This is an optimization exercise on Yosys and OpenROAD, whose aim is small area and a short achievable clock period, not a production implementation.
Only simulation tests tie the RTL to the original design; equivalence was not proved.
The series may have gaps, and a smaller design here may also do less where the tests do not look.

==> flow/design.v <==
module mux2 (
input logic  [31:0] a_1,
input logic  [31:0] b_0,
input logic         sel,
output logic [31:0] c
);
assign c = sel ? a_1:b_0;
endmodule
module mux32x3 (
input  logic [31:0] in0,
input  logic [31:0] in1,
input  logic [31:0] in2,
input  logic [01:0] sel,
output logic [31:0] out
);
always_comb begin
  case(sel)
    2'd0: out = in0;
    2'd1: out = in1;
    2'd2: out = in2;
    default: out = '0;
  endcase
end
endmodule
module mux32x5 (
input  logic [31:0] in0,
input  logic [31:0] in1,
input  logic [31:0] in2,
input  logic [31:0] in3,
input  logic [31:0] in4,
input  logic [02:0] sel,
output logic [31:0] out
);
always_comb begin
  case(sel)
    3'd0: out = in0;
    3'd1: out = in1;
    3'd2: out = in2;
    3'd3: out = in3;
    3'd4: out = in4;
    default: out = '0;
  endcase
end
endmodule
module and_32_b (
input [31:0] A,
  input [31:0] B,
  output [31:0] out_and
);
assign out_and = A & B;
endmodule
module or_32_b (
  input [31:0] A,
  input [31:0] B,
  output [31:0] out_or
);
assign out_or = A | B;
endmodule
module comp_menshe (
  input [31:0] A,
  input [31:0] B,
  output out
);
wire [31:0] S;
assign S = A-B;
assign out = (A[31] & ~B[31]) | (~A[31] & ~B[31] & S[31]) | (A[31] & B[31] & S[31]);
endmodule
module ALU (
  input [4:0] Upr_ALU,
  input [31:0] A,
  input [31:0] B,
  output C,
  output [31:0] Out_ALU
);
parameter ADD   = 5'b00000;
parameter SUB   = 5'b01000;
parameter SLL   = 5'b00001;
parameter SLTS  = 5'b00010;
parameter SLTU  = 5'b00011;
parameter XOR   = 5'b00100;
parameter SRL   = 5'b00101;
parameter SRA   = 5'b01101;
parameter OR    = 5'b00110;
parameter AND   = 5'b00111;
parameter EQ    = 5'b11000;
parameter NE    = 5'b11001;
parameter LTS   = 5'b11100;
parameter GES   = 5'b11101;
parameter LTU   = 5'b11110;
parameter GEU   = 5'b11111;
wire [31:0] out_or;
wire [31:0] out_and;
wire [31:0] out_add;
wire [31:0] out_sub;
wire [31:0] out_xor;
wire [31:0] out_sll;
wire [31:0] out_slts;
wire [31:0] out_sltu;
wire [31:0] out_srl;
wire [31:0] out_sra;
wire out_A_menshe_B_zn;
wire out_A_ne_menshe_B_zn;
wire out_A_menshe_B;
wire out_A_ne_menshe_B;
wire out_equal;
wire out_notequal;
assign out_A_ne_menshe_B_zn = ~out_A_menshe_B_zn;
assign out_A_ne_menshe_B = ~out_A_menshe_B;
assign out_equal = (A==B) ? 1'b1 : 1'b0;
assign out_A_menshe_B = (A<B) ? 1'b1 : 1'b0;
assign out_notequal = ~out_equal;
assign out_add = A+B;
assign out_sub = A-B;
assign out_sll = A << B[4:0];
assign out_slts = out_A_menshe_B_zn;
assign out_sltu = out_A_menshe_B;
assign out_srl = A >> B[4:0];
assign out_sra = $signed(A) >>> B[4:0];
assign Out_ALU = (Upr_ALU == ADD) ? out_add:
            (Upr_ALU == SUB) ? out_sub:
            (Upr_ALU == SLL) ? out_sll:
            (Upr_ALU == SLTS) ? out_slts:
            (Upr_ALU == SLTU) ? out_sltu:
            (Upr_ALU == XOR) ? out_xor:
            (Upr_ALU == SRL) ? out_srl: 
            (Upr_ALU == SRA) ? out_sra:
            (Upr_ALU == OR) ? out_or:
            (Upr_ALU == AND) ? out_and:32'b0;
assign C = (Upr_ALU == EQ) ? out_equal:
        (Upr_ALU == NE) ? out_notequal:
        (Upr_ALU == LTS) ? out_A_menshe_B_zn:
        (Upr_ALU == GES) ? out_A_ne_menshe_B_zn:
        (Upr_ALU == LTU) ? out_A_menshe_B:
        (Upr_ALU == GEU) ? out_A_ne_menshe_B:1'b0;
or_32_b or_ALU (
  .A(A),
  .B(B),
  .out_or(out_or)
);
and_32_b and_ALU (
  .A(A),
  .B(B),
  .out_and(out_and)
);
assign out_xor = A ^ B;
comp_menshe zn_comp (
  .A(A),
  .B(B),
  .out(out_A_menshe_B_zn)
);      
endmodule
module REG_FILE (
input clk,
input WE,              
input [4:0] WA,        
input [31:0] WD,       
input [4:0] RA1,       
input [4:0] RA2,       
output [31:0] RD1,     
output [31:0] RD2      
);
logic [31:0] register [0:31];
always @(posedge clk) begin
  if (WE)
    register[WA] <= WD;
end
assign RD1 = (RA1 == 5'b0) ? 32'b0 : register[RA1];
assign RD2 = (RA2 == 5'b0) ? 32'b0 : register[RA2];
endmodule
module Decoder_R (
	input [6:0] opcode,
	input [2:0] func3,
	input [6:0] func7,
	output jalr,
	output enpc,
	output jal,
	output b,
	output ws,
	output [4:0] memi,
	output mwe,
	output rfwe,
	output [4:0] aop,
	output [2:0] srcB,
	output [1:0] srcA
);
parameter opcode_R = 7'd51;
parameter opcode_I_1 = 7'd19;
parameter opcode_I_2 = 7'd3;
parameter opcode_I_3 = 7'd103;
parameter opcode_S = 7'd35;
parameter opcode_B= 7'd99;
parameter opcode_J = 7'd111;
parameter opcode_U_lui = 7'd55;
parameter opcode_U_auipc = 7'd23;
wire [31:0] ZAT;	 
assign ZAT = 32'd0;
assign srcA = (opcode == opcode_R) ? 2'd0 :
				  (opcode == opcode_I_1) ? 2'd0 :
				  (opcode == opcode_I_2) ? 2'd0 : 
				  (opcode == opcode_I_3) ? 2'd1 :
				  (opcode == opcode_S) ? 2'd0 :
				  (opcode == opcode_B) ? 2'd0 :
				  (opcode == opcode_J) ? 2'd1 :
				  (opcode == opcode_U_lui) ? 2'd2 :
				  (opcode == opcode_U_auipc) ? 2'd1 : ZAT[1:0];
assign srcB = (opcode == opcode_R) ? 3'd0 :
				  (opcode == opcode_I_1) ? 3'd1 : 
				  (opcode == opcode_I_2) ? 3'd1 :
				  (opcode == opcode_I_3) ? 3'd4 :
				  (opcode == opcode_S) ? 3'd3 :
				  (opcode == opcode_B) ? 3'd0 :
				  (opcode == opcode_J) ? 3'd4 :
				  ((opcode == opcode_U_lui) |(opcode == opcode_U_auipc))  ? 3'd2 : ZAT[2:0];
assign memi = (opcode == opcode_R) ? 5'd0 :
				  (opcode == opcode_I_1) ? 5'd0 :
				  (opcode == opcode_I_2) ? {func3, 1'b0, 1'b1} :  
				  (opcode == opcode_I_3) ? 5'd0 :
				  (opcode == opcode_S) ? {func3, 1'b1, 1'b0} :  
				  (opcode == opcode_B) ? 5'd0 :
				  (opcode == opcode_J) ? 5'd0 : 
				  ((opcode == opcode_U_lui) |(opcode == opcode_U_auipc))  ? 5'd0 : ZAT[4:0];
assign aop = (opcode == opcode_R) ? {func7[6:5], func3} :
				 (opcode == opcode_I_1) ? ((func3 == 3'd5) ? {1'b0, func7[5], func3} : {2'd0, func3}) :
				 (opcode == opcode_I_2) ? 5'd0 :   
				 (opcode == opcode_I_3) ? 5'd0 :
				 (opcode == opcode_S) ? 5'd0 :
				 (opcode == opcode_B) ? {2'd3, func3} : 
				 (opcode == opcode_J) ? 5'd0 :
				 ((opcode == opcode_U_lui) |(opcode == opcode_U_auipc))  ? 5'd0 : ZAT[4:0];
assign enpc = (opcode == opcode_R) ? 1'd1 :
				  (opcode == opcode_I_1) ? 1'd1 :
				  (opcode == opcode_I_2) ? 1'd1 :
				  (opcode == opcode_I_3) ? 1'd1 :
				  (opcode == opcode_S) ? 1'd1 :
				  (opcode == opcode_B) ? 1'd1 :
				  (opcode == opcode_J) ? 1'd1 :
				  ((opcode == opcode_U_lui) |(opcode == opcode_U_auipc))  ? 1'd1 : ZAT[0];
assign ws = (opcode == opcode_R) ? 1'd0 : 
				(opcode == opcode_I_1) ? 1'd0 :
				(opcode == opcode_I_2) ? 1'd1 :
				(opcode == opcode_I_3) ? 1'd0 :
				(opcode == opcode_S) ? 1'd1 : 
				(opcode == opcode_B) ? 1'd0 : 
				(opcode == opcode_J) ? 1'd0 :
				((opcode == opcode_U_lui) |(opcode == opcode_U_auipc))  ? 1'd0 : ZAT[0];
assign mwe = (opcode == opcode_R) ? 1'd0 :
				 (opcode == opcode_I_1) ? 1'd0 :
				 (opcode == opcode_I_2) ? 1'd0 :  
				 (opcode == opcode_I_3) ? 1'd0 :
				 (opcode == opcode_S) ? 1'd1 :
				 (opcode == opcode_B) ? 1'd0 :
				 (opcode == opcode_J) ? 1'd0 :
				 ((opcode == opcode_U_lui) |(opcode == opcode_U_auipc))  ? 1'd0 : ZAT[0];
assign rfwe = (opcode == opcode_R) ? 1'd1 :
				  (opcode == opcode_I_1) ? 1'd1 :
				  (opcode == opcode_I_2) ? 1'd1 :
				  (opcode == opcode_I_3) ? 1'd1 :
				  (opcode == opcode_S) ? 1'd0 :
				  (opcode == opcode_B) ? 1'd0 :
				  (opcode == opcode_J) ? 1'd1 : 
				  ((opcode == opcode_U_lui) |(opcode == opcode_U_auipc))  ? 1'd1 : ZAT[0];
assign jalr = (opcode == opcode_R) ? 1'd0 :
				  (opcode == opcode_I_1) ? 1'd0 :
				  (opcode == opcode_I_2) ? 1'd0 :
				  (opcode == opcode_I_3) ? 1'd1 :
				  (opcode == opcode_S) ? 1'd0 :
				  (opcode == opcode_B) ? 1'd0 :
				  (opcode == opcode_J) ? 1'd0 :
				  ((opcode == opcode_U_lui) |(opcode == opcode_U_auipc))  ? 1'd0 : ZAT[0];
assign jal = (opcode == opcode_R) ? 1'd0 :
				 (opcode == opcode_I_1) ? 1'd0 :
				 (opcode == opcode_I_2) ? 1'd0 :
				 (opcode == opcode_I_3) ? 1'd0 :
				 (opcode == opcode_S) ? 1'd0 :
				 (opcode == opcode_B) ? 1'd0 :
				 (opcode == opcode_J) ? 1'd1 :
				 ((opcode == opcode_U_lui) |(opcode == opcode_U_auipc))  ? 1'd0 : ZAT[0];
assign b = (opcode == opcode_R) ? 1'd0 :
			  (opcode == opcode_I_1) ? 1'd0 :
			  (opcode == opcode_I_2) ? 1'd0 :
			  (opcode == opcode_I_3) ? 1'd0 :
			  (opcode == opcode_S) ? 1'd0 :
			  (opcode == opcode_B) ? 1'd1 : 
			  (opcode == opcode_J) ? 1'd0 :
			  ((opcode == opcode_U_lui) |(opcode == opcode_U_auipc))  ? 1'd0 : ZAT[0];
endmodule
module core (
input  logic         clk_i,
input  logic         rst_i,
input  logic [31:0] instr_i,
output logic [31:0] instr_addr_o,
input  logic [31:0] mem_rd_i,
output logic [31:0] mem_wd_o,
output logic [31:0] mem_addr_o,
output logic [04:0] memi_o,
output logic        mem_we_o
);
logic [31:0] pc;
logic [31:0] pc_next;
logic pc_en;
always_ff @(posedge clk_i) begin
  if (rst_i) begin
    pc <= '0;
  end else begin
    if (pc_en) begin
      pc <= pc_next;
    end
  end
end
assign instr_addr_o = pc;
logic [31:0] fetched_instr;
assign fetched_instr = instr_i;
logic [11:0] cI;
logic [11:0] cS;
logic [12:0] cB;
logic [20:0] cJ;
logic [19:0] cU;
logic [31:0] I;
logic [31:0] S;
logic [31:0] B;
logic [31:0] J;
logic [31:0] U;
assign cI =   fetched_instr[31:20];
assign cS = {
              fetched_instr[31:25], 
              fetched_instr[11:7]
            };
assign cB = {
              fetched_instr[31], 
              fetched_instr[7], 
              fetched_instr[30:25], 
              fetched_instr[11:8], 
              1'b0
            };
assign cJ = {
              fetched_instr[31], 
              fetched_instr[19:12], 
              fetched_instr[20], 
              fetched_instr[30:21], 
              1'b0
            };
assign cU =   fetched_instr[31:12];
assign  I = {{20{cI[11]}}, cI};
assign  S = {{20{cS[11]}}, cS};
assign  B = {{19{cB[12]}}, cB};
assign  J = {{11{cJ[20]}}, cJ};
assign  U = {cU, 12'b0};
logic [1:0]   a_sel;
logic [2:0]   b_sel;
logic [4:0]   alu_oper;
logic [2:0]   csr_oper;
logic         csr_we;
logic         mem_we;
logic         gpr_we;
logic [1:0]   wb_sel;
logic         illegal_instr;
logic         branch;
logic         jal;
logic         jalr;
logic         mret;
logic [4:0]   memi;
assign memi_o     = memi;
assign mem_we_o   = mem_we;
assign pc_en      = illegal_instr;
logic [6:0]  opcode;
logic [2:0]  func3;
logic [6:0]  func7;
assign opcode     = fetched_instr[6:0];
assign func3      = fetched_instr[14:12];
assign func7      = fetched_instr[31:25];
Decoder_R dc2 (
  .opcode(opcode),
  .func3(func3),
  .func7(func7),
  .jalr(jalr),
  .enpc(illegal_instr),
  .jal(jal),
  .b(branch),
  .ws(wb_sel[0]),
  .memi(memi),
  .mwe(mem_we),
  .rfwe(gpr_we),
  .aop(alu_oper),
  .srcB(b_sel),
  .srcA(a_sel)
);
logic [4:0]   ra1; 
logic [4:0]   ra2; 
logic [4:0]   wa; 
logic         we; 
logic [31:0]  wdata; 
logic [31:0]  rd1; 
logic [31:0]  rd2;
assign we  = gpr_we;
assign ra1 = fetched_instr[19:15];
assign ra2 = fetched_instr[24:20];
assign wa  = fetched_instr[11:7];
assign mem_wd_o = rd2;
REG_FILE meme1 (
  .clk(clk_i),
  .WE(we),
  .WA(wa),
  .WD(wdata),
  .RA1(ra1),
  .RA2(ra2),
  .RD1(rd1),
  .RD2(rd2)
);
logic [31:0]  alu_a;
logic [31:0]  alu_b;
logic [31:0]  alu_res;
logic         flag;
assign mem_addr_o = alu_res;
mux32x3 mux_selA(
  .in0(rd1),
  .in1(pc),
  .in2('0),
  .sel(a_sel),
  .out(alu_a)
);
mux32x5 mux_selB(
  .in0(rd2),
  .in1(I),
  .in2(U),
  .in3(S),
  .in4(32'd4),
  .sel(b_sel),
  .out(alu_b)
);
ALU alu1 (
  .A(alu_a),
  .B(alu_b),
  .Upr_ALU(alu_oper),
  .C(flag),
  .Out_ALU(alu_res)
);
mux2 mux_regWD(
  .a_1(mem_rd_i),
  .b_0(alu_res),
  .sel(wb_sel[0]),
  .c(wdata)
);
logic [31:0]  I_addr;
logic [31:0]  bj;
logic [31:0]  bj4;
logic [31:0]  bj4_addr;
logic         bj_sel;
logic         bj4_sel;
assign I_addr   = rd1 + I;
assign bj4_addr = bj4 + pc;
assign bj_sel   = branch;
assign bj4_sel  = jal | (flag & branch);
mux2 mux_bj (
  .a_1(B),
  .b_0(J),
  .sel(bj_sel),
  .c(bj)
);
mux2 mux_bj4 (
  .a_1(bj),
  .b_0(32'd4),
  .sel(bj4_sel),
  .c(bj4)
);
mux2 mux_pc_next (
  .a_1(I_addr),
  .b_0(bj4_addr),
  .sel(jalr),
  .c(pc_next)
);
endmodule
==> flow/run.sh <==
#!/bin/bash
# synth_recipe.tcl (not shown) runs the flow's synth.tcl, then flattens the netlist and writes it again
# the make line also repeats each setting of config.mk as NAME=value (left out here)
make -C /OpenROAD-flow-scripts/flow DESIGN_CONFIG=/design/flow/config.mk WORK_HOME=/design/flow/orfs CLKGATE_MAP_FILE= SYNTH_SCRIPT=/design/flow/synth_recipe.tcl finish
==> flow/config.mk <==
export PLATFORM = sky130hd
export DESIGN_NAME = core
export DESIGN_NICKNAME = core
export VERILOG_FILES = /design/flow/design.v
export SDC_FILE = /design/flow/constraint.sdc
export NUM_CORES = 4
export LEC_CHECK = 0
export CAP_MARGIN = 20
export CORE_MARGIN = 2
export CORE_UTILIZATION = 40
export PLACE_DENSITY = 0.6
export SLEW_MARGIN = 20
==> flow/constraint.sdc <==
create_clock -name core_clock -period 12.5 [get_ports {clk_i}]
set_input_delay 2.5000 -clock core_clock [delete_from_list [all_inputs] [get_ports {clk_i}]]
set_output_delay 2.5000 -clock core_clock [all_outputs]
set_load 0.01 [all_outputs]
Figure 1. The metal 1 layer (run 1).
(1.5 px per um) Supply wires on this layer in gray.
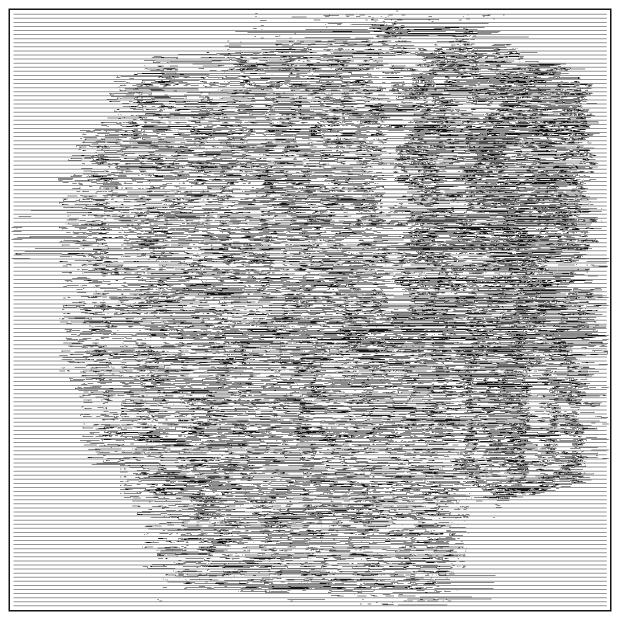
4,850 nets have wire on it. The wires run mostly horizontal. The layer carries 94.3 mm of wire. The longest straight run is 131 um. The layer holds 37% of the routed length.
Vias: 47,937
final WL: 257,000 um
met1 Track Usage GR: 0.4182

Figure 2. M2 wires (run 1).
(1 px per um)
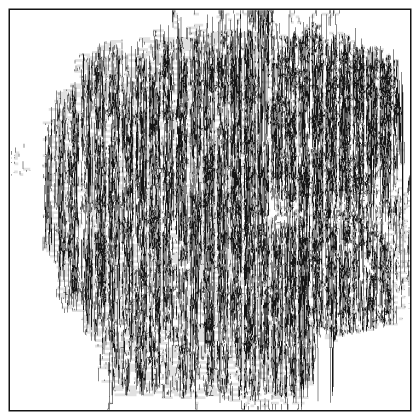
The longest straight run is 175 um. The wires run mostly vertical.
M2 GR Usage: 0.4783

Figure 3. M3 wires (run 1).
(1 px per um)
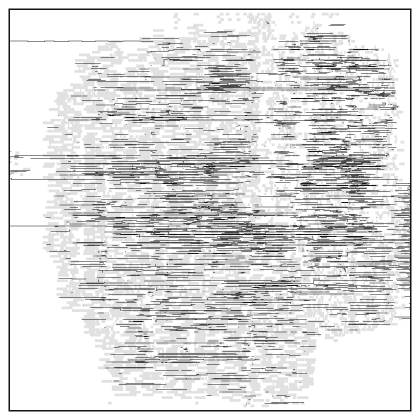
The longest straight run is 243 um. The layer holds 13% of the routed length.
met3 usage: 0.07805

==> qor.txt, run 1 <==
TAP cells: 2,058
Num Clock Sinks: 1,056
Max-cap violations: 0
I/O Pins: 168
register area share after synthesis: 0.5006
area of the multi-input gates: 29,510 sq um
critical path startpoint category: input port
# port buffers: 167
multi-input combinational area share: 0.4135
Core Area: 156,000 sq um
adder-cell share of the synthesized area: 0.03312
Tmin final: 12.09 ns
largest net degree at the start of global routing: 69
Clk Latency, worst-skew pair: 0.77 ns
CTS Buf Count: 109
Top delay family on crit path: compound AO/OA/AOI/OAI gates
DIE WIDTH: 399.9 um
Layout clock buffers: 135
endpoints failing setup: 0
fin area: 71,350 sq um
WS Path Type: in2out
DR pass1 iterations: 8
NonClk Buf Share: 0.05650
sequential cell count: 1,056
crit path launch: instr_i[6]
ys flop type: edfxtp_1
Final Util: 0.4573
die height: 399.9 um
Top cell by count, worst path: buf_4
status: complete, no violations
share of cells above drive strength 1: 0.2042
crit-path max cell delay: 0.73 ns
Regs by FF count: meme1.register (1024), pc (32)
Biggest register: meme1.register
Worst Max-Slew Pin Slew: 1.280 ns
Seq/total area: 0.4399
Cell Area, Placed: 67,960 sq um
mux share of post-synthesis cell area: 0.2266
leading area contributor after synthesis: edfxtp_1
cts hold-fix bufs: 0
Non-Filler Instances: 7,077
Max clock buf depth: 3
Critical R2R Capture: pc[19]
DRC Markers: 0
synth warn: 4
Post-Synthesis Cells: 4,709
crit end category: output port
clock root cell: clkbuf_16
Syn Std Cell Area: 62,710 sq um
# diodes: 8
CTS tree: done
==> run 2: a larger rewrite; changed files in full <==
==> flow/design.v <==
module mux2 (
input  logic [31:0] d,
input  logic [31:0] q,
input  logic        wr,
input  logic        hold,
output logic [31:0] y
);
assign y = ({32{wr}} & d) | ({32{hold}} & q);
endmodule
module mux32x3 (
input  logic [31:1] sel,
input  logic [31:1] d,
output logic        y
);
assign y = |(sel & d);
endmodule
module mux32x5 (
input  logic [31:0] in0,
input  logic [31:0] in1,
input  logic [31:0] in2,
input  logic [31:0] in3,
input  logic [31:0] in4,
input  logic [02:0] sel,
output logic [31:0] out
);
always_comb begin
  case(sel)
    3'd0: out = in0;
    3'd1: out = in1;
    3'd2: out = in2;
    3'd3: out = in3;
    3'd4: out = in4;
    default: out = '0;
  endcase
end
endmodule
module and_32_b (
input [31:0] A,
  input [31:0] B,
  output [31:0] out_and
);
assign out_and = A & B;
endmodule
module or_32_b (
  input [31:0] A,
  input [31:0] B,
  output [31:0] out_or
);
assign out_or = A | B;
endmodule
module comp_menshe (
  input [31:0] A,
  input [31:0] B,
  output out
);
wire [31:0] S;
assign S = A-B;
assign out = (A[31] & ~B[31]) | (~A[31] & ~B[31] & S[31]) | (A[31] & B[31] & S[31]);
endmodule
module ALU (
  input  logic [31:0] A,
  input  logic [31:0] B,
  input  logic        sub,      
  input  logic        sra,      
  input  logic        left,     
  input  logic [7:0]  sel,
  output logic [31:0] Out_ALU,
  output logic        eq,
  output logic        lt,
  output logic        ltu
);
logic [31:0] bb, sum, x, y, xr, yr, xo;
assign bb  = B ^ {32{sub}};
assign sum = A + bb + {31'b0, sub};
assign xo  = A ^ B;
assign eq  = ~|xo;
assign lt  = (A[31] ^ B[31]) ? A[31] : sum[31];
assign ltu = (A[31] ^ B[31]) ? B[31] : sum[31];
always_comb for (int i = 0; i < 32; i++) xr[i] = A[31-i];
assign x = left ? xr : A;
assign y = $signed({sra & ~left & A[31], x}) >>> B[4:0];
always_comb for (int i = 0; i < 32; i++) yr[i] = y[31-i];
assign Out_ALU = ({32{sel[0]}} & sum)
               | ({32{sel[1]}} & yr)
               | ({32{sel[2]}} & {31'b0, lt})
               | ({32{sel[3]}} & {31'b0, ltu})
               | ({32{sel[4]}} & xo)
               | ({32{sel[5]}} & y)
               | ({32{sel[6]}} & (A | B))
               | ({32{sel[7]}} & (A & B));
endmodule
module REG_FILE (
  input  logic        clk,
  input  logic        WE,
  input  logic [4:0]  WA,
  input  logic [31:0] WD,
  input  logic [4:0]  RA1,
  input  logic [4:0]  RA2,
  output logic [31:0] RD1,
  output logic [31:0] RD2
);
logic [31:1][31:0] regs, nxt;
logic [31:1]       s1, s2, wsel, hold;
logic [31:0][31:1] col;
always_comb begin
  for (int k = 1; k < 32; k++) begin
    s1[k]   = (RA1 == 5'(k));
    s2[k]   = (RA2 == 5'(k));
    wsel[k] = WE & (WA == 5'(k));
    hold[k] = ~wsel[k];
  end
end
for (genvar k = 1; k < 32; k++) begin : t
  for (genvar b = 0; b < 32; b++) begin : u
    assign col[b][k] = regs[k][b];
  end
end
for (genvar k = 1; k < 32; k++) begin : w
  mux2 upd (.d(WD), .q(regs[k]), .wr(wsel[k]), .hold(hold[k]), .y(nxt[k]));
end
always_ff @(posedge clk) regs <= nxt;
for (genvar b = 0; b < 32; b++) begin : r
  mux32x3 rd1 (.sel(s1), .d(col[b]), .y(RD1[b]));
  mux32x3 rd2 (.sel(s2), .d(col[b]), .y(RD2[b]));
end
endmodule
module Decoder_R (
	input [6:0] opcode,
	input [2:0] func3,
	input [6:0] func7,
	output jalr,
	output enpc,
	output jal,
	output b,
	output ws,
	output [4:0] memi,
	output mwe,
	output rfwe,
	output [4:0] aop,
	output [2:0] srcB,
	output [1:0] srcA
);
parameter opcode_R = 7'd51;
parameter opcode_I_1 = 7'd19;
parameter opcode_I_2 = 7'd3;
parameter opcode_I_3 = 7'd103;
parameter opcode_S = 7'd35;
parameter opcode_B= 7'd99;
parameter opcode_J = 7'd111;
parameter opcode_U_lui = 7'd55;
parameter opcode_U_auipc = 7'd23;
wire [31:0] ZAT;	 
assign ZAT = 32'd0;
assign srcA = (opcode == opcode_R) ? 2'd0 :
				  (opcode == opcode_I_1) ? 2'd0 :
				  (opcode == opcode_I_2) ? 2'd0 : 
				  (opcode == opcode_I_3) ? 2'd1 :
				  (opcode == opcode_S) ? 2'd0 :
				  (opcode == opcode_B) ? 2'd0 :
				  (opcode == opcode_J) ? 2'd1 :
				  (opcode == opcode_U_lui) ? 2'd2 :
				  (opcode == opcode_U_auipc) ? 2'd1 : ZAT[1:0];
assign srcB = (opcode == opcode_R) ? 3'd0 :
				  (opcode == opcode_I_1) ? 3'd1 : 
				  (opcode == opcode_I_2) ? 3'd1 :
				  (opcode == opcode_I_3) ? 3'd4 :
				  (opcode == opcode_S) ? 3'd3 :
				  (opcode == opcode_B) ? 3'd0 :
				  (opcode == opcode_J) ? 3'd4 :
				  ((opcode == opcode_U_lui) |(opcode == opcode_U_auipc))  ? 3'd2 : ZAT[2:0];
assign memi = (opcode == opcode_R) ? 5'd0 :
				  (opcode == opcode_I_1) ? 5'd0 :
				  (opcode == opcode_I_2) ? {func3, 1'b0, 1'b1} :  
				  (opcode == opcode_I_3) ? 5'd0 :
				  (opcode == opcode_S) ? {func3, 1'b1, 1'b0} :  
				  (opcode == opcode_B) ? 5'd0 :
				  (opcode == opcode_J) ? 5'd0 : 
				  ((opcode == opcode_U_lui) |(opcode == opcode_U_auipc))  ? 5'd0 : ZAT[4:0];
assign aop = (opcode == opcode_R) ? {func7[6:5], func3} :
				 (opcode == opcode_I_1) ? ((func3 == 3'd5) ? {1'b0, func7[5], func3} : {2'd0, func3}) :
				 (opcode == opcode_I_2) ? 5'd0 :   
				 (opcode == opcode_I_3) ? 5'd0 :
				 (opcode == opcode_S) ? 5'd0 :
				 (opcode == opcode_B) ? {2'd3, func3} : 
				 (opcode == opcode_J) ? 5'd0 :
				 ((opcode == opcode_U_lui) |(opcode == opcode_U_auipc))  ? 5'd0 : ZAT[4:0];
assign enpc = (opcode == opcode_R) ? 1'd1 :
				  (opcode == opcode_I_1) ? 1'd1 :
				  (opcode == opcode_I_2) ? 1'd1 :
				  (opcode == opcode_I_3) ? 1'd1 :
				  (opcode == opcode_S) ? 1'd1 :
				  (opcode == opcode_B) ? 1'd1 :
				  (opcode == opcode_J) ? 1'd1 :
				  ((opcode == opcode_U_lui) |(opcode == opcode_U_auipc))  ? 1'd1 : ZAT[0];
assign ws = (opcode == opcode_R) ? 1'd0 : 
				(opcode == opcode_I_1) ? 1'd0 :
				(opcode == opcode_I_2) ? 1'd1 :
				(opcode == opcode_I_3) ? 1'd0 :
				(opcode == opcode_S) ? 1'd1 : 
				(opcode == opcode_B) ? 1'd0 : 
				(opcode == opcode_J) ? 1'd0 :
				((opcode == opcode_U_lui) |(opcode == opcode_U_auipc))  ? 1'd0 : ZAT[0];
assign mwe = (opcode == opcode_R) ? 1'd0 :
				 (opcode == opcode_I_1) ? 1'd0 :
				 (opcode == opcode_I_2) ? 1'd0 :  
				 (opcode == opcode_I_3) ? 1'd0 :
				 (opcode == opcode_S) ? 1'd1 :
				 (opcode == opcode_B) ? 1'd0 :
				 (opcode == opcode_J) ? 1'd0 :
				 ((opcode == opcode_U_lui) |(opcode == opcode_U_auipc))  ? 1'd0 : ZAT[0];
assign rfwe = (opcode == opcode_R) ? 1'd1 :
				  (opcode == opcode_I_1) ? 1'd1 :
				  (opcode == opcode_I_2) ? 1'd1 :
				  (opcode == opcode_I_3) ? 1'd1 :
				  (opcode == opcode_S) ? 1'd0 :
				  (opcode == opcode_B) ? 1'd0 :
				  (opcode == opcode_J) ? 1'd1 : 
				  ((opcode == opcode_U_lui) |(opcode == opcode_U_auipc))  ? 1'd1 : ZAT[0];
assign jalr = (opcode == opcode_R) ? 1'd0 :
				  (opcode == opcode_I_1) ? 1'd0 :
				  (opcode == opcode_I_2) ? 1'd0 :
				  (opcode == opcode_I_3) ? 1'd1 :
				  (opcode == opcode_S) ? 1'd0 :
				  (opcode == opcode_B) ? 1'd0 :
				  (opcode == opcode_J) ? 1'd0 :
				  ((opcode == opcode_U_lui) |(opcode == opcode_U_auipc))  ? 1'd0 : ZAT[0];
assign jal = (opcode == opcode_R) ? 1'd0 :
				 (opcode == opcode_I_1) ? 1'd0 :
				 (opcode == opcode_I_2) ? 1'd0 :
				 (opcode == opcode_I_3) ? 1'd0 :
				 (opcode == opcode_S) ? 1'd0 :
				 (opcode == opcode_B) ? 1'd0 :
				 (opcode == opcode_J) ? 1'd1 :
				 ((opcode == opcode_U_lui) |(opcode == opcode_U_auipc))  ? 1'd0 : ZAT[0];
assign b = (opcode == opcode_R) ? 1'd0 :
			  (opcode == opcode_I_1) ? 1'd0 :
			  (opcode == opcode_I_2) ? 1'd0 :
			  (opcode == opcode_I_3) ? 1'd0 :
			  (opcode == opcode_S) ? 1'd0 :
			  (opcode == opcode_B) ? 1'd1 : 
			  (opcode == opcode_J) ? 1'd0 :
			  ((opcode == opcode_U_lui) |(opcode == opcode_U_auipc))  ? 1'd0 : ZAT[0];
endmodule
module core (
input  logic         clk_i,
input  logic         rst_i,
input  logic [31:0] instr_i,
output logic [31:0] instr_addr_o,
input  logic [31:0] mem_rd_i,
output logic [31:0] mem_wd_o,
output logic [31:0] mem_addr_o,
output logic [04:0] memi_o,
output logic        mem_we_o
);
logic [31:0] pc;
logic [31:0] ins;
assign ins          = instr_i;
assign instr_addr_o = pc;
logic [6:0] opcode;
logic [2:0] f3;
assign opcode = ins[6:0];
assign f3     = ins[14:12];
logic is_op, is_opi, is_ld, is_st, is_br, is_jal, is_jalr, is_lui, is_auipc;
logic valid, rfwe;
assign is_op    = (opcode == 7'b0110011);
assign is_opi   = (opcode == 7'b0010011);
assign is_ld    = (opcode == 7'b0000011);
assign is_st    = (opcode == 7'b0100011);
assign is_br    = (opcode == 7'b1100011);
assign is_jal   = (opcode == 7'b1101111);
assign is_jalr  = (opcode == 7'b1100111);
assign is_lui   = (opcode == 7'b0110111);
assign is_auipc = (opcode == 7'b0010111);
assign rfwe  = is_op | is_opi | is_ld | is_jal | is_jalr | is_lui | is_auipc;
assign valid = rfwe | is_st | is_br;
assign memi_o   = {f3 & {3{is_ld | is_st}}, is_st, is_ld};
assign mem_we_o = is_st;
logic [31:0] immI, immS, immB, immJ, immU;
assign immI = {{20{ins[31]}}, ins[31:20]};
assign immS = {{20{ins[31]}}, ins[31:25], ins[11:7]};
assign immB = {{19{ins[31]}}, ins[31], ins[7], ins[30:25], ins[11:8], 1'b0};
assign immJ = {{11{ins[31]}}, ins[31], ins[19:12], ins[20], ins[30:21], 1'b0};
assign immU = {ins[31:12], 12'b0};
logic [31:0] rs1v, rs2v, wdata;
REG_FILE meme1 (
  .clk(clk_i),
  .WE(rfwe),
  .WA(ins[11:7]),
  .WD(wdata),
  .RA1(ins[19:15]),
  .RA2(ins[24:20]),
  .RD1(rs1v),
  .RD2(rs2v)
);
assign mem_wd_o = rs2v;
logic [31:0] agu;
assign agu        = rs1v + (is_st ? immS : immI);
assign mem_addr_o = agu;
logic        alu_any, zero_res, sub;
logic [7:0]  sel;
logic [31:0] alu_res;
logic        eq, lt, ltu;
assign alu_any  = is_op | is_opi;
assign zero_res = is_op & (ins[31] | (ins[30] & (f3 != 3'd0) & (f3 != 3'd5)));
assign sub      = is_br | (f3[2:1] == 2'b01) | (is_op & ins[30] & (f3 == 3'd0));
always_comb for (int k = 0; k < 8; k++) sel[k] = alu_any & ~zero_res & (f3 == 3'(k));
ALU alu1 (
  .A(rs1v),
  .B((is_op | is_br) ? rs2v : immI),
  .sub(sub),
  .sra(ins[30]),
  .left(~f3[2]),
  .sel(sel),
  .Out_ALU(alu_res),
  .eq(eq),
  .lt(lt),
  .ltu(ltu)
);
logic cond;
assign cond = f3[2] ? ((f3[1] ? ltu : lt) ^ f3[0]) : (~f3[1] & (eq ^ f3[0]));
logic [31:0] pc4, tgt;
assign pc4 = pc + 32'd4;
assign tgt = pc + (is_jal ? immJ : is_auipc ? immU : immB);
always_ff @(posedge clk_i) begin
  if (rst_i)
    pc <= '0;
  else if (valid) begin
    if (is_jalr)
      pc <= agu;
    else if (is_jal | (is_br & cond))
      pc <= tgt;
    else
      pc <= pc4;
  end
end
assign wdata = ({32{is_ld}}            & mem_rd_i)
             | ({32{is_lui}}           & immU)
             | ({32{is_auipc}}         & tgt)
             | ({32{is_jal | is_jalr}} & pc4)
             | alu_res;
endmodule
==> flow/config.mk <==
export PLATFORM = sky130hd
export DESIGN_NAME = core
export DESIGN_NICKNAME = core
export VERILOG_FILES = /design/flow/design.v
export SDC_FILE = /design/flow/constraint.sdc
export NUM_CORES = 4
export LEC_CHECK = 0
export CAP_MARGIN = 20
export CORE_MARGIN = 2
export CORE_UTILIZATION = 40
export PLACE_DENSITY = 0.6
export SLEW_MARGIN = 20
export SYNTH_HIERARCHICAL = 1
==> qor.txt, run 2 <==
cts hold-fix bufs: 0
clock root cell: clkbuf_16
NonClk Buf Share: 0.05398
DRC Markers: 0
crit path launch: instr_i[16]
Worst slew margin: 0.1493
most frequent cells in the layout: 1,024 x dfxtp_1, 994 x a22o_1, 782 x a22oi_1
Num Clock Sinks: 1,024
WP depth: 17
post-CTS setup buffer count: 0
Core Area: 137,200 sq um
Worst Path Arrival: 9.56 ns
synth unique cells: 100
starting density of the core: 0.4018
end of the critical path: mem_addr_o[31]
Top delay family on crit path: simple AND/OR/NAND/NOR gates
area of the multi-input gates: 32,260 sq um
DR pass1 iterations: 10
synth warn: 9
adder-cell share of the synthesized area: 0.03673
share of cells above drive strength 1: 0.1284
Regs by FF count: meme1.regs (992), pc (32)
comb_multi_in: 4,072
f_max: 82.95 MHz
top cell type's share of synthesized area: 0.3720
crit-path max cell delay: 1.03 ns
Clock buf/inv share: 0.05860
total gr overflow: 0
#FFs+latches synth: 1,024
Max-cap violations: 0
ys flop type: dfxtp_1
simple logic cell fraction of the synthesized area: 0.1011
register area share after synthesis: 0.3720
crit end category: output port
# port buffers: 167
Repair and plain buffers: 386
Syn Std Cell Area: 55,110 sq um
largest net degree at the start of global routing: 51
area grow syn2layout: 13.56%
Final Util: 0.4563
Biggest register: meme1.regs
Worst Max-Slew Pin Slew: 1.276 ns
multi-input combinational area share: 0.5155
CTS Buf Count: 108
status: complete, no violations
max reg flops: 992
endpoints failing setup: 0
Total GRT Usage: 0.3897
H-tree levels: 3
fillers: 13,017
top post-synthesis cells by area: dfxtp_1 37%, a22o_1 16%, a22oi_1 11%
Cell Area, Placed: 58,830 sq um
Slew Limit Fails: 0
floorplan row count: 136
Post-Synthesis Cells: 5,558
largest family of logic cells by synthesized area: compound AO/OA/AOI/OAI gates
critical path cell sequence: clkdlybuf4s50_1 -> nand2b_1 -> nor2_4 -> buf_4 -> a22oi_1 -> nand4_1 -> or4_1 -> ha_1 -> a21oi_1 -> o21bai_1 -> a211o_1 -> or2_1 -> a21oi_1 -> o211a_1 -> xor2_1 -> inv_1 -> clkdlybuf4s50_1
WS Path Type: in2out
critical path startpoint category: input port
Layout clock buffers: 158
Slowest-stage cell, CP: or4_1
sequential cell count: 1,024
TAP cells: 1,794
WL per Instance: 37.74 um
Non-Filler Instances: 7,619
CTS tree: done
Critical R2R Capture: meme1.regs[990]
WL met3: 39,130 um
fin area: 62,580 sq um
Hold Path End: meme1.regs[904]
Tmin final: 12.06 ns
# diodes: 21
met1 Track Usage GR: 0.4864
gr busiest metal: met2
met3 usage: 0.1327
worst setup margin: 0.4448 ns
M1 wire length: 106,200 um
first-pass GRT wire length: 398,900 um
I/O Pins: 168
Crit path buffers/inverters: 4
Clk Latency, worst-skew pair: 0.78 ns
mux share of post-synthesis cell area: 0.02291
Seq/total area: 0.3276
Register Area: 20,500 sq um
Final #Nets: 5,946
die height: 375.2 um
DIE WIDTH: 375.2 um
leading area contributor after synthesis: dfxtp_1
Max clock buf depth: 3
Figure 4. The metal 4 layer (run 2).
(1.5 px per um) Supply wires on this layer in gray.
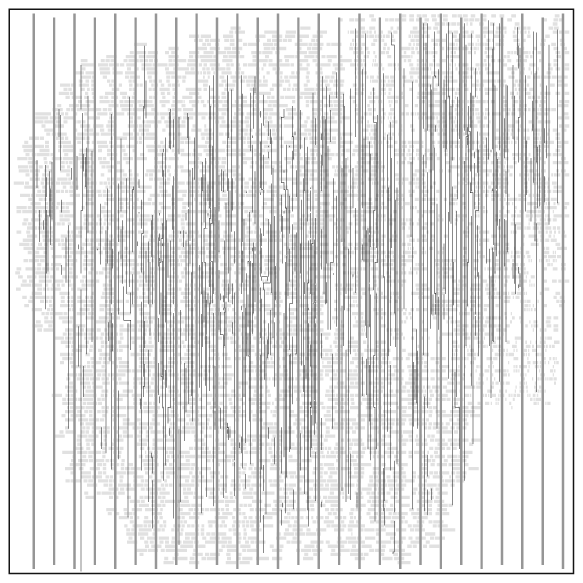
The wires run mostly vertical. The layer carries 26.3 mm of wire. The longest straight run is 285 um.
final WL: 287,600 um
Vias: 55,840

Figure 5. M3 wires (run 2).
(1 px per um)
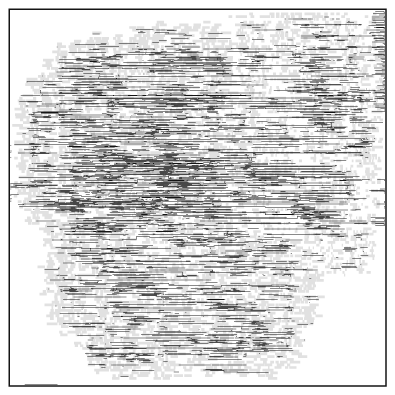
1,113 nets have wire on it. The layer carries 39.1 mm of wire. The wires run mostly horizontal. The longest straight run is 152 um. The layer holds 14% of the routed length.

Figure 6. M2 wires (run 2).
(1 px per um)
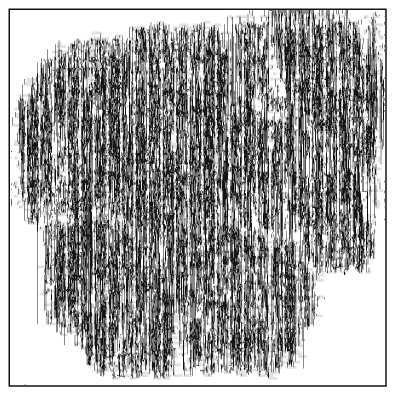
The longest straight run is 127 um. 5,017 nets have wire on it.
M2 GR Usage: 0.5480

==> inputs of run 3 (changes only) <==
==> flow/flow/run.sh (new file) <==
#!/bin/bash
# Standard ORFS layout (standard.sh, unchanged synthesis), with the port
# buffers that buffer_ports inserts made plain buf_2 cells instead of the
# default delay-buffer cells. The make output goes to flow_make.log here.
set -euo pipefail
bash standard.sh "BUFFER_PORTS_ARGS=-buffer_cell sky130_fd_sc_hd__buf_2" finish > flow_make.log 2>&1
==> flow/standard.sh (new file) <==
#!/bin/bash
# synth_recipe.tcl (not shown) runs the flow's synth.tcl, then flattens the netlist and writes it again
# the make line also repeats each setting of config.mk as NAME=value (left out here)
make -C /OpenROAD-flow-scripts/flow DESIGN_CONFIG=/design/flow/config.mk WORK_HOME=/design/flow/orfs CLKGATE_MAP_FILE= SYNTH_SCRIPT=/design/flow/synth_recipe.tcl "${@:-finish}"
--- a/flow/config.mk
+++ b/flow/config.mk
@@ -9,5 +9,7 @@
 export CORE_MARGIN = 2
 export CORE_UTILIZATION = 40
 export PLACE_DENSITY = 0.6
+export SETUP_SLACK_MARGIN = 4.0
 export SLEW_MARGIN = 20
 export SYNTH_HIERARCHICAL = 1
+export TNS_END_PERCENT = 0
removed: flow/run.sh
==> qor.txt, run 3 <==
DRC Markers: 0
Register Area: 20,500 sq um
critical path startpoint category: input port
Num Clock Sinks: 1,024
end of the critical path: mem_addr_o[29]
Total GRT Usage: 0.3958
simple logic cell fraction of the synthesized area: 0.1011
crit path launch: instr_i[15]
leading area contributor after synthesis: dfxtp_1
top post-synthesis cells by area: dfxtp_1 37%, a22o_1 16%, a22oi_1 11%
Syn Std Cell Area: 55,110 sq um
NonClk Buf Share: 0.06072
Tmin final: 9.273 ns
Top cell by count, worst path: buf_4
area of the multi-input gates: 33,440 sq um
critical path cell sequence: buf_12 -> or3b_4 -> buf_4 -> nor2_4 -> buf_6 -> a22oi_2 -> nand4_1 -> or4_4 -> ha_4 -> a211oi_4 -> o211a_4 -> nor4_4 -> buf_4 -> o21ai_4 -> nand2_1 -> a21o_1 -> xnor2_2 -> inv_1 -> buf_2
Clock buf/inv share: 0.05938
WP depth: 19
top cell type's share of synthesized area: 0.3720
Post-Synthesis Cells: 5,558
Final Util: 0.4698
starting density of the core: 0.4018
WS Path Type: in2out
status: complete, no violations
Cell Area, Placed: 57,730 sq um
Worst Path Arrival: 6.77 ns
Critical R2R Capture: meme1.regs[366]
Worst Max-Slew Pin Slew: 1.317 ns
mux share of post-synthesis cell area: 0.02291
die height: 375.2 um
# diodes: 13
Layout clock buffers: 159
fillers: 12,907
Worst slew margin: 0.1220
post-CTS setup buffer count: 93
gr busiest metal: met2
I/O Pins: 168
Max clock buf depth: 3
synth unique cells: 100
area grow syn2layout: 16.93%
first-pass GRT wire length: 403,800 um
Hold Path End: pc[0]
Crit path buffers/inverters: 6
synth warn: 9
register area share after synthesis: 0.3720
ys flop type: dfxtp_1
met1 Track Usage GR: 0.5142
Biggest register: meme1.regs
Figure 7. The metal 4 layer (run 3).
(1.5 px per um) Supply wires on this layer in gray.
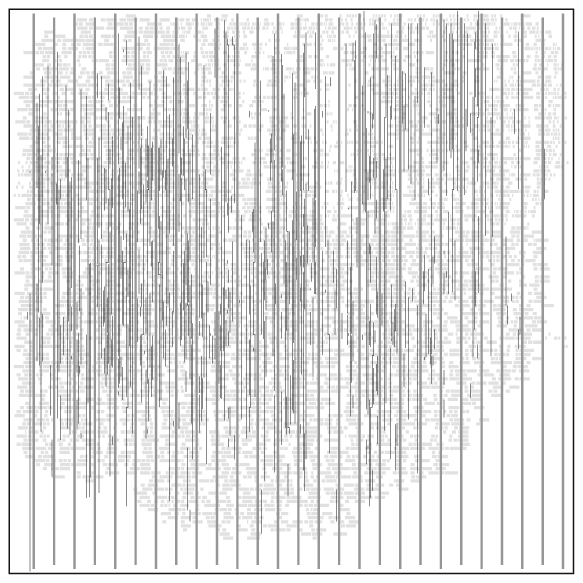
The layer carries 23.9 mm of wire. 318 nets have wire on it.
final WL: 293,600 um
Vias: 56,988

Figure 8. Track usage over the die (run 3).
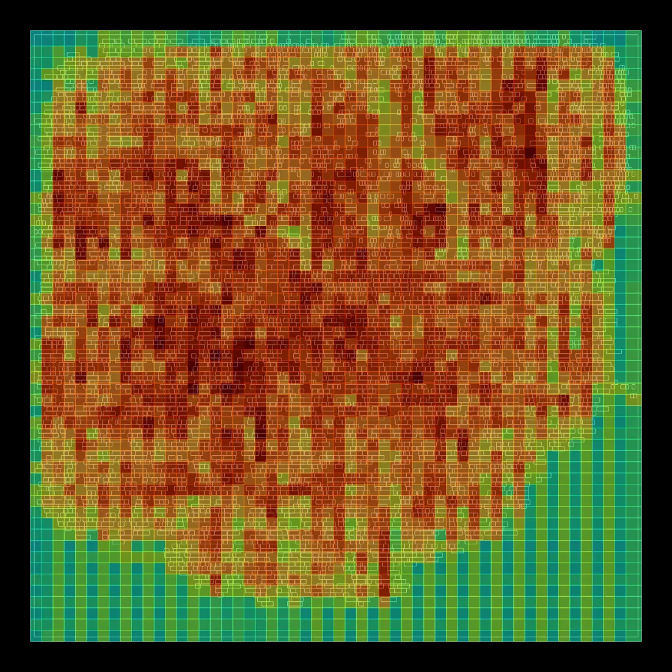
met3 usage: 0.1655
WL per Instance: 38.05 um

Figure 9. M3 wires (run 3).
(1 px per um)
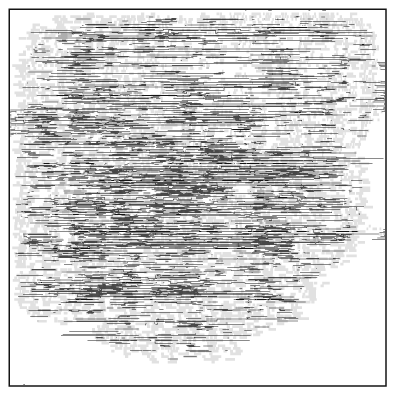
1,090 nets have wire on it. The layer carries 45.6 mm of wire. The layer holds 16% of the routed length.

==> inputs of run 4 (changes only) <==
--- a/flow/design.v
+++ b/flow/design.v
@@ -34,12 +34,98 @@
   endcase
 end
 endmodule
+module ks_pre (
+input  logic [31:0] a,
+input  logic [31:0] b,
+input  logic        cin,
+output logic [31:0] g,
+output logic [31:0] t
+);
+assign g = (a & b) | {31'b0, (a[0] | b[0]) & cin};
+assign t = a | b;
+endmodule
+module ks_xor (
+input  logic [31:0] a,
+input  logic [31:0] b,
+output logic [31:0] y
+);
+assign y = a ^ b;
+endmodule
+module ks_xnor (
+input  logic [31:0] a,
+input  logic [31:0] b,
+output logic [31:0] y
+);
+assign y = ~(a ^ b);
+endmodule
+module ks_aoi (
+input  logic gh, th, gl, tl,
+output logic gn, tn
+);
+assign gn = ~(gh | (th & gl));
+assign tn = ~(th & tl);
+endmodule
+module ks_oai (
+input  logic ghn, thn, gln, tln,
+output logic g, t
+);
+assign g = ~(ghn & (thn | gln));
+assign t = ~(thn | tln);
+endmodule
+module ks_inv (
+input  logic a, b,
+output logic an, bn
+);
+assign an = ~a;
+assign bn = ~b;
+endmodule
 module and_32_b (
-input [31:0] A,
-  input [31:0] B,
-  output [31:0] out_and
+input  logic [31:0] a,
+input  logic [31:0] b,
+input  logic        cin,
+output logic [31:0] s
 );
-assign out_and = A & B;
+logic [31:0] g0, t0, h, c;
+logic [31:0] g1, t1, g2, t2, g3, t3, g4, t4, g5, t5;
+ks_pre pre (.a(a), .b(b), .cin(cin), .g(g0), .t(t0));
+ks_xor hx  (.a(a), .b(b), .y(h));
+for (genvar i = 0; i < 32; i++) begin : l1
+  if (i >= 1) begin : n
+    ks_aoi c (.gh(g0[i]), .th(t0[i]), .gl(g0[i-1]), .tl(t0[i-1]), .gn(g1[i]), .tn(t1[i]));
+  end else begin : p
+    ks_inv c (.a(g0[i]), .b(t0[i]), .an(g1[i]), .bn(t1[i]));
+  end
+end
+for (genvar i = 0; i < 32; i++) begin : l2
+  if (i >= 2) begin : n
+    ks_oai c (.ghn(g1[i]), .thn(t1[i]), .gln(g1[i-2]), .tln(t1[i-2]), .g(g2[i]), .t(t2[i]));
+  end else begin : p
+    ks_inv c (.a(g1[i]), .b(t1[i]), .an(g2[i]), .bn(t2[i]));
+  end
+end
+for (genvar i = 0; i < 32; i++) begin : l3
+  if (i >= 4) begin : n
+    ks_aoi c (.gh(g2[i]), .th(t2[i]), .gl(g2[i-4]), .tl(t2[i-4]), .gn(g3[i]), .tn(t3[i]));
+  end else begin : p
+    ks_inv c (.a(g2[i]), .b(t2[i]), .an(g3[i]), .bn(t3[i]));
+  end
+end
+for (genvar i = 0; i < 32; i++) begin : l4
+  if (i >= 8) begin : n
+    ks_oai c (.ghn(g3[i]), .thn(t3[i]), .gln(g3[i-8]), .tln(t3[i-8]), .g(g4[i]), .t(t4[i]));
+  end else begin : p
+    ks_inv c (.a(g3[i]), .b(t3[i]), .an(g4[i]), .bn(t4[i]));
+  end
+end
+for (genvar i = 0; i < 32; i++) begin : l5
+  if (i >= 16) begin : n
+    ks_aoi c (.gh(g4[i]), .th(t4[i]), .gl(g4[i-16]), .tl(t4[i-16]), .gn(g5[i]), .tn(t5[i]));
+  end else begin : p
+    ks_inv c (.a(g4[i]), .b(t4[i]), .an(g5[i]), .bn(t5[i]));
+  end
+end
+assign c = {g5[30:0], ~cin};
+ks_xnor sx (.a(h), .b(c), .y(s));
 endmodule
 module or_32_b (
   input [31:0] A,
@@ -49,13 +135,37 @@
 assign out_or = A | B;
 endmodule
 module comp_menshe (
-  input [31:0] A,
-  input [31:0] B,
-  output out
+  input  logic [31:0] A,
+  input  logic [31:0] B,
+  output logic        eq,
+  output logic        lt,
+  output logic        ltu
 );
-wire [31:0] S;
-assign S = A-B;
-assign out = (A[31] & ~B[31]) | (~A[31] & ~B[31] & S[31]) | (A[31] & B[31] & S[31]);
+logic [31:0] g0, t0;
+logic [15:0] g1, t1;
+logic [7:0]  g2, t2;
+logic [3:0]  g3, t3;
+logic [1:0]  g4, t4;
+logic        g5, t5;
+logic [31:0] d;
+ks_pre pre (.a(~A), .b(B), .cin(1'b0), .g(g0), .t(t0));
+for (genvar i = 0; i < 16; i++) begin : l1
+  ks_aoi c (.gh(g0[2*i+1]), .th(t0[2*i+1]), .gl(g0[2*i]), .tl(t0[2*i]), .gn(g1[i]), .tn(t1[i]));
+end
+for (genvar i = 0; i < 8; i++) begin : l2
+  ks_oai c (.ghn(g1[2*i+1]), .thn(t1[2*i+1]), .gln(g1[2*i]), .tln(t1[2*i]), .g(g2[i]), .t(t2[i]));
+end
+for (genvar i = 0; i < 4; i++) begin : l3
+  ks_aoi c (.gh(g2[2*i+1]), .th(t2[2*i+1]), .gl(g2[2*i]), .tl(t2[2*i]), .gn(g3[i]), .tn(t3[i]));
+end
+for (genvar i = 0; i < 2; i++) begin : l4
+  ks_oai c (.ghn(g3[2*i+1]), .thn(t3[2*i+1]), .gln(g3[2*i]), .tln(t3[2*i]), .g(g4[i]), .t(t4[i]));
+end
+ks_aoi l5 (.gh(g4[1]), .th(t4[1]), .gl(g4[0]), .tl(t4[0]), .gn(g5), .tn(t5));
+assign ltu = ~g5;
+assign lt  = ~g5 ^ A[31] ^ B[31];
+ks_xor dx (.a(A), .b(B), .y(d));
+assign eq = ~|d;
 endmodule
 module ALU (
   input  logic [31:0] A,
@@ -65,7 +175,6 @@
   input  logic        left,     
   input  logic [7:0]  sel,
   output logic [31:0] Out_ALU,
-  output logic        eq,
   output logic        lt,
   output logic        ltu
 );
@@ -73,7 +182,6 @@
 assign bb  = B ^ {32{sub}};
 assign sum = A + bb + {31'b0, sub};
 assign xo  = A ^ B;
-assign eq  = ~|xo;
 assign lt  = (A[31] ^ B[31]) ? A[31] : sum[31];
 assign ltu = (A[31] ^ B[31]) ? B[31] : sum[31];
 always_comb for (int i = 0; i < 32; i++) xr[i] = A[31-i];
@@ -294,24 +402,31 @@
 );
 assign mem_wd_o = rs2v;
 logic [31:0] agu;
-assign agu        = rs1v + (is_st ? immS : immI);
+and_32_b agu_add (.a(rs1v), .b(is_st ? immS : immI), .cin(1'b0), .s(agu));
 assign mem_addr_o = agu;
 logic        alu_any, zero_res, sub;
 logic [7:0]  sel;
 logic [31:0] alu_res;
 logic        eq, lt, ltu;
+logic        alu_lt, alu_ltu;
 assign alu_any  = is_op | is_opi;
 assign zero_res = is_op & (ins[31] | (ins[30] & (f3 != 3'd0) & (f3 != 3'd5)));
-assign sub      = is_br | (f3[2:1] == 2'b01) | (is_op & ins[30] & (f3 == 3'd0));
+assign sub      = (f3[2:1] == 2'b01) | (is_op & ins[30] & (f3 == 3'd0));
 always_comb for (int k = 0; k < 8; k++) sel[k] = alu_any & ~zero_res & (f3 == 3'(k));
 ALU alu1 (
   .A(rs1v),
-  .B((is_op | is_br) ? rs2v : immI),
+  .B(is_op ? rs2v : immI),
   .sub(sub),
   .sra(ins[30]),
   .left(~f3[2]),
   .sel(sel),
   .Out_ALU(alu_res),
+  .lt(alu_lt),
+  .ltu(alu_ltu)
+);
+comp_menshe bcmp (
+  .A(rs1v),
+  .B(rs2v),
   .eq(eq),
   .lt(lt),
   .ltu(ltu)
==> flow/flow/run.sh (replaced) <==
#!/bin/bash
# Standard ORFS layout (standard.sh, unchanged synthesis), with
#  - plain buf_2 port buffers instead of the default delay-buffer cells,
#  - a clock tree of clkbuf_8 cells without dummy balancing loads.
# The make output goes to flow_make.log here; ORFS keeps per-step logs in orfs/logs.
set -euo pipefail
bash standard.sh \
  "BUFFER_PORTS_ARGS=-buffer_cell sky130_fd_sc_hd__buf_2" \
  "CTS_ARGS=-sink_clustering_enable -repair_clock_nets -dont_use_dummy_load -buf_list sky130_fd_sc_hd__clkbuf_8" \
  finish > flow_make.log 2>&1
==> qor.txt, run 4 <==
share of cells above drive strength 1: 0.2214
critical path startpoint category: input port
WP depth: 23
area grow syn2layout: 14.65%
Worst Path Arrival: 9.82 ns
Critical R2R Capture: meme1.regs[539]
Clock buf/inv share: 0.03625
M2 GR Usage: 0.5757
cts hold-fix bufs: 0
gr busiest metal: met2
Final #Nets: 6,462
Worst Max-Slew Pin Slew: 1.237 ns
M1 wire length: 113,200 um
CTS tree: done
I/O Pins: 168
Slowest-stage cell, CP: or4_4
status: complete, no violations
first-pass GRT wire length: 428,400 um
CTS Buf Count: 173
sequential cell count: 1,024
critical path cell sequence: buf_2 -> nand3b_1 -> nor2_2 -> buf_4 -> a22o_1 -> a221oi_2 -> nand3_1 -> or4_4 -> a21o_1 -> xor2_1 -> ha_1 -> nand2_1 -> or3_1 -> a211o_1 -> a21oi_2 -> nor2b_1 -> o21bai_1 -> xor2_1 -> a221o_1 -> a221oi_1 -> o21ai_0 -> or3_4 -> a22o_1
fillers: 13,565
WL met3: 42,960 um
DIE WIDTH: 382.5 um
NonClk Buf Share: 0.06606
Cell Area, Placed: 60,130 sq um
Vias: 59,343
Syn Std Cell Area: 57,290 sq um
f_max: 110.0 MHz
Tmin final: 9.088 ns
area of the multi-input gates: 35,410 sq um
clock root cell: clkbuf_8
H-tree levels: 4
crit path launch: instr_i[22]
final WL: 309,400 um
crit end category: flip-flop
Repair and plain buffers: 511
Non-Filler Instances: 8,180
Crit path buffers/inverters: 2
crit-path max cell delay: 0.85 ns
largest net degree at the start of global routing: 69
# diodes: 24
Seq/total area: 0.3121
DR pass1 iterations: 9
max reg flops: 992
DRC Markers: 0
synth warn: 9
Clk Latency, worst-skew pair: 0.93 ns
Total GRT Usage: 0.4055
post-CTS setup buffer count: 117
met3 usage: 0.1508
TAP cells: 1,890
Top delay family on crit path: simple AND/OR/NAND/NOR gates
Max clock buf depth: 3
met1 Track Usage GR: 0.4982
floorplan row count: 138
Final Util: 0.4628
starting density of the core: 0.4037
Max-cap violations: 0
Layout clock buffers: 173
die height: 382.5 um
Register Area: 20,500 sq um
Figure 10. M2 wires (run 4).
(1 px per um)
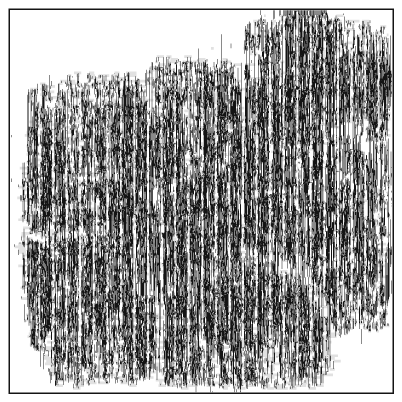
The longest straight run is 161 um. The layer holds 40% of the routed length. 5,548 nets have wire on it. The layer carries 125 mm of wire. The wires run mostly vertical.

Figure 11. The worst timing path (run 4).
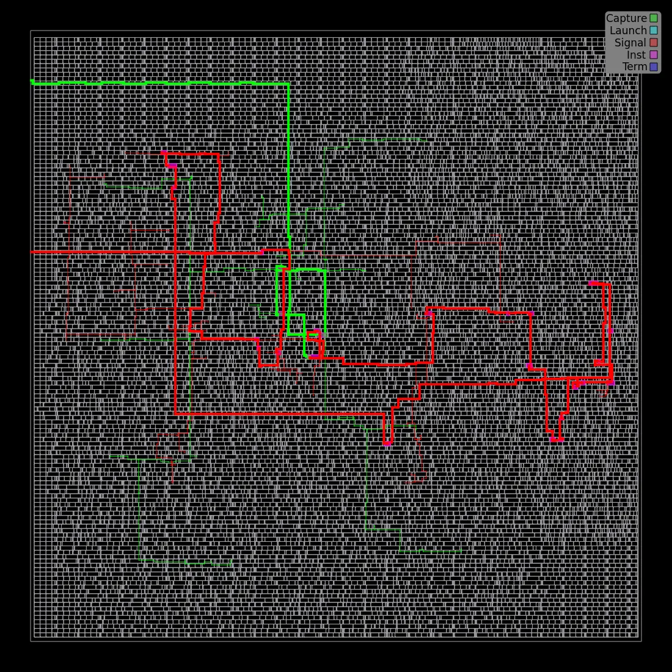
worst setup margin: 3.412 ns
total negative setup slack: 0 ns

Figure 12. The metal 4 layer (run 4).
(1.5 px per um) Supply wires on this layer in gray.
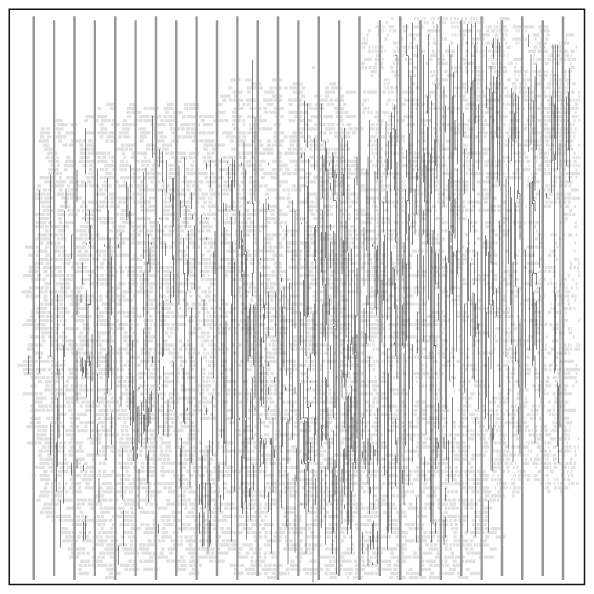
The layer carries 27.5 mm of wire. 400 nets have wire on it. The longest straight run is 246 um. The wires run mostly vertical.

==> inputs of run 5 (changes only) <==
--- a/flow/design.v
+++ b/flow/design.v
@@ -7,12 +7,52 @@
 );
 assign y = ({32{wr}} & d) | ({32{hold}} & q);
 endmodule
+module rd_aoi222 (
+input  logic s0, d0, s1, d1, s2, d2,
+output logic yn
+);
+assign yn = ~((s0 & d0) | (s1 & d1) | (s2 & d2));
+endmodule
+module rd_nand2 (
+input  logic a, b,
+output logic y
+);
+assign y = ~(a & b);
+endmodule
+module rd_nand4 (
+input  logic a, b, c, d,
+output logic y
+);
+assign y = ~(a & b & c & d);
+endmodule
+module rd_nand3 (
+input  logic a, b, c,
+output logic y
+);
+assign y = ~(a & b & c);
+endmodule
+module rd_or3 (
+input  logic a, b, c,
+output logic y
+);
+assign y = a | b | c;
+endmodule
 module mux32x3 (
 input  logic [31:1] sel,
 input  logic [31:1] d,
+output logic [2:0]  u,      
 output logic        y
 );
-assign y = |(sel & d);
+logic [10:0] tn;
+for (genvar i = 0; i < 10; i++) begin : l1
+  rd_aoi222 c (.s0(sel[3*i+1]), .d0(d[3*i+1]), .s1(sel[3*i+2]), .d1(d[3*i+2]),
+               .s2(sel[3*i+3]), .d2(d[3*i+3]), .yn(tn[i]));
+end
+rd_nand2 l1x (.a(sel[31]), .b(d[31]), .y(tn[10]));
+rd_nand4 l2a (.a(tn[0]), .b(tn[1]), .c(tn[2]),  .d(tn[3]), .y(u[0]));
+rd_nand4 l2b (.a(tn[4]), .b(tn[5]), .c(tn[6]),  .d(tn[7]), .y(u[1]));
+rd_nand3 l2c (.a(tn[8]), .b(tn[9]), .c(tn[10]), .y(u[2]));
+rd_or3 l3 (.a(u[0]), .b(u[1]), .c(u[2]), .y(y));
 endmodule
 module mux32x5 (
 input  logic [31:0] in0,
@@ -38,11 +78,22 @@
 input  logic [31:0] a,
 input  logic [31:0] b,
 input  logic        cin,
-output logic [31:0] g,
-output logic [31:0] t
+output logic [31:0] gn,
+output logic [31:0] tn
 );
-assign g = (a & b) | {31'b0, (a[0] | b[0]) & cin};
-assign t = a | b;
+assign gn = ~((a & b) | {31'b0, (a[0] | b[0]) & cin});
+assign tn = ~(a | b);
+endmodule
+module ks_pre3 (
+input  logic [31:0] u0,
+input  logic [31:0] u1,
+input  logic [31:0] u2,
+input  logic [31:0] b,
+output logic [31:0] gn,
+output logic [31:0] tn
+);
+assign gn = ~((u0 | u1 | u2) & b);
+assign tn = ~(u0 | u1 | u2 | b);
 endmodule
 module ks_xor (
 input  logic [31:0] a,
@@ -87,52 +138,95 @@
 );
 logic [31:0] g0, t0, h, c;
 logic [31:0] g1, t1, g2, t2, g3, t3, g4, t4, g5, t5;
-ks_pre pre (.a(a), .b(b), .cin(cin), .g(g0), .t(t0));
+ks_pre pre (.a(a), .b(b), .cin(cin), .gn(g0), .tn(t0));
 ks_xor hx  (.a(a), .b(b), .y(h));
 for (genvar i = 0; i < 32; i++) begin : l1
   if (i >= 1) begin : n
-    ks_aoi c (.gh(g0[i]), .th(t0[i]), .gl(g0[i-1]), .tl(t0[i-1]), .gn(g1[i]), .tn(t1[i]));
+    ks_oai c (.ghn(g0[i]), .thn(t0[i]), .gln(g0[i-1]), .tln(t0[i-1]), .g(g1[i]), .t(t1[i]));
   end else begin : p
     ks_inv c (.a(g0[i]), .b(t0[i]), .an(g1[i]), .bn(t1[i]));
   end
 end
 for (genvar i = 0; i < 32; i++) begin : l2
   if (i >= 2) begin : n
-    ks_oai c (.ghn(g1[i]), .thn(t1[i]), .gln(g1[i-2]), .tln(t1[i-2]), .g(g2[i]), .t(t2[i]));
+    ks_aoi c (.gh(g1[i]), .th(t1[i]), .gl(g1[i-2]), .tl(t1[i-2]), .gn(g2[i]), .tn(t2[i]));
   end else begin : p
     ks_inv c (.a(g1[i]), .b(t1[i]), .an(g2[i]), .bn(t2[i]));
   end
 end
 for (genvar i = 0; i < 32; i++) begin : l3
   if (i >= 4) begin : n
-    ks_aoi c (.gh(g2[i]), .th(t2[i]), .gl(g2[i-4]), .tl(t2[i-4]), .gn(g3[i]), .tn(t3[i]));
+    ks_oai c (.ghn(g2[i]), .thn(t2[i]), .gln(g2[i-4]), .tln(t2[i-4]), .g(g3[i]), .t(t3[i]));
   end else begin : p
     ks_inv c (.a(g2[i]), .b(t2[i]), .an(g3[i]), .bn(t3[i]));
   end
 end
 for (genvar i = 0; i < 32; i++) begin : l4
   if (i >= 8) begin : n
-    ks_oai c (.ghn(g3[i]), .thn(t3[i]), .gln(g3[i-8]), .tln(t3[i-8]), .g(g4[i]), .t(t4[i]));
+    ks_aoi c (.gh(g3[i]), .th(t3[i]), .gl(g3[i-8]), .tl(t3[i-8]), .gn(g4[i]), .tn(t4[i]));
   end else begin : p
     ks_inv c (.a(g3[i]), .b(t3[i]), .an(g4[i]), .bn(t4[i]));
   end
 end
 for (genvar i = 0; i < 32; i++) begin : l5
   if (i >= 16) begin : n
-    ks_aoi c (.gh(g4[i]), .th(t4[i]), .gl(g4[i-16]), .tl(t4[i-16]), .gn(g5[i]), .tn(t5[i]));
+    ks_oai c (.ghn(g4[i]), .thn(t4[i]), .gln(g4[i-16]), .tln(t4[i-16]), .g(g5[i]), .t(t5[i]));
   end else begin : p
     ks_inv c (.a(g4[i]), .b(t4[i]), .an(g5[i]), .bn(t5[i]));
   end
 end
-assign c = {g5[30:0], ~cin};
-ks_xnor sx (.a(h), .b(c), .y(s));
+assign c = {g5[30:0], cin};
+ks_xor sx (.a(h), .b(c), .y(s));
 endmodule
 module or_32_b (
-  input [31:0] A,
-  input [31:0] B,
-  output [31:0] out_or
+input  logic [31:0] a,
+input  logic [31:0] u0,
+input  logic [31:0] u1,
+input  logic [31:0] u2,
+input  logic [31:0] b,
+output logic [31:0] s
 );
-assign out_or = A | B;
+logic [31:0] g0, t0, h, c;
+logic [31:0] g1, t1, g2, t2, g3, t3, g4, t4, g5, t5;
+ks_pre3 pre (.u0(u0), .u1(u1), .u2(u2), .b(b), .gn(g0), .tn(t0));
+ks_xor hx  (.a(a), .b(b), .y(h));
+for (genvar i = 0; i < 32; i++) begin : l1
+  if (i >= 1) begin : n
+    ks_oai c (.ghn(g0[i]), .thn(t0[i]), .gln(g0[i-1]), .tln(t0[i-1]), .g(g1[i]), .t(t1[i]));
+  end else begin : p
+    ks_inv c (.a(g0[i]), .b(t0[i]), .an(g1[i]), .bn(t1[i]));
+  end
+end
+for (genvar i = 0; i < 32; i++) begin : l2
+  if (i >= 2) begin : n
+    ks_aoi c (.gh(g1[i]), .th(t1[i]), .gl(g1[i-2]), .tl(t1[i-2]), .gn(g2[i]), .tn(t2[i]));
+  end else begin : p
+    ks_inv c (.a(g1[i]), .b(t1[i]), .an(g2[i]), .bn(t2[i]));
+  end
+end
+for (genvar i = 0; i < 32; i++) begin : l3
+  if (i >= 4) begin : n
+    ks_oai c (.ghn(g2[i]), .thn(t2[i]), .gln(g2[i-4]), .tln(t2[i-4]), .g(g3[i]), .t(t3[i]));
+  end else begin : p
+    ks_inv c (.a(g2[i]), .b(t2[i]), .an(g3[i]), .bn(t3[i]));
+  end
+end
+for (genvar i = 0; i < 32; i++) begin : l4
+  if (i >= 8) begin : n
+    ks_aoi c (.gh(g3[i]), .th(t3[i]), .gl(g3[i-8]), .tl(t3[i-8]), .gn(g4[i]), .tn(t4[i]));
+  end else begin : p
+    ks_inv c (.a(g3[i]), .b(t3[i]), .an(g4[i]), .bn(t4[i]));
+  end
+end
+for (genvar i = 0; i < 32; i++) begin : l5
+  if (i >= 16) begin : n
+    ks_oai c (.ghn(g4[i]), .thn(t4[i]), .gln(g4[i-16]), .tln(t4[i-16]), .g(g5[i]), .t(t5[i]));
+  end else begin : p
+    ks_inv c (.a(g4[i]), .b(t4[i]), .an(g5[i]), .bn(t5[i]));
+  end
+end
+assign c = {g5[30:0], 1'b0};
+ks_xor sx (.a(h), .b(c), .y(s));
 endmodule
 module comp_menshe (
   input  logic [31:0] A,
@@ -148,22 +242,22 @@
 logic [1:0]  g4, t4;
 logic        g5, t5;
 logic [31:0] d;
-ks_pre pre (.a(~A), .b(B), .cin(1'b0), .g(g0), .t(t0));
+ks_pre pre (.a(~A), .b(B), .cin(1'b0), .gn(g0), .tn(t0));
 for (genvar i = 0; i < 16; i++) begin : l1
-  ks_aoi c (.gh(g0[2*i+1]), .th(t0[2*i+1]), .gl(g0[2*i]), .tl(t0[2*i]), .gn(g1[i]), .tn(t1[i]));
+  ks_oai c (.ghn(g0[2*i+1]), .thn(t0[2*i+1]), .gln(g0[2*i]), .tln(t0[2*i]), .g(g1[i]), .t(t1[i]));
 end
 for (genvar i = 0; i < 8; i++) begin : l2
-  ks_oai c (.ghn(g1[2*i+1]), .thn(t1[2*i+1]), .gln(g1[2*i]), .tln(t1[2*i]), .g(g2[i]), .t(t2[i]));
+  ks_aoi c (.gh(g1[2*i+1]), .th(t1[2*i+1]), .gl(g1[2*i]), .tl(t1[2*i]), .gn(g2[i]), .tn(t2[i]));
 end
 for (genvar i = 0; i < 4; i++) begin : l3
-  ks_aoi c (.gh(g2[2*i+1]), .th(t2[2*i+1]), .gl(g2[2*i]), .tl(t2[2*i]), .gn(g3[i]), .tn(t3[i]));
+  ks_oai c (.ghn(g2[2*i+1]), .thn(t2[2*i+1]), .gln(g2[2*i]), .tln(t2[2*i]), .g(g3[i]), .t(t3[i]));
 end
 for (genvar i = 0; i < 2; i++) begin : l4
-  ks_oai c (.ghn(g3[2*i+1]), .thn(t3[2*i+1]), .gln(g3[2*i]), .tln(t3[2*i]), .g(g4[i]), .t(t4[i]));
+  ks_aoi c (.gh(g3[2*i+1]), .th(t3[2*i+1]), .gl(g3[2*i]), .tl(t3[2*i]), .gn(g4[i]), .tn(t4[i]));
 end
-ks_aoi l5 (.gh(g4[1]), .th(t4[1]), .gl(g4[0]), .tl(t4[0]), .gn(g5), .tn(t5));
-assign ltu = ~g5;
-assign lt  = ~g5 ^ A[31] ^ B[31];
+ks_oai l5 (.ghn(g4[1]), .thn(t4[1]), .gln(g4[0]), .tln(t4[0]), .g(g5), .t(t5));
+assign ltu = g5;
+assign lt  = g5 ^ A[31] ^ B[31];
 ks_xor dx (.a(A), .b(B), .y(d));
 assign eq = ~|d;
 endmodule
@@ -174,6 +268,7 @@
   input  logic        sra,      
   input  logic        left,     
   input  logic [7:0]  sel,
+  input  logic [31:0] other,    
   output logic [31:0] Out_ALU,
   output logic        lt,
   output logic        ltu
@@ -195,7 +290,8 @@
                | ({32{sel[4]}} & xo)
                | ({32{sel[5]}} & y)
                | ({32{sel[6]}} & (A | B))
-               | ({32{sel[7]}} & (A & B));
+               | ({32{sel[7]}} & (A & B))
+               | other;
 endmodule
 module REG_FILE (
   input  logic        clk,
@@ -205,6 +301,9 @@
   input  logic [4:0]  RA1,
   input  logic [4:0]  RA2,
   output logic [31:0] RD1,
+  output logic [31:0] RD1u0,   
+  output logic [31:0] RD1u1,
+  output logic [31:0] RD1u2,
   output logic [31:0] RD2
 );
 logic [31:1][31:0] regs, nxt;
@@ -228,8 +327,8 @@
 end
 always_ff @(posedge clk) regs <= nxt;
 for (genvar b = 0; b < 32; b++) begin : r
-  mux32x3 rd1 (.sel(s1), .d(col[b]), .y(RD1[b]));
-  mux32x3 rd2 (.sel(s2), .d(col[b]), .y(RD2[b]));
+  mux32x3 rd1 (.sel(s1), .d(col[b]), .u({RD1u2[b], RD1u1[b], RD1u0[b]}), .y(RD1[b]));
+  mux32x3 rd2 (.sel(s2), .d(col[b]), .u(), .y(RD2[b]));
 end
 endmodule
 module Decoder_R (
@@ -390,6 +489,7 @@
 assign immJ = {{11{ins[31]}}, ins[31], ins[19:12], ins[20], ins[30:21], 1'b0};
 assign immU = {ins[31:12], 12'b0};
 logic [31:0] rs1v, rs2v, wdata;
+logic [31:0] rs1u0, rs1u1, rs1u2;
 REG_FILE meme1 (
   .clk(clk_i),
   .WE(rfwe),
@@ -398,15 +498,18 @@
   .RA1(ins[19:15]),
   .RA2(ins[24:20]),
   .RD1(rs1v),
+  .RD1u0(rs1u0),
+  .RD1u1(rs1u1),
+  .RD1u2(rs1u2),
   .RD2(rs2v)
 );
 assign mem_wd_o = rs2v;
 logic [31:0] agu;
-and_32_b agu_add (.a(rs1v), .b(is_st ? immS : immI), .cin(1'b0), .s(agu));
+or_32_b agu_add (.a(rs1v), .u0(rs1u0), .u1(rs1u1), .u2(rs1u2), .b(is_st ? immS : immI), .s(agu));
 assign mem_addr_o = agu;
 logic        alu_any, zero_res, sub;
 logic [7:0]  sel;
-logic [31:0] alu_res;
+logic [31:0] wb_other;
 logic        eq, lt, ltu;
 logic        alu_lt, alu_ltu;
 assign alu_any  = is_op | is_opi;
@@ -420,7 +523,8 @@
   .sra(ins[30]),
   .left(~f3[2]),
   .sel(sel),
-  .Out_ALU(alu_res),
+  .other(wb_other),
+  .Out_ALU(wdata),
   .lt(alu_lt),
   .ltu(alu_ltu)
 );
@@ -448,9 +552,8 @@
       pc <= pc4;
   end
 end
-assign wdata = ({32{is_ld}}            & mem_rd_i)
-             | ({32{is_lui}}           & immU)
-             | ({32{is_auipc}}         & tgt)
-             | ({32{is_jal | is_jalr}} & pc4)
-             | alu_res;
+assign wb_other = ({32{is_ld}}            & mem_rd_i)
+                | ({32{is_lui}}           & immU)
+                | ({32{is_auipc}}         & tgt)
+                | ({32{is_jal | is_jalr}} & pc4);
 endmodule
==> qor.txt, run 5 <==
Slowest-stage cell, CP: nand4_1
clk slew on worst S/H paths: 0.05 ns
Final #Nets: 6,058
number of placed instances, taps included: 7,366
Post-Synthesis Cells: 5,533
sequential cell count: 1,024
Max clock buf depth: 3
worst setup margin: 3.680 ns
largest net degree at the start of global routing: 67
pre-CTS WS: 2.329 ns
Worst Max-Slew Pin Slew: 1.243 ns
Max-cap violations: 0
starting density of the core: 0.4033
Biggest register: meme1.regs
most frequent cells in the layout: 1,024 x dfxtp_1, 937 x a22o_1, 661 x a222oi_1
Top cell by count, worst path: nor2_1
Top delay family on crit path: simple AND/OR/NAND/NOR gates
Final Util: 0.4546
Num Clock Sinks: 1,024
commonest non-fill, non-tap cell in the layout: dfxtp_1
Signal inverters: 174
Clock buf/inv share: 0.03805
DR pass1 iterations: 14
comb_multi_in: 4,026
gr busiest metal: met2
hpwl dp: 187,100 um
status: complete, no violations
Core Area: 137,700 sq um
Syn Std Cell Area: 55,520 sq um
die height: 376.6 um
total negative setup slack: 0 ns
Final ANT Viol Nets: 0
CTS tree: done
first-pass GRT wire length: 401,000 um
floorplan row count: 136
NonClk Buf Share: 0.05564
Cell Area, Placed: 58,210 sq um
Layout clock buffers: 173
Post-CTS Resized: 125
share of cells above drive strength 1: 0.2035
Worst Path Arrival: 9.62 ns
Clk Latency, worst-skew pair: 0.92 ns
number of global-route vias before repair: 53,047
WL met3: 43,960 um
WL per Instance: 37.41 um
drt via density: 7.463
clock root cell: clkbuf_8
CTS Buf Count: 173
Reg2Reg Depth: 16
f_max: 113.4 MHz
Seq/total area: 0.3276
hold_ws: 0.4912 ns
total gr overflow: 0
multi-input combinational area share: 0.5317
Crit path buffers/inverters: 3
DIE AREA: 141,800 sq um
DRC Markers: 0
max reg flops: 992
Tcrit/Tclk final: 0.7056
Hold Path End: pc[0]
fin area: 62,580 sq um
crit path launch: instr_i[20]
CP Data Required Time: 13.30 ns
RSZ-0062 raised after global routing: true
crit-path max cell delay: 0.62 ns
cts hold-fix bufs: 0
# port buffers: 167
WP depth: 25
TAP cells: 1,794
critical path startpoint category: input port
WS Path Type: in2reg
# diodes: 18
H-tree levels: 4
fillers: 13,055
Tmin final: 8.820 ns
post-CTS setup buffer count: 96
endpoints failing setup: 0
area of the multi-input gates: 33,270 sq um
Register Area: 20,500 sq um
drt first-iter violations: 12,232
Regs by FF count: meme1.regs (992), pc (32)
Largest area class, layout: multi-input gates
Slew Limit Fails: 0
worst hold stages: 2
Non-Filler Instances: 7,674
Final Hold Vio Count: 0
end of the critical path: pc[11]
M1 wire length: 104,700 um
synth warn: 9
crit end category: flip-flop
I/O Pins: 168
Worst slew margin: 0.1713
DIE WIDTH: 376.6 um
Critical R2R Capture: meme1.regs[671]
Repair and plain buffers: 465
area grow syn2layout: 12.71%
HP Start: pc[0]
Figure 13. M2 wires (run 5).
(1 px per um)
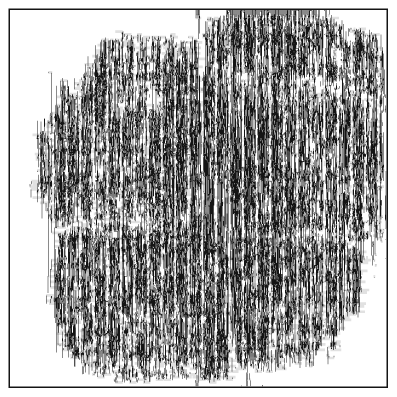
The longest straight run is 134 um. The wires run mostly vertical. The layer carries 114 mm of wire. The layer holds 40% of the routed length. 5,218 nets have wire on it.
M2 GR Usage: 0.5400
final WL: 287,100 um
Vias: 57,270

Figure 14. M3 wires (run 5).
(1 px per um)
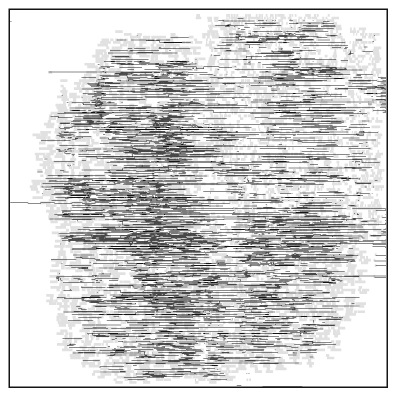
The wires run mostly horizontal. 1,036 nets have wire on it.

Figure 15. Track usage over the die (run 5).
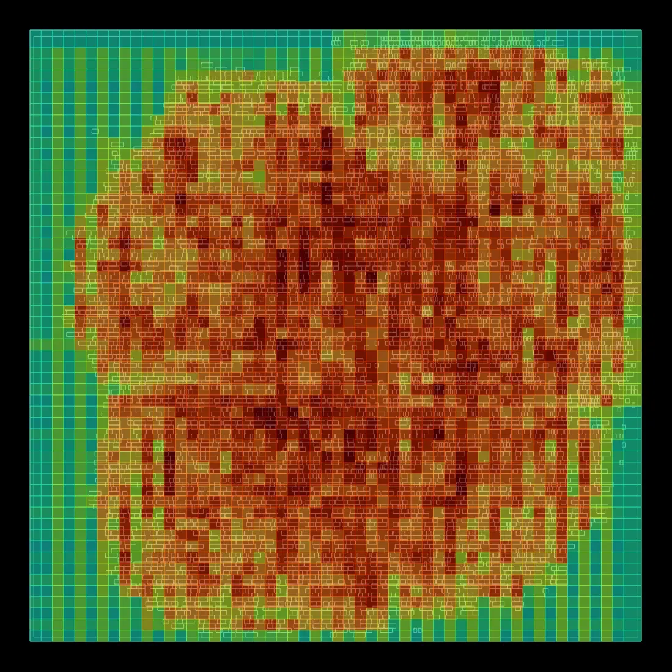
Total GRT Usage: 0.3880
met1 Track Usage GR: 0.4832
met3 usage: 0.1547

==> inputs of run 6 (changes only) <==
--- a/flow/config.mk
+++ b/flow/config.mk
@@ -7,8 +7,8 @@
 export LEC_CHECK = 0
 export CAP_MARGIN = 20
 export CORE_MARGIN = 2
-export CORE_UTILIZATION = 40
-export PLACE_DENSITY = 0.6
+export CORE_UTILIZATION = 55
+export PLACE_DENSITY = 0.72
 export SETUP_SLACK_MARGIN = 4.0
 export SLEW_MARGIN = 20
 export SYNTH_HIERARCHICAL = 1
==> qor.txt, run 6 <==
status: complete, no violations
critical path cell sequence: buf_2 -> or2_4 -> nor2_4 -> buf_4 -> a222oi_1 -> nand4_1 -> or3_1 -> mux2_2 -> xor2_1 -> ha_1 -> nand2_1 -> o21ai_0 -> a211oi_1 -> a21oi_1 -> a21oi_1 -> xor2_1 -> o21ai_4 -> buf_4 -> a22o_1
area of the multi-input gates: 33,370 sq um
worst setup margin: 3.730 ns
# port buffers: 167
Num Clock Sinks: 1,024
comb_multi_in: 4,028
met1 Track Usage GR: 0.5903
first-pass GRT wire length: 377,000 um
HP Start: pc[0]
Biggest register: meme1.regs
area grow syn2layout: 11.76%
Final Util: 0.6196
die height: 321.7 um
DIE WIDTH: 321.7 um
critical path startpoint category: input port
Reg2Reg Depth: 15
Worst Path Arrival: 9.56 ns
Final ANT Viol Nets: 0
DRC Markers: 0
CTS tree: done
Syn Std Cell Area: 55,520 sq um
Max clock buf depth: 3
DR pass1 iterations: 17
WS Path Type: in2reg
floorplan row count: 116
CTS Buf Count: 165
CP Data Required Time: 13.29 ns
Top delay family on crit path: compound AO/OA/AOI/OAI gates
commonest non-fill, non-tap cell in the layout: dfxtp_1
Worst Max-Slew Pin Slew: 1.381 ns
WP depth: 19
# diodes: 18
hold_ws: 0.4692 ns
M2 GR Usage: 0.6699
worst hold stages: 2
total negative setup slack: 0 ns
hpwl dp: 169,000 um
Slew Limit Fails: 0
Worst slew margin: 0.07836
crit end category: flip-flop
TAP cells: 1,298
Crit path buffers/inverters: 3
number of global-route vias before repair: 52,909
Hold Path End: pc[0]
share of cells above drive strength 1: 0.2072
cts hold-fix bufs: 0
max reg flops: 992
Repair and plain buffers: 478
Core Area: 100,100 sq um
most frequent cells in the layout: 1,024 x dfxtp_1, 937 x a22o_1, 661 x a222oi_1
final WL: 270,200 um
Tmin final: 8.770 ns
clk slew on worst S/H paths: 0.06 ns
Clk Latency, worst-skew pair: 0.91 ns
Figure 16. M2 wires (run 6).
(1.5 px per um)
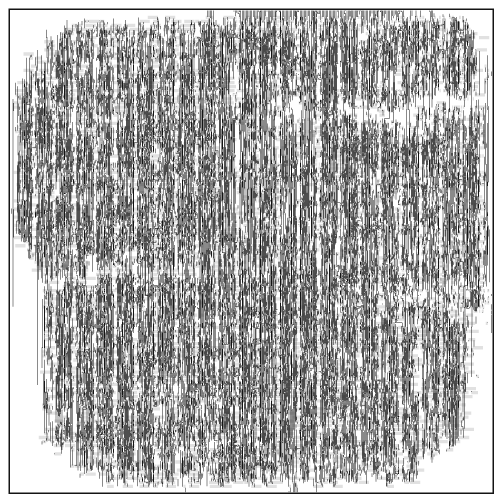
The layer carries 104 mm of wire. The longest straight run is 138 um. The wires run mostly vertical. The layer holds 38% of the routed length. 5,303 nets have wire on it.

Figure 17. The metal 1 layer (run 6).
(2 px per um) Supply wires on this layer in gray.
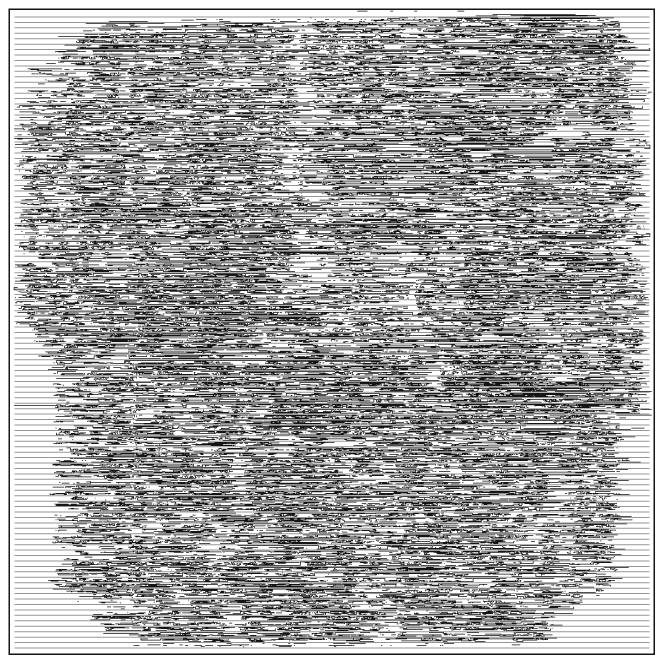
The layer carries 91.2 mm of wire. The layer holds 34% of the routed length.

Figure 18. Track usage over the die (run 6).
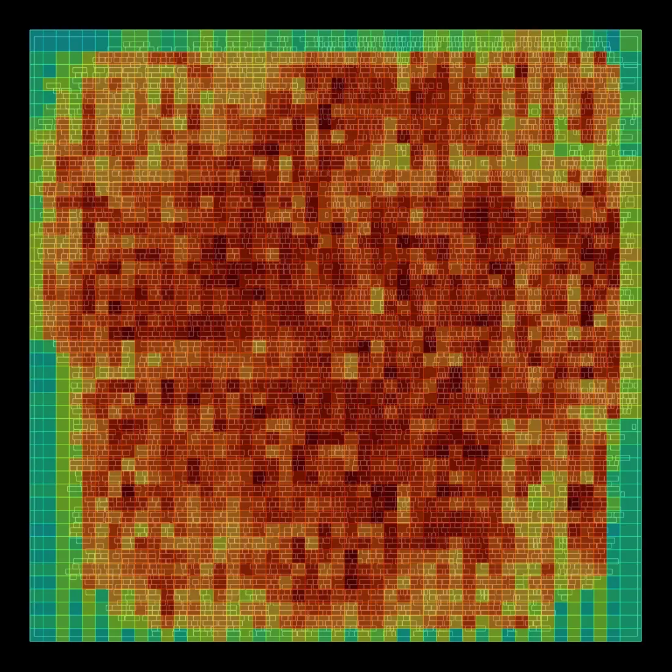
WL per Instance: 37.61 um
Total GRT Usage: 0.4941

==> inputs of run 7 (changes only) <==
==> flow/flow/run.sh (replaced) <==
#!/bin/bash
# Standard ORFS layout (standard.sh, unchanged synthesis), with
#  - plain buf_2 port buffers instead of the default delay-buffer cells,
#  - a clock tree of clkbuf_8 cells in sink clusters of at most 16 flip-flops
#    within 50 um, without dummy balancing loads.
# The make output goes to flow_make.log here; ORFS keeps per-step logs in orfs/logs.
set -euo pipefail
bash standard.sh \
  "BUFFER_PORTS_ARGS=-buffer_cell sky130_fd_sc_hd__buf_2" \
  "CTS_ARGS=-sink_clustering_enable -repair_clock_nets -dont_use_dummy_load -buf_list sky130_fd_sc_hd__clkbuf_8 -sink_clustering_size 16 -sink_clustering_max_diameter 50" \
  finish > flow_make.log 2>&1
--- a/flow/config.mk
+++ b/flow/config.mk
@@ -9,7 +9,7 @@
 export CORE_MARGIN = 2
 export CORE_UTILIZATION = 55
 export PLACE_DENSITY = 0.72
-export SETUP_SLACK_MARGIN = 4.0
+export SETUP_SLACK_MARGIN = 4.5
 export SLEW_MARGIN = 20
 export SYNTH_HIERARCHICAL = 1
 export TNS_END_PERCENT = 0
==> qor.txt, run 7 <==
Max-cap violations: 0
pre-CTS WS: 2.519 ns
WL met3: 46,910 um
WS Path Type: in2reg
Biggest register: meme1.regs
Worst Max-Slew Pin Slew: 1.257 ns
Regs by FF count: meme1.regs (992), pc (32)
DIE WIDTH: 321.7 um
Signal inverters: 174
crit end category: flip-flop
Clk Latency, worst-skew pair: 0.84 ns
Slowest-stage cell, CP: nand4_1
CTS Buf Count: 93
Post-CTS Resized: 221
status: complete, no violations
floorplan row count: 116
DIE AREA: 103,500 sq um
end of the critical path: meme1.regs[853]
worst hold stages: 1
Final Hold Vio Count: 0
Total GRT Usage: 0.4878
hold_ws: 0.4971 ns
HP Start: meme1.regs[624]
multi-input combinational area share: 0.5435
max reg flops: 992
CP Data Required Time: 13.14 ns
most frequent cells in the layout: 1,024 x dfxtp_1, 937 x a22o_1, 661 x a222oi_1
cts hold-fix bufs: 0
area of the multi-input gates: 33,660 sq um
Post-Synthesis Cells: 5,533
Num Clock Sinks: 1,024
die height: 321.7 um
Critical R2R Capture: meme1.regs[853]
Layout clock buffers: 93
M2 GR Usage: 0.6637
TAP cells: 1,298
critical path cell sequence: clkbuf_4 -> nand2b_4 -> buf_12 -> nor2_4 -> buf_4 -> a222oi_1 -> nand4_1 -> or3_4 -> mux2_2 -> xor2_1 -> ha_1 -> a21oi_1 -> o21ai_0 -> a32oi_2 -> buf_4 -> o211a_1 -> or2_2 -> o21bai_1 -> xor2_1 -> a221o_4 -> buf_4 -> a22o_1
Largest area class, layout: multi-input gates
# port buffers: 167
Top cell by count, worst path: buf_4
number of placed instances, taps included: 6,850
total gr overflow: 0
Figure 19. The metal 1 layer (run 7).
(2 px per um) Supply wires on this layer in gray.
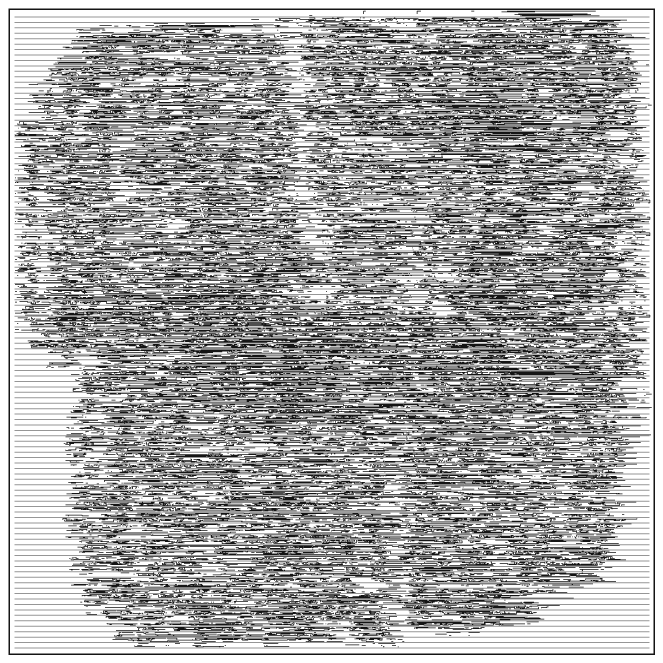
The wires run mostly horizontal. 5,750 nets have wire on it.
met1 Track Usage GR: 0.5869
final WL: 265,200 um
Vias: 58,194

Figure 20. The metal 4 layer (run 7).
(2 px per um) Supply wires on this layer in gray.
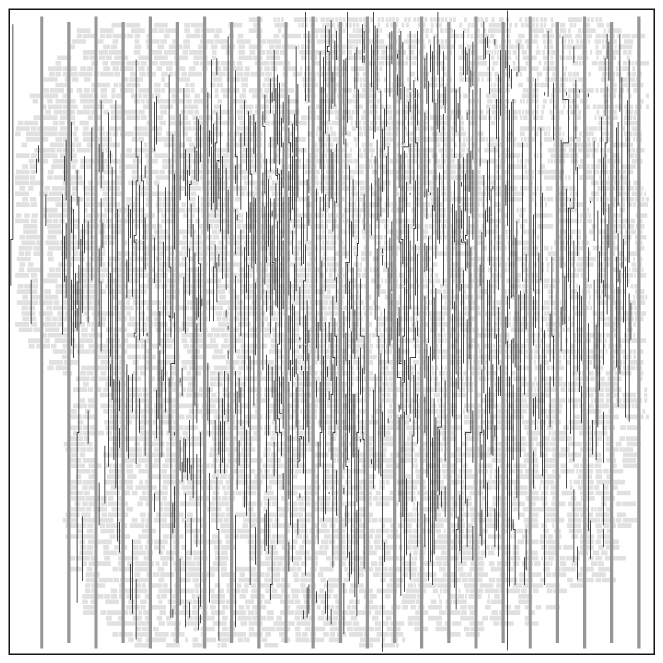
The layer holds 10% of the routed length. The longest straight run is 194 um. The wires run mostly vertical. The layer carries 26.6 mm of wire.

Figure 21. The worst timing path (run 7).
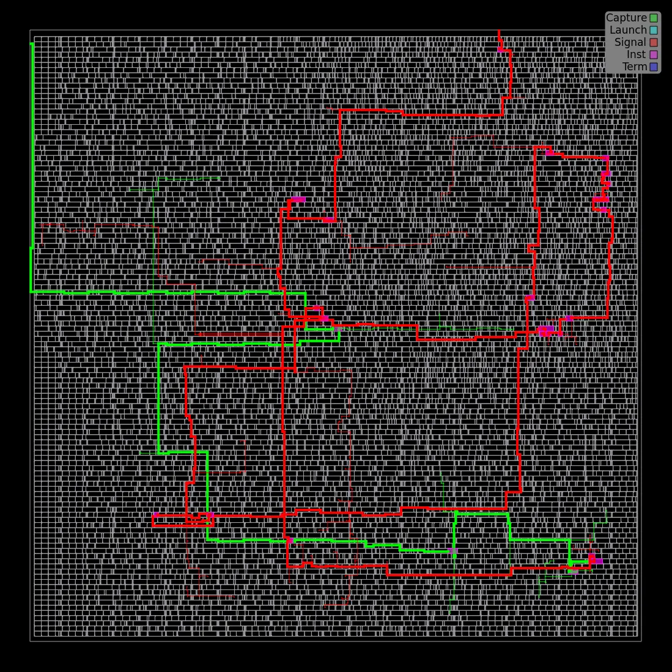
Final Util: 0.6184
worst setup margin: 3.975 ns
Tmin final: 8.525 ns
Non-Filler Instances: 7,152

==> inputs of run 8 (changes only) <==
--- a/flow/config.mk
+++ b/flow/config.mk
@@ -7,8 +7,8 @@
 export LEC_CHECK = 0
 export CAP_MARGIN = 20
 export CORE_MARGIN = 2
-export CORE_UTILIZATION = 55
-export PLACE_DENSITY = 0.72
+export CORE_UTILIZATION = 65
+export PLACE_DENSITY = 0.8
 export SETUP_SLACK_MARGIN = 4.5
 export SLEW_MARGIN = 20
 export SYNTH_HIERARCHICAL = 1
==> qor.txt, run 8 <==
fin area: 61,100 sq um
crit-path max cell delay: 0.78 ns
Signal inverters: 174
I/O Pins: 168
max reg flops: 992
pre-CTS WS: 2.205 ns
Largest area class, layout: multi-input gates
Final Hold Vio Count: 0
met1 Track Usage GR: 0.6644
Hold Path End: pc[0]
WS Path Type: in2reg
Num Clock Sinks: 1,024
drt first-iter violations: 13,341
clk slew on worst S/H paths: 0.06 ns
most frequent cells in the layout: 1,024 x dfxtp_1, 937 x a22o_1, 661 x a222oi_1
WL met3: 49,810 um
Reg2Reg Depth: 17
Critical R2R Capture: meme1.regs[896]
DR WL met2: 100,300 um
CP Data Required Time: 13.21 ns
Max-cap violations: 0
total negative setup slack: 0 ns
RSZ-0062 raised after global routing: true
hpwl dp: 169,400 um
DIE AREA: 87,770 sq um
WP depth: 21
drt via density: 8.476
Worst slew margin: 0.1209
die height: 296.3 um
HP Start: pc[0]
status: complete, no violations
type of the worst min-delay path: reg2reg
f_max: 116.2 MHz
critical path startpoint category: input port
Clk Latency, worst-skew pair: 0.86 ns
Register Area: 20,500 sq um
area of the multi-input gates: 33,560 sq um
number of placed instances, taps included: 6,694
hold_ws: 0.4804 ns
Clock buf/inv share: 0.02140
first-pass GRT wire length: 371,100 um
Core Area: 84,880 sq um
Final #Nets: 5,970
Post-Synthesis Cells: 5,533
number of global-route vias before repair: 53,738
Final ANT Viol Nets: 0
critical path cell sequence: clkbuf_4 -> or3b_4 -> nor2_4 -> buf_4 -> a222oi_1 -> nand4_1 -> or3_4 -> mux2_2 -> buf_4 -> xor2_1 -> ha_1 -> a21oi_2 -> o211ai_1 -> a32oi_2 -> o221ai_1 -> o211ai_1 -> nand2_1 -> xnor3_1 -> o311ai_4 -> buf_6 -> a22o_1
Repair and plain buffers: 457
Biggest register: meme1.regs
Worst Max-Slew Pin Slew: 1.316 ns
share of cells above drive strength 1: 0.1990
CTS tree: done
gr busiest metal: met2
DR pass1 iterations: 17
synth warn: 9
cts hold-fix bufs: 0
Max clock buf depth: 3
CTS Buf Count: 95
Worst Path Arrival: 9.32 ns
endpoints failing setup: 0
DRC Markers: 0
Tcrit/Tclk final: 0.6888
M1 wire length: 83,460 um
WL per Instance: 38.15 um
area grow syn2layout: 10.05%
Slew Limit Fails: 0
crit end category: flip-flop
fillers: 6,542
H-tree levels: 3
DIE WIDTH: 296.3 um
crit path launch: instr_i[23]
Regs by FF count: meme1.regs (992), pc (32)
Post-CTS Resized: 269
met3 usage: 0.2993
sequential cell count: 1,024
Crit path buffers/inverters: 4
post-CTS setup buffer count: 114
# diodes: 24
Seq/total area: 0.3355
largest net degree at the start of global routing: 51
Avg Cell Area, Syn: 10.03 sq um
Top delay family on crit path: compound AO/OA/AOI/OAI gates
starting density of the core: 0.6541
total gr overflow: 0
Slowest-stage cell, CP: nand4_1
end of the critical path: meme1.regs[896]
Cell Area, Placed: 57,000 sq um
TAP cells: 1,144
comb_multi_in: 4,024
commonest non-fill, non-tap cell in the layout: dfxtp_1
Figure 22. The worst timing path (run 8).
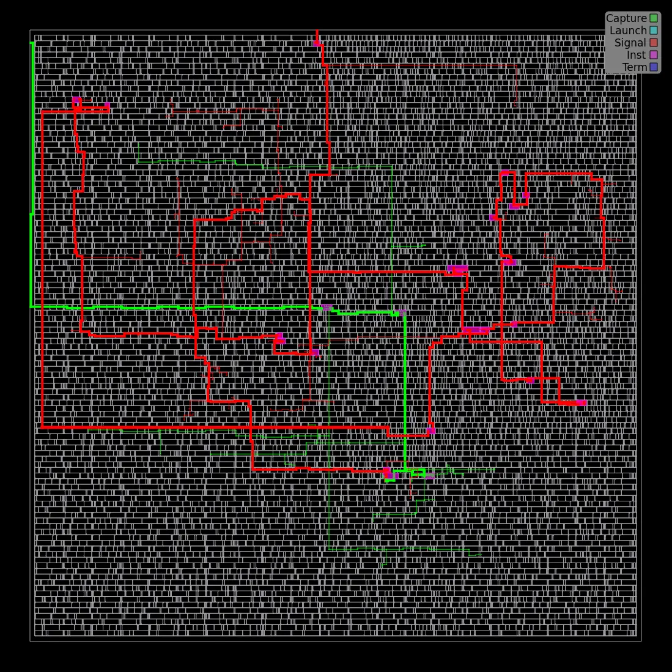
Non-Filler Instances: 6,942
Tmin final: 8.609 ns
Final Util: 0.7199

Figure 23. The metal 4 layer (run 8).
(2 px per um) Supply wires on this layer in gray.
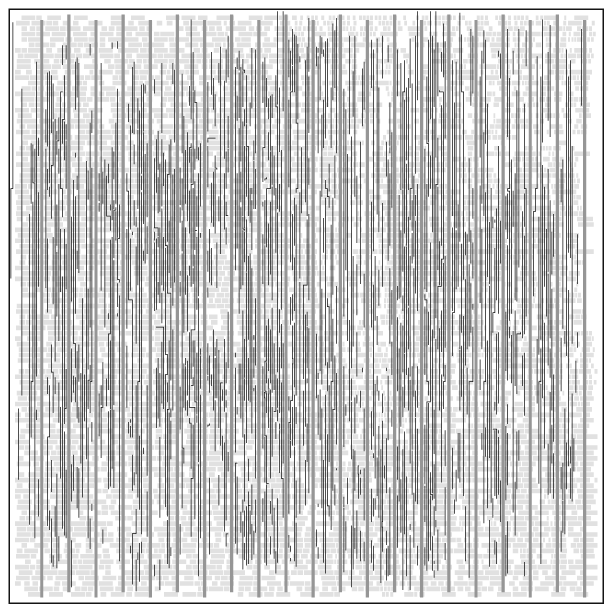
The longest straight run is 178 um. The wires run mostly vertical. The layer holds 12% of the routed length. 523 nets have wire on it.

Figure 24. M2 wires (run 8).
(1.5 px per um)
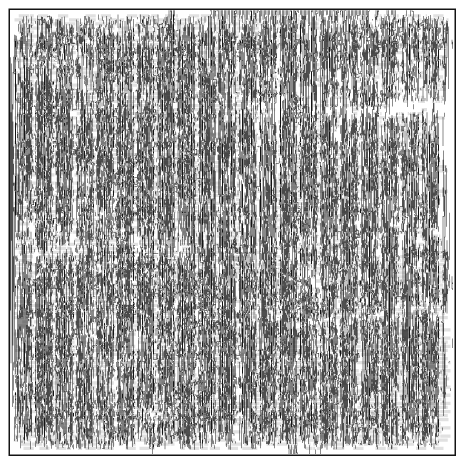
The longest straight run is 202 um. 5,238 nets have wire on it.
M2 GR Usage: 0.7782
final WL: 264,900 um

==> inputs of run 9 (changes only) <==
==> flow/flow/run.sh (replaced) <==
#!/bin/bash
# Standard ORFS layout (standard.sh, unchanged synthesis), with
#  - plain buf_2 port buffers instead of the default delay-buffer cells,
#  - a clock tree of clkbuf_8 cells in sink clusters of at most 14 flip-flops
#    within 45 um, without dummy balancing loads.
# The make output goes to flow_make.log here; ORFS keeps per-step logs in orfs/logs.
set -euo pipefail
bash standard.sh \
  "BUFFER_PORTS_ARGS=-buffer_cell sky130_fd_sc_hd__buf_2" \
  "CTS_ARGS=-sink_clustering_enable -repair_clock_nets -dont_use_dummy_load -buf_list sky130_fd_sc_hd__clkbuf_8 -sink_clustering_size 14 -sink_clustering_max_diameter 45" \
  finish > flow_make.log 2>&1
--- a/flow/config.mk
+++ b/flow/config.mk
@@ -7,8 +7,8 @@
 export LEC_CHECK = 0
 export CAP_MARGIN = 20
 export CORE_MARGIN = 2
-export CORE_UTILIZATION = 65
-export PLACE_DENSITY = 0.8
+export CORE_UTILIZATION = 60
+export PLACE_DENSITY = 0.76
 export SETUP_SLACK_MARGIN = 4.5
 export SLEW_MARGIN = 20
 export SYNTH_HIERARCHICAL = 1
==> qor.txt, run 9 <==
DIE AREA: 94,990 sq um
met1 Track Usage GR: 0.6315
Core Area: 91,660 sq um
DR WL met2: 104,700 um
Register Area: 20,500 sq um
Top delay family on crit path: compound AO/OA/AOI/OAI gates
WP depth: 20
hold_ws: 0.4967 ns
total negative setup slack: 0 ns
TAP cells: 1,186
DIE WIDTH: 308.2 um
M1 wire length: 87,600 um
area of the multi-input gates: 33,770 sq um
Critical R2R Capture: meme1.regs[411]
H-tree levels: 3
Cell Area, Placed: 57,060 sq um
multi-input combinational area share: 0.5464
post-CTS setup buffer count: 126
crit end category: flip-flop
end of the critical path: meme1.regs[411]
crit-path max cell delay: 0.82 ns
CP Data Required Time: 13.13 ns
critical path startpoint category: input port
Num Clock Sinks: 1,024
Tmin final: 8.605 ns
Worst Max-Slew Pin Slew: 1.269 ns
CTS tree: done
Slowest-stage cell, CP: nand4_1
fin area: 61,800 sq um
DR pass1 iterations: 15
type of the worst min-delay path: reg2reg
sequential cell count: 1,024
Post-Synthesis Cells: 5,533
Regs by FF count: meme1.regs (992), pc (32)
# port buffers: 167
drt via density: 8.360
comb_multi_in: 4,029
cts hold-fix bufs: 0
Syn Std Cell Area: 55,520 sq um
WS Path Type: in2reg
pre-CTS WS: 2.648 ns
die height: 308.2 um
RSZ-0062 raised after global routing: true
endpoints failing setup: 0
clock root cell: clkbuf_8
Max-cap violations: 0
status: complete, no violations
Worst Path Arrival: 9.24 ns
worst hold stages: 1
crit path launch: instr_i[20]
f_max: 116.2 MHz
Tcrit/Tclk final: 0.6884
Repair and plain buffers: 489
Slew Limit Fails: 0
Hold Path End: meme1.regs[291]
number of global-route vias before repair: 53,365
Final #Nets: 6,015
hpwl dp: 171,000 um
Crit path buffers/inverters: 3
max reg flops: 992
Post-CTS Resized: 227
Signal inverters: 174
commonest non-fill, non-tap cell in the layout: dfxtp_1
Final Hold Vio Count: 0
synth warn: 9
Non-Filler Instances: 7,016
Max clock buf depth: 3
HP Start: meme1.regs[291]
Biggest register: meme1.regs
Avg Cell Area, Syn: 10.03 sq um
Layout clock buffers: 103
largest net degree at the start of global routing: 64
Final ANT Viol Nets: 0
I/O Pins: 168
Figure 25. M3 wires (run 9).
(1 px per um)
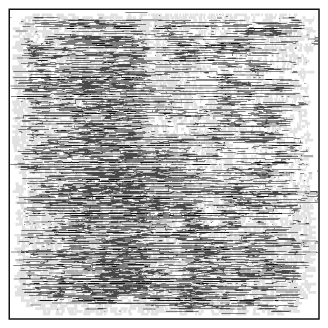
The longest straight run is 253 um. The wires run mostly horizontal.
final WL: 270,700 um
met3 usage: 0.2613
Vias: 58,654

Figure 26. The worst timing path (run 9).
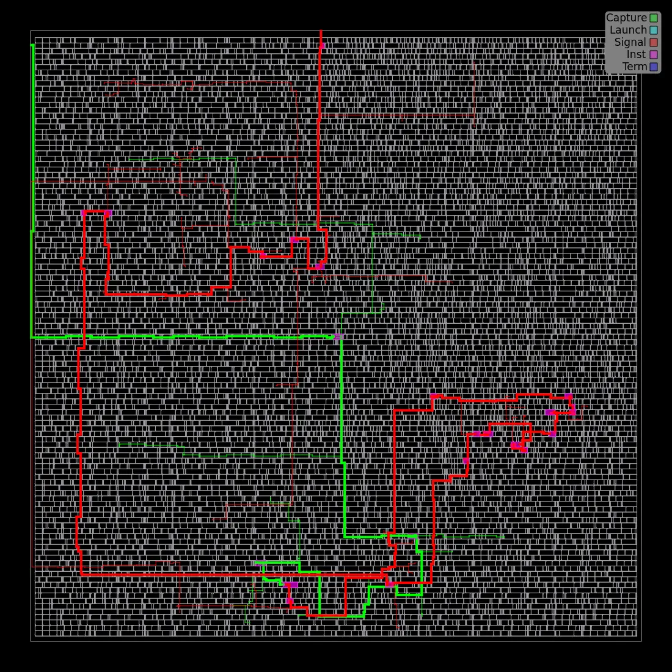
Final Util: 0.6742
worst setup margin: 3.895 ns

Figure 27. Track usage over the die (run 9).
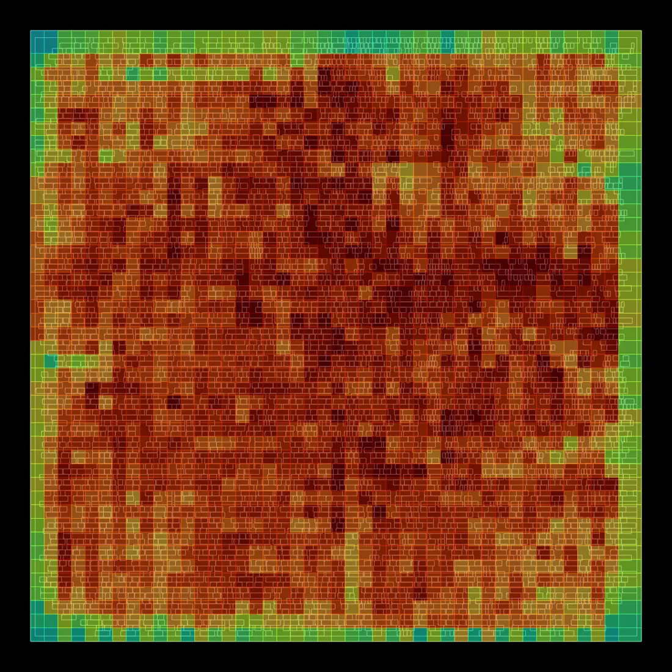
gr busiest metal: met2
M2 GR Usage: 0.7482
Total GRT Usage: 0.5419


## Gallery

The metal 4 layer.
picture 1
(1.5 px per um) Supply wires on this layer in gray.
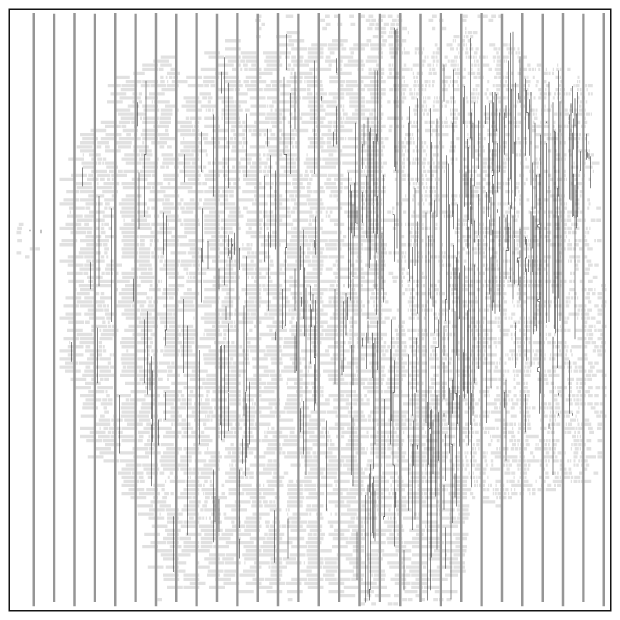
picture 2
(1.5 px per um) Supply wires on this layer in gray.
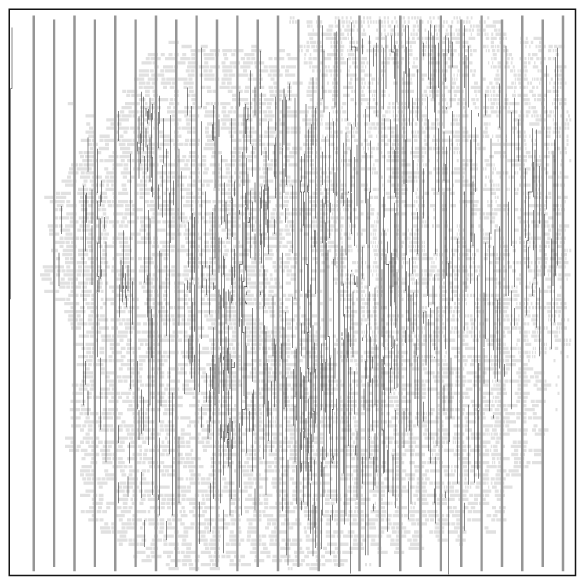
picture 3
(2 px per um) Supply wires on this layer in gray.
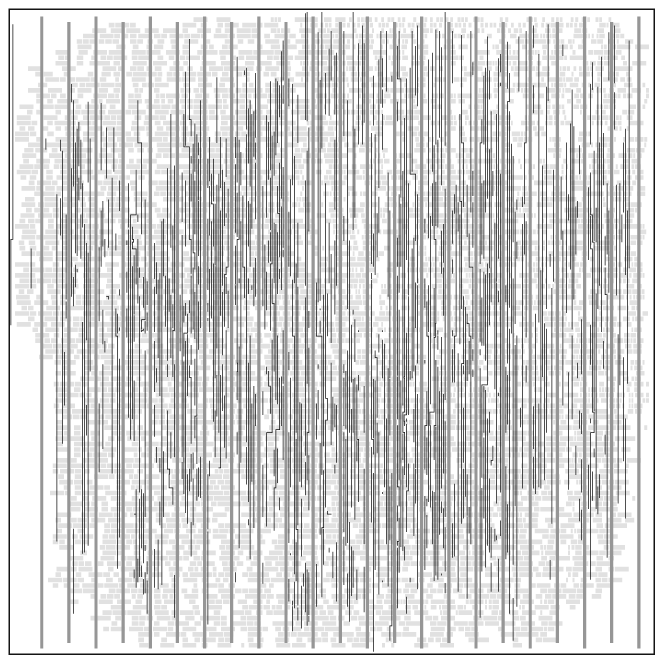
- picture 2 = run 5
- picture 1 = run 1
- picture 3 = run 6
- smallest die: picture 3


==> notes/layouts.md <==
Pictures saved along the way, in no particular order.

M2 wires.
Plate I
(1 px per um)
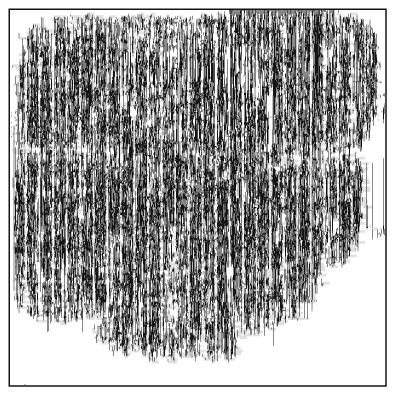
Plate II
(1.5 px per um)
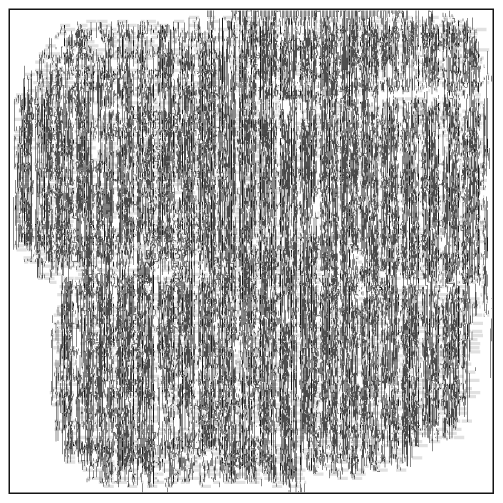
- largest die: Plate I
- Plate II = run 7
- Plate I = run 3

Key to Plate II:
The longest straight run is 89.1 um. 5,279 nets have wire on it. The layer holds 38% of the routed length.

-- what the ideal ports hide --
The results above use ideal ports. As a check the final layouts listed here were re-extracted and re-timed, cells and wires unchanged. Step 1, drivers: a clkbuf_16 drives clk_i and a buf_2 each remaining input, both assumed. Step 2 times the ports against the registers' clock, not the clock port: input delays grow and output delays shrink by t, the midpoint of the rising clock arrivals with the driver on. a / b / c = ideal / step 1 / step 2; a / b = the first two.
run | t (ns) | setup slack, ns | worst setup path after step 2
run 1 | 0.825 | 0.413 / 0.388 / 0.247 | input to register
run 2 | 0.845 | 0.445 / 0.410 / 0.410 | input to output
run 3 | 0.852 | 3.227 / 3.076 / 2.593 | input to register
run 4 | 0.946 | 3.412 / 3.279 / 2.357 | input to register
run 5 | 0.934 | 3.680 / 3.710 / 2.792 | input to register
run 6 | 0.928 | 3.730 / 3.781 / 2.852 | input to register
run 7 | 0.862 | 3.975 / 3.858 / 3.156 | input to register
run 8 | 0.842 | 3.891 / 3.941 / 3.099 | input to register
run 9 | 0.872 | 3.895 / 3.851 / 3.073 | input to register
After both steps setup and hold are still met in every run listed. The setup slack of run 4, which loses most, moves by -0.133 ns with the drivers and by -1.055 ns with both steps.
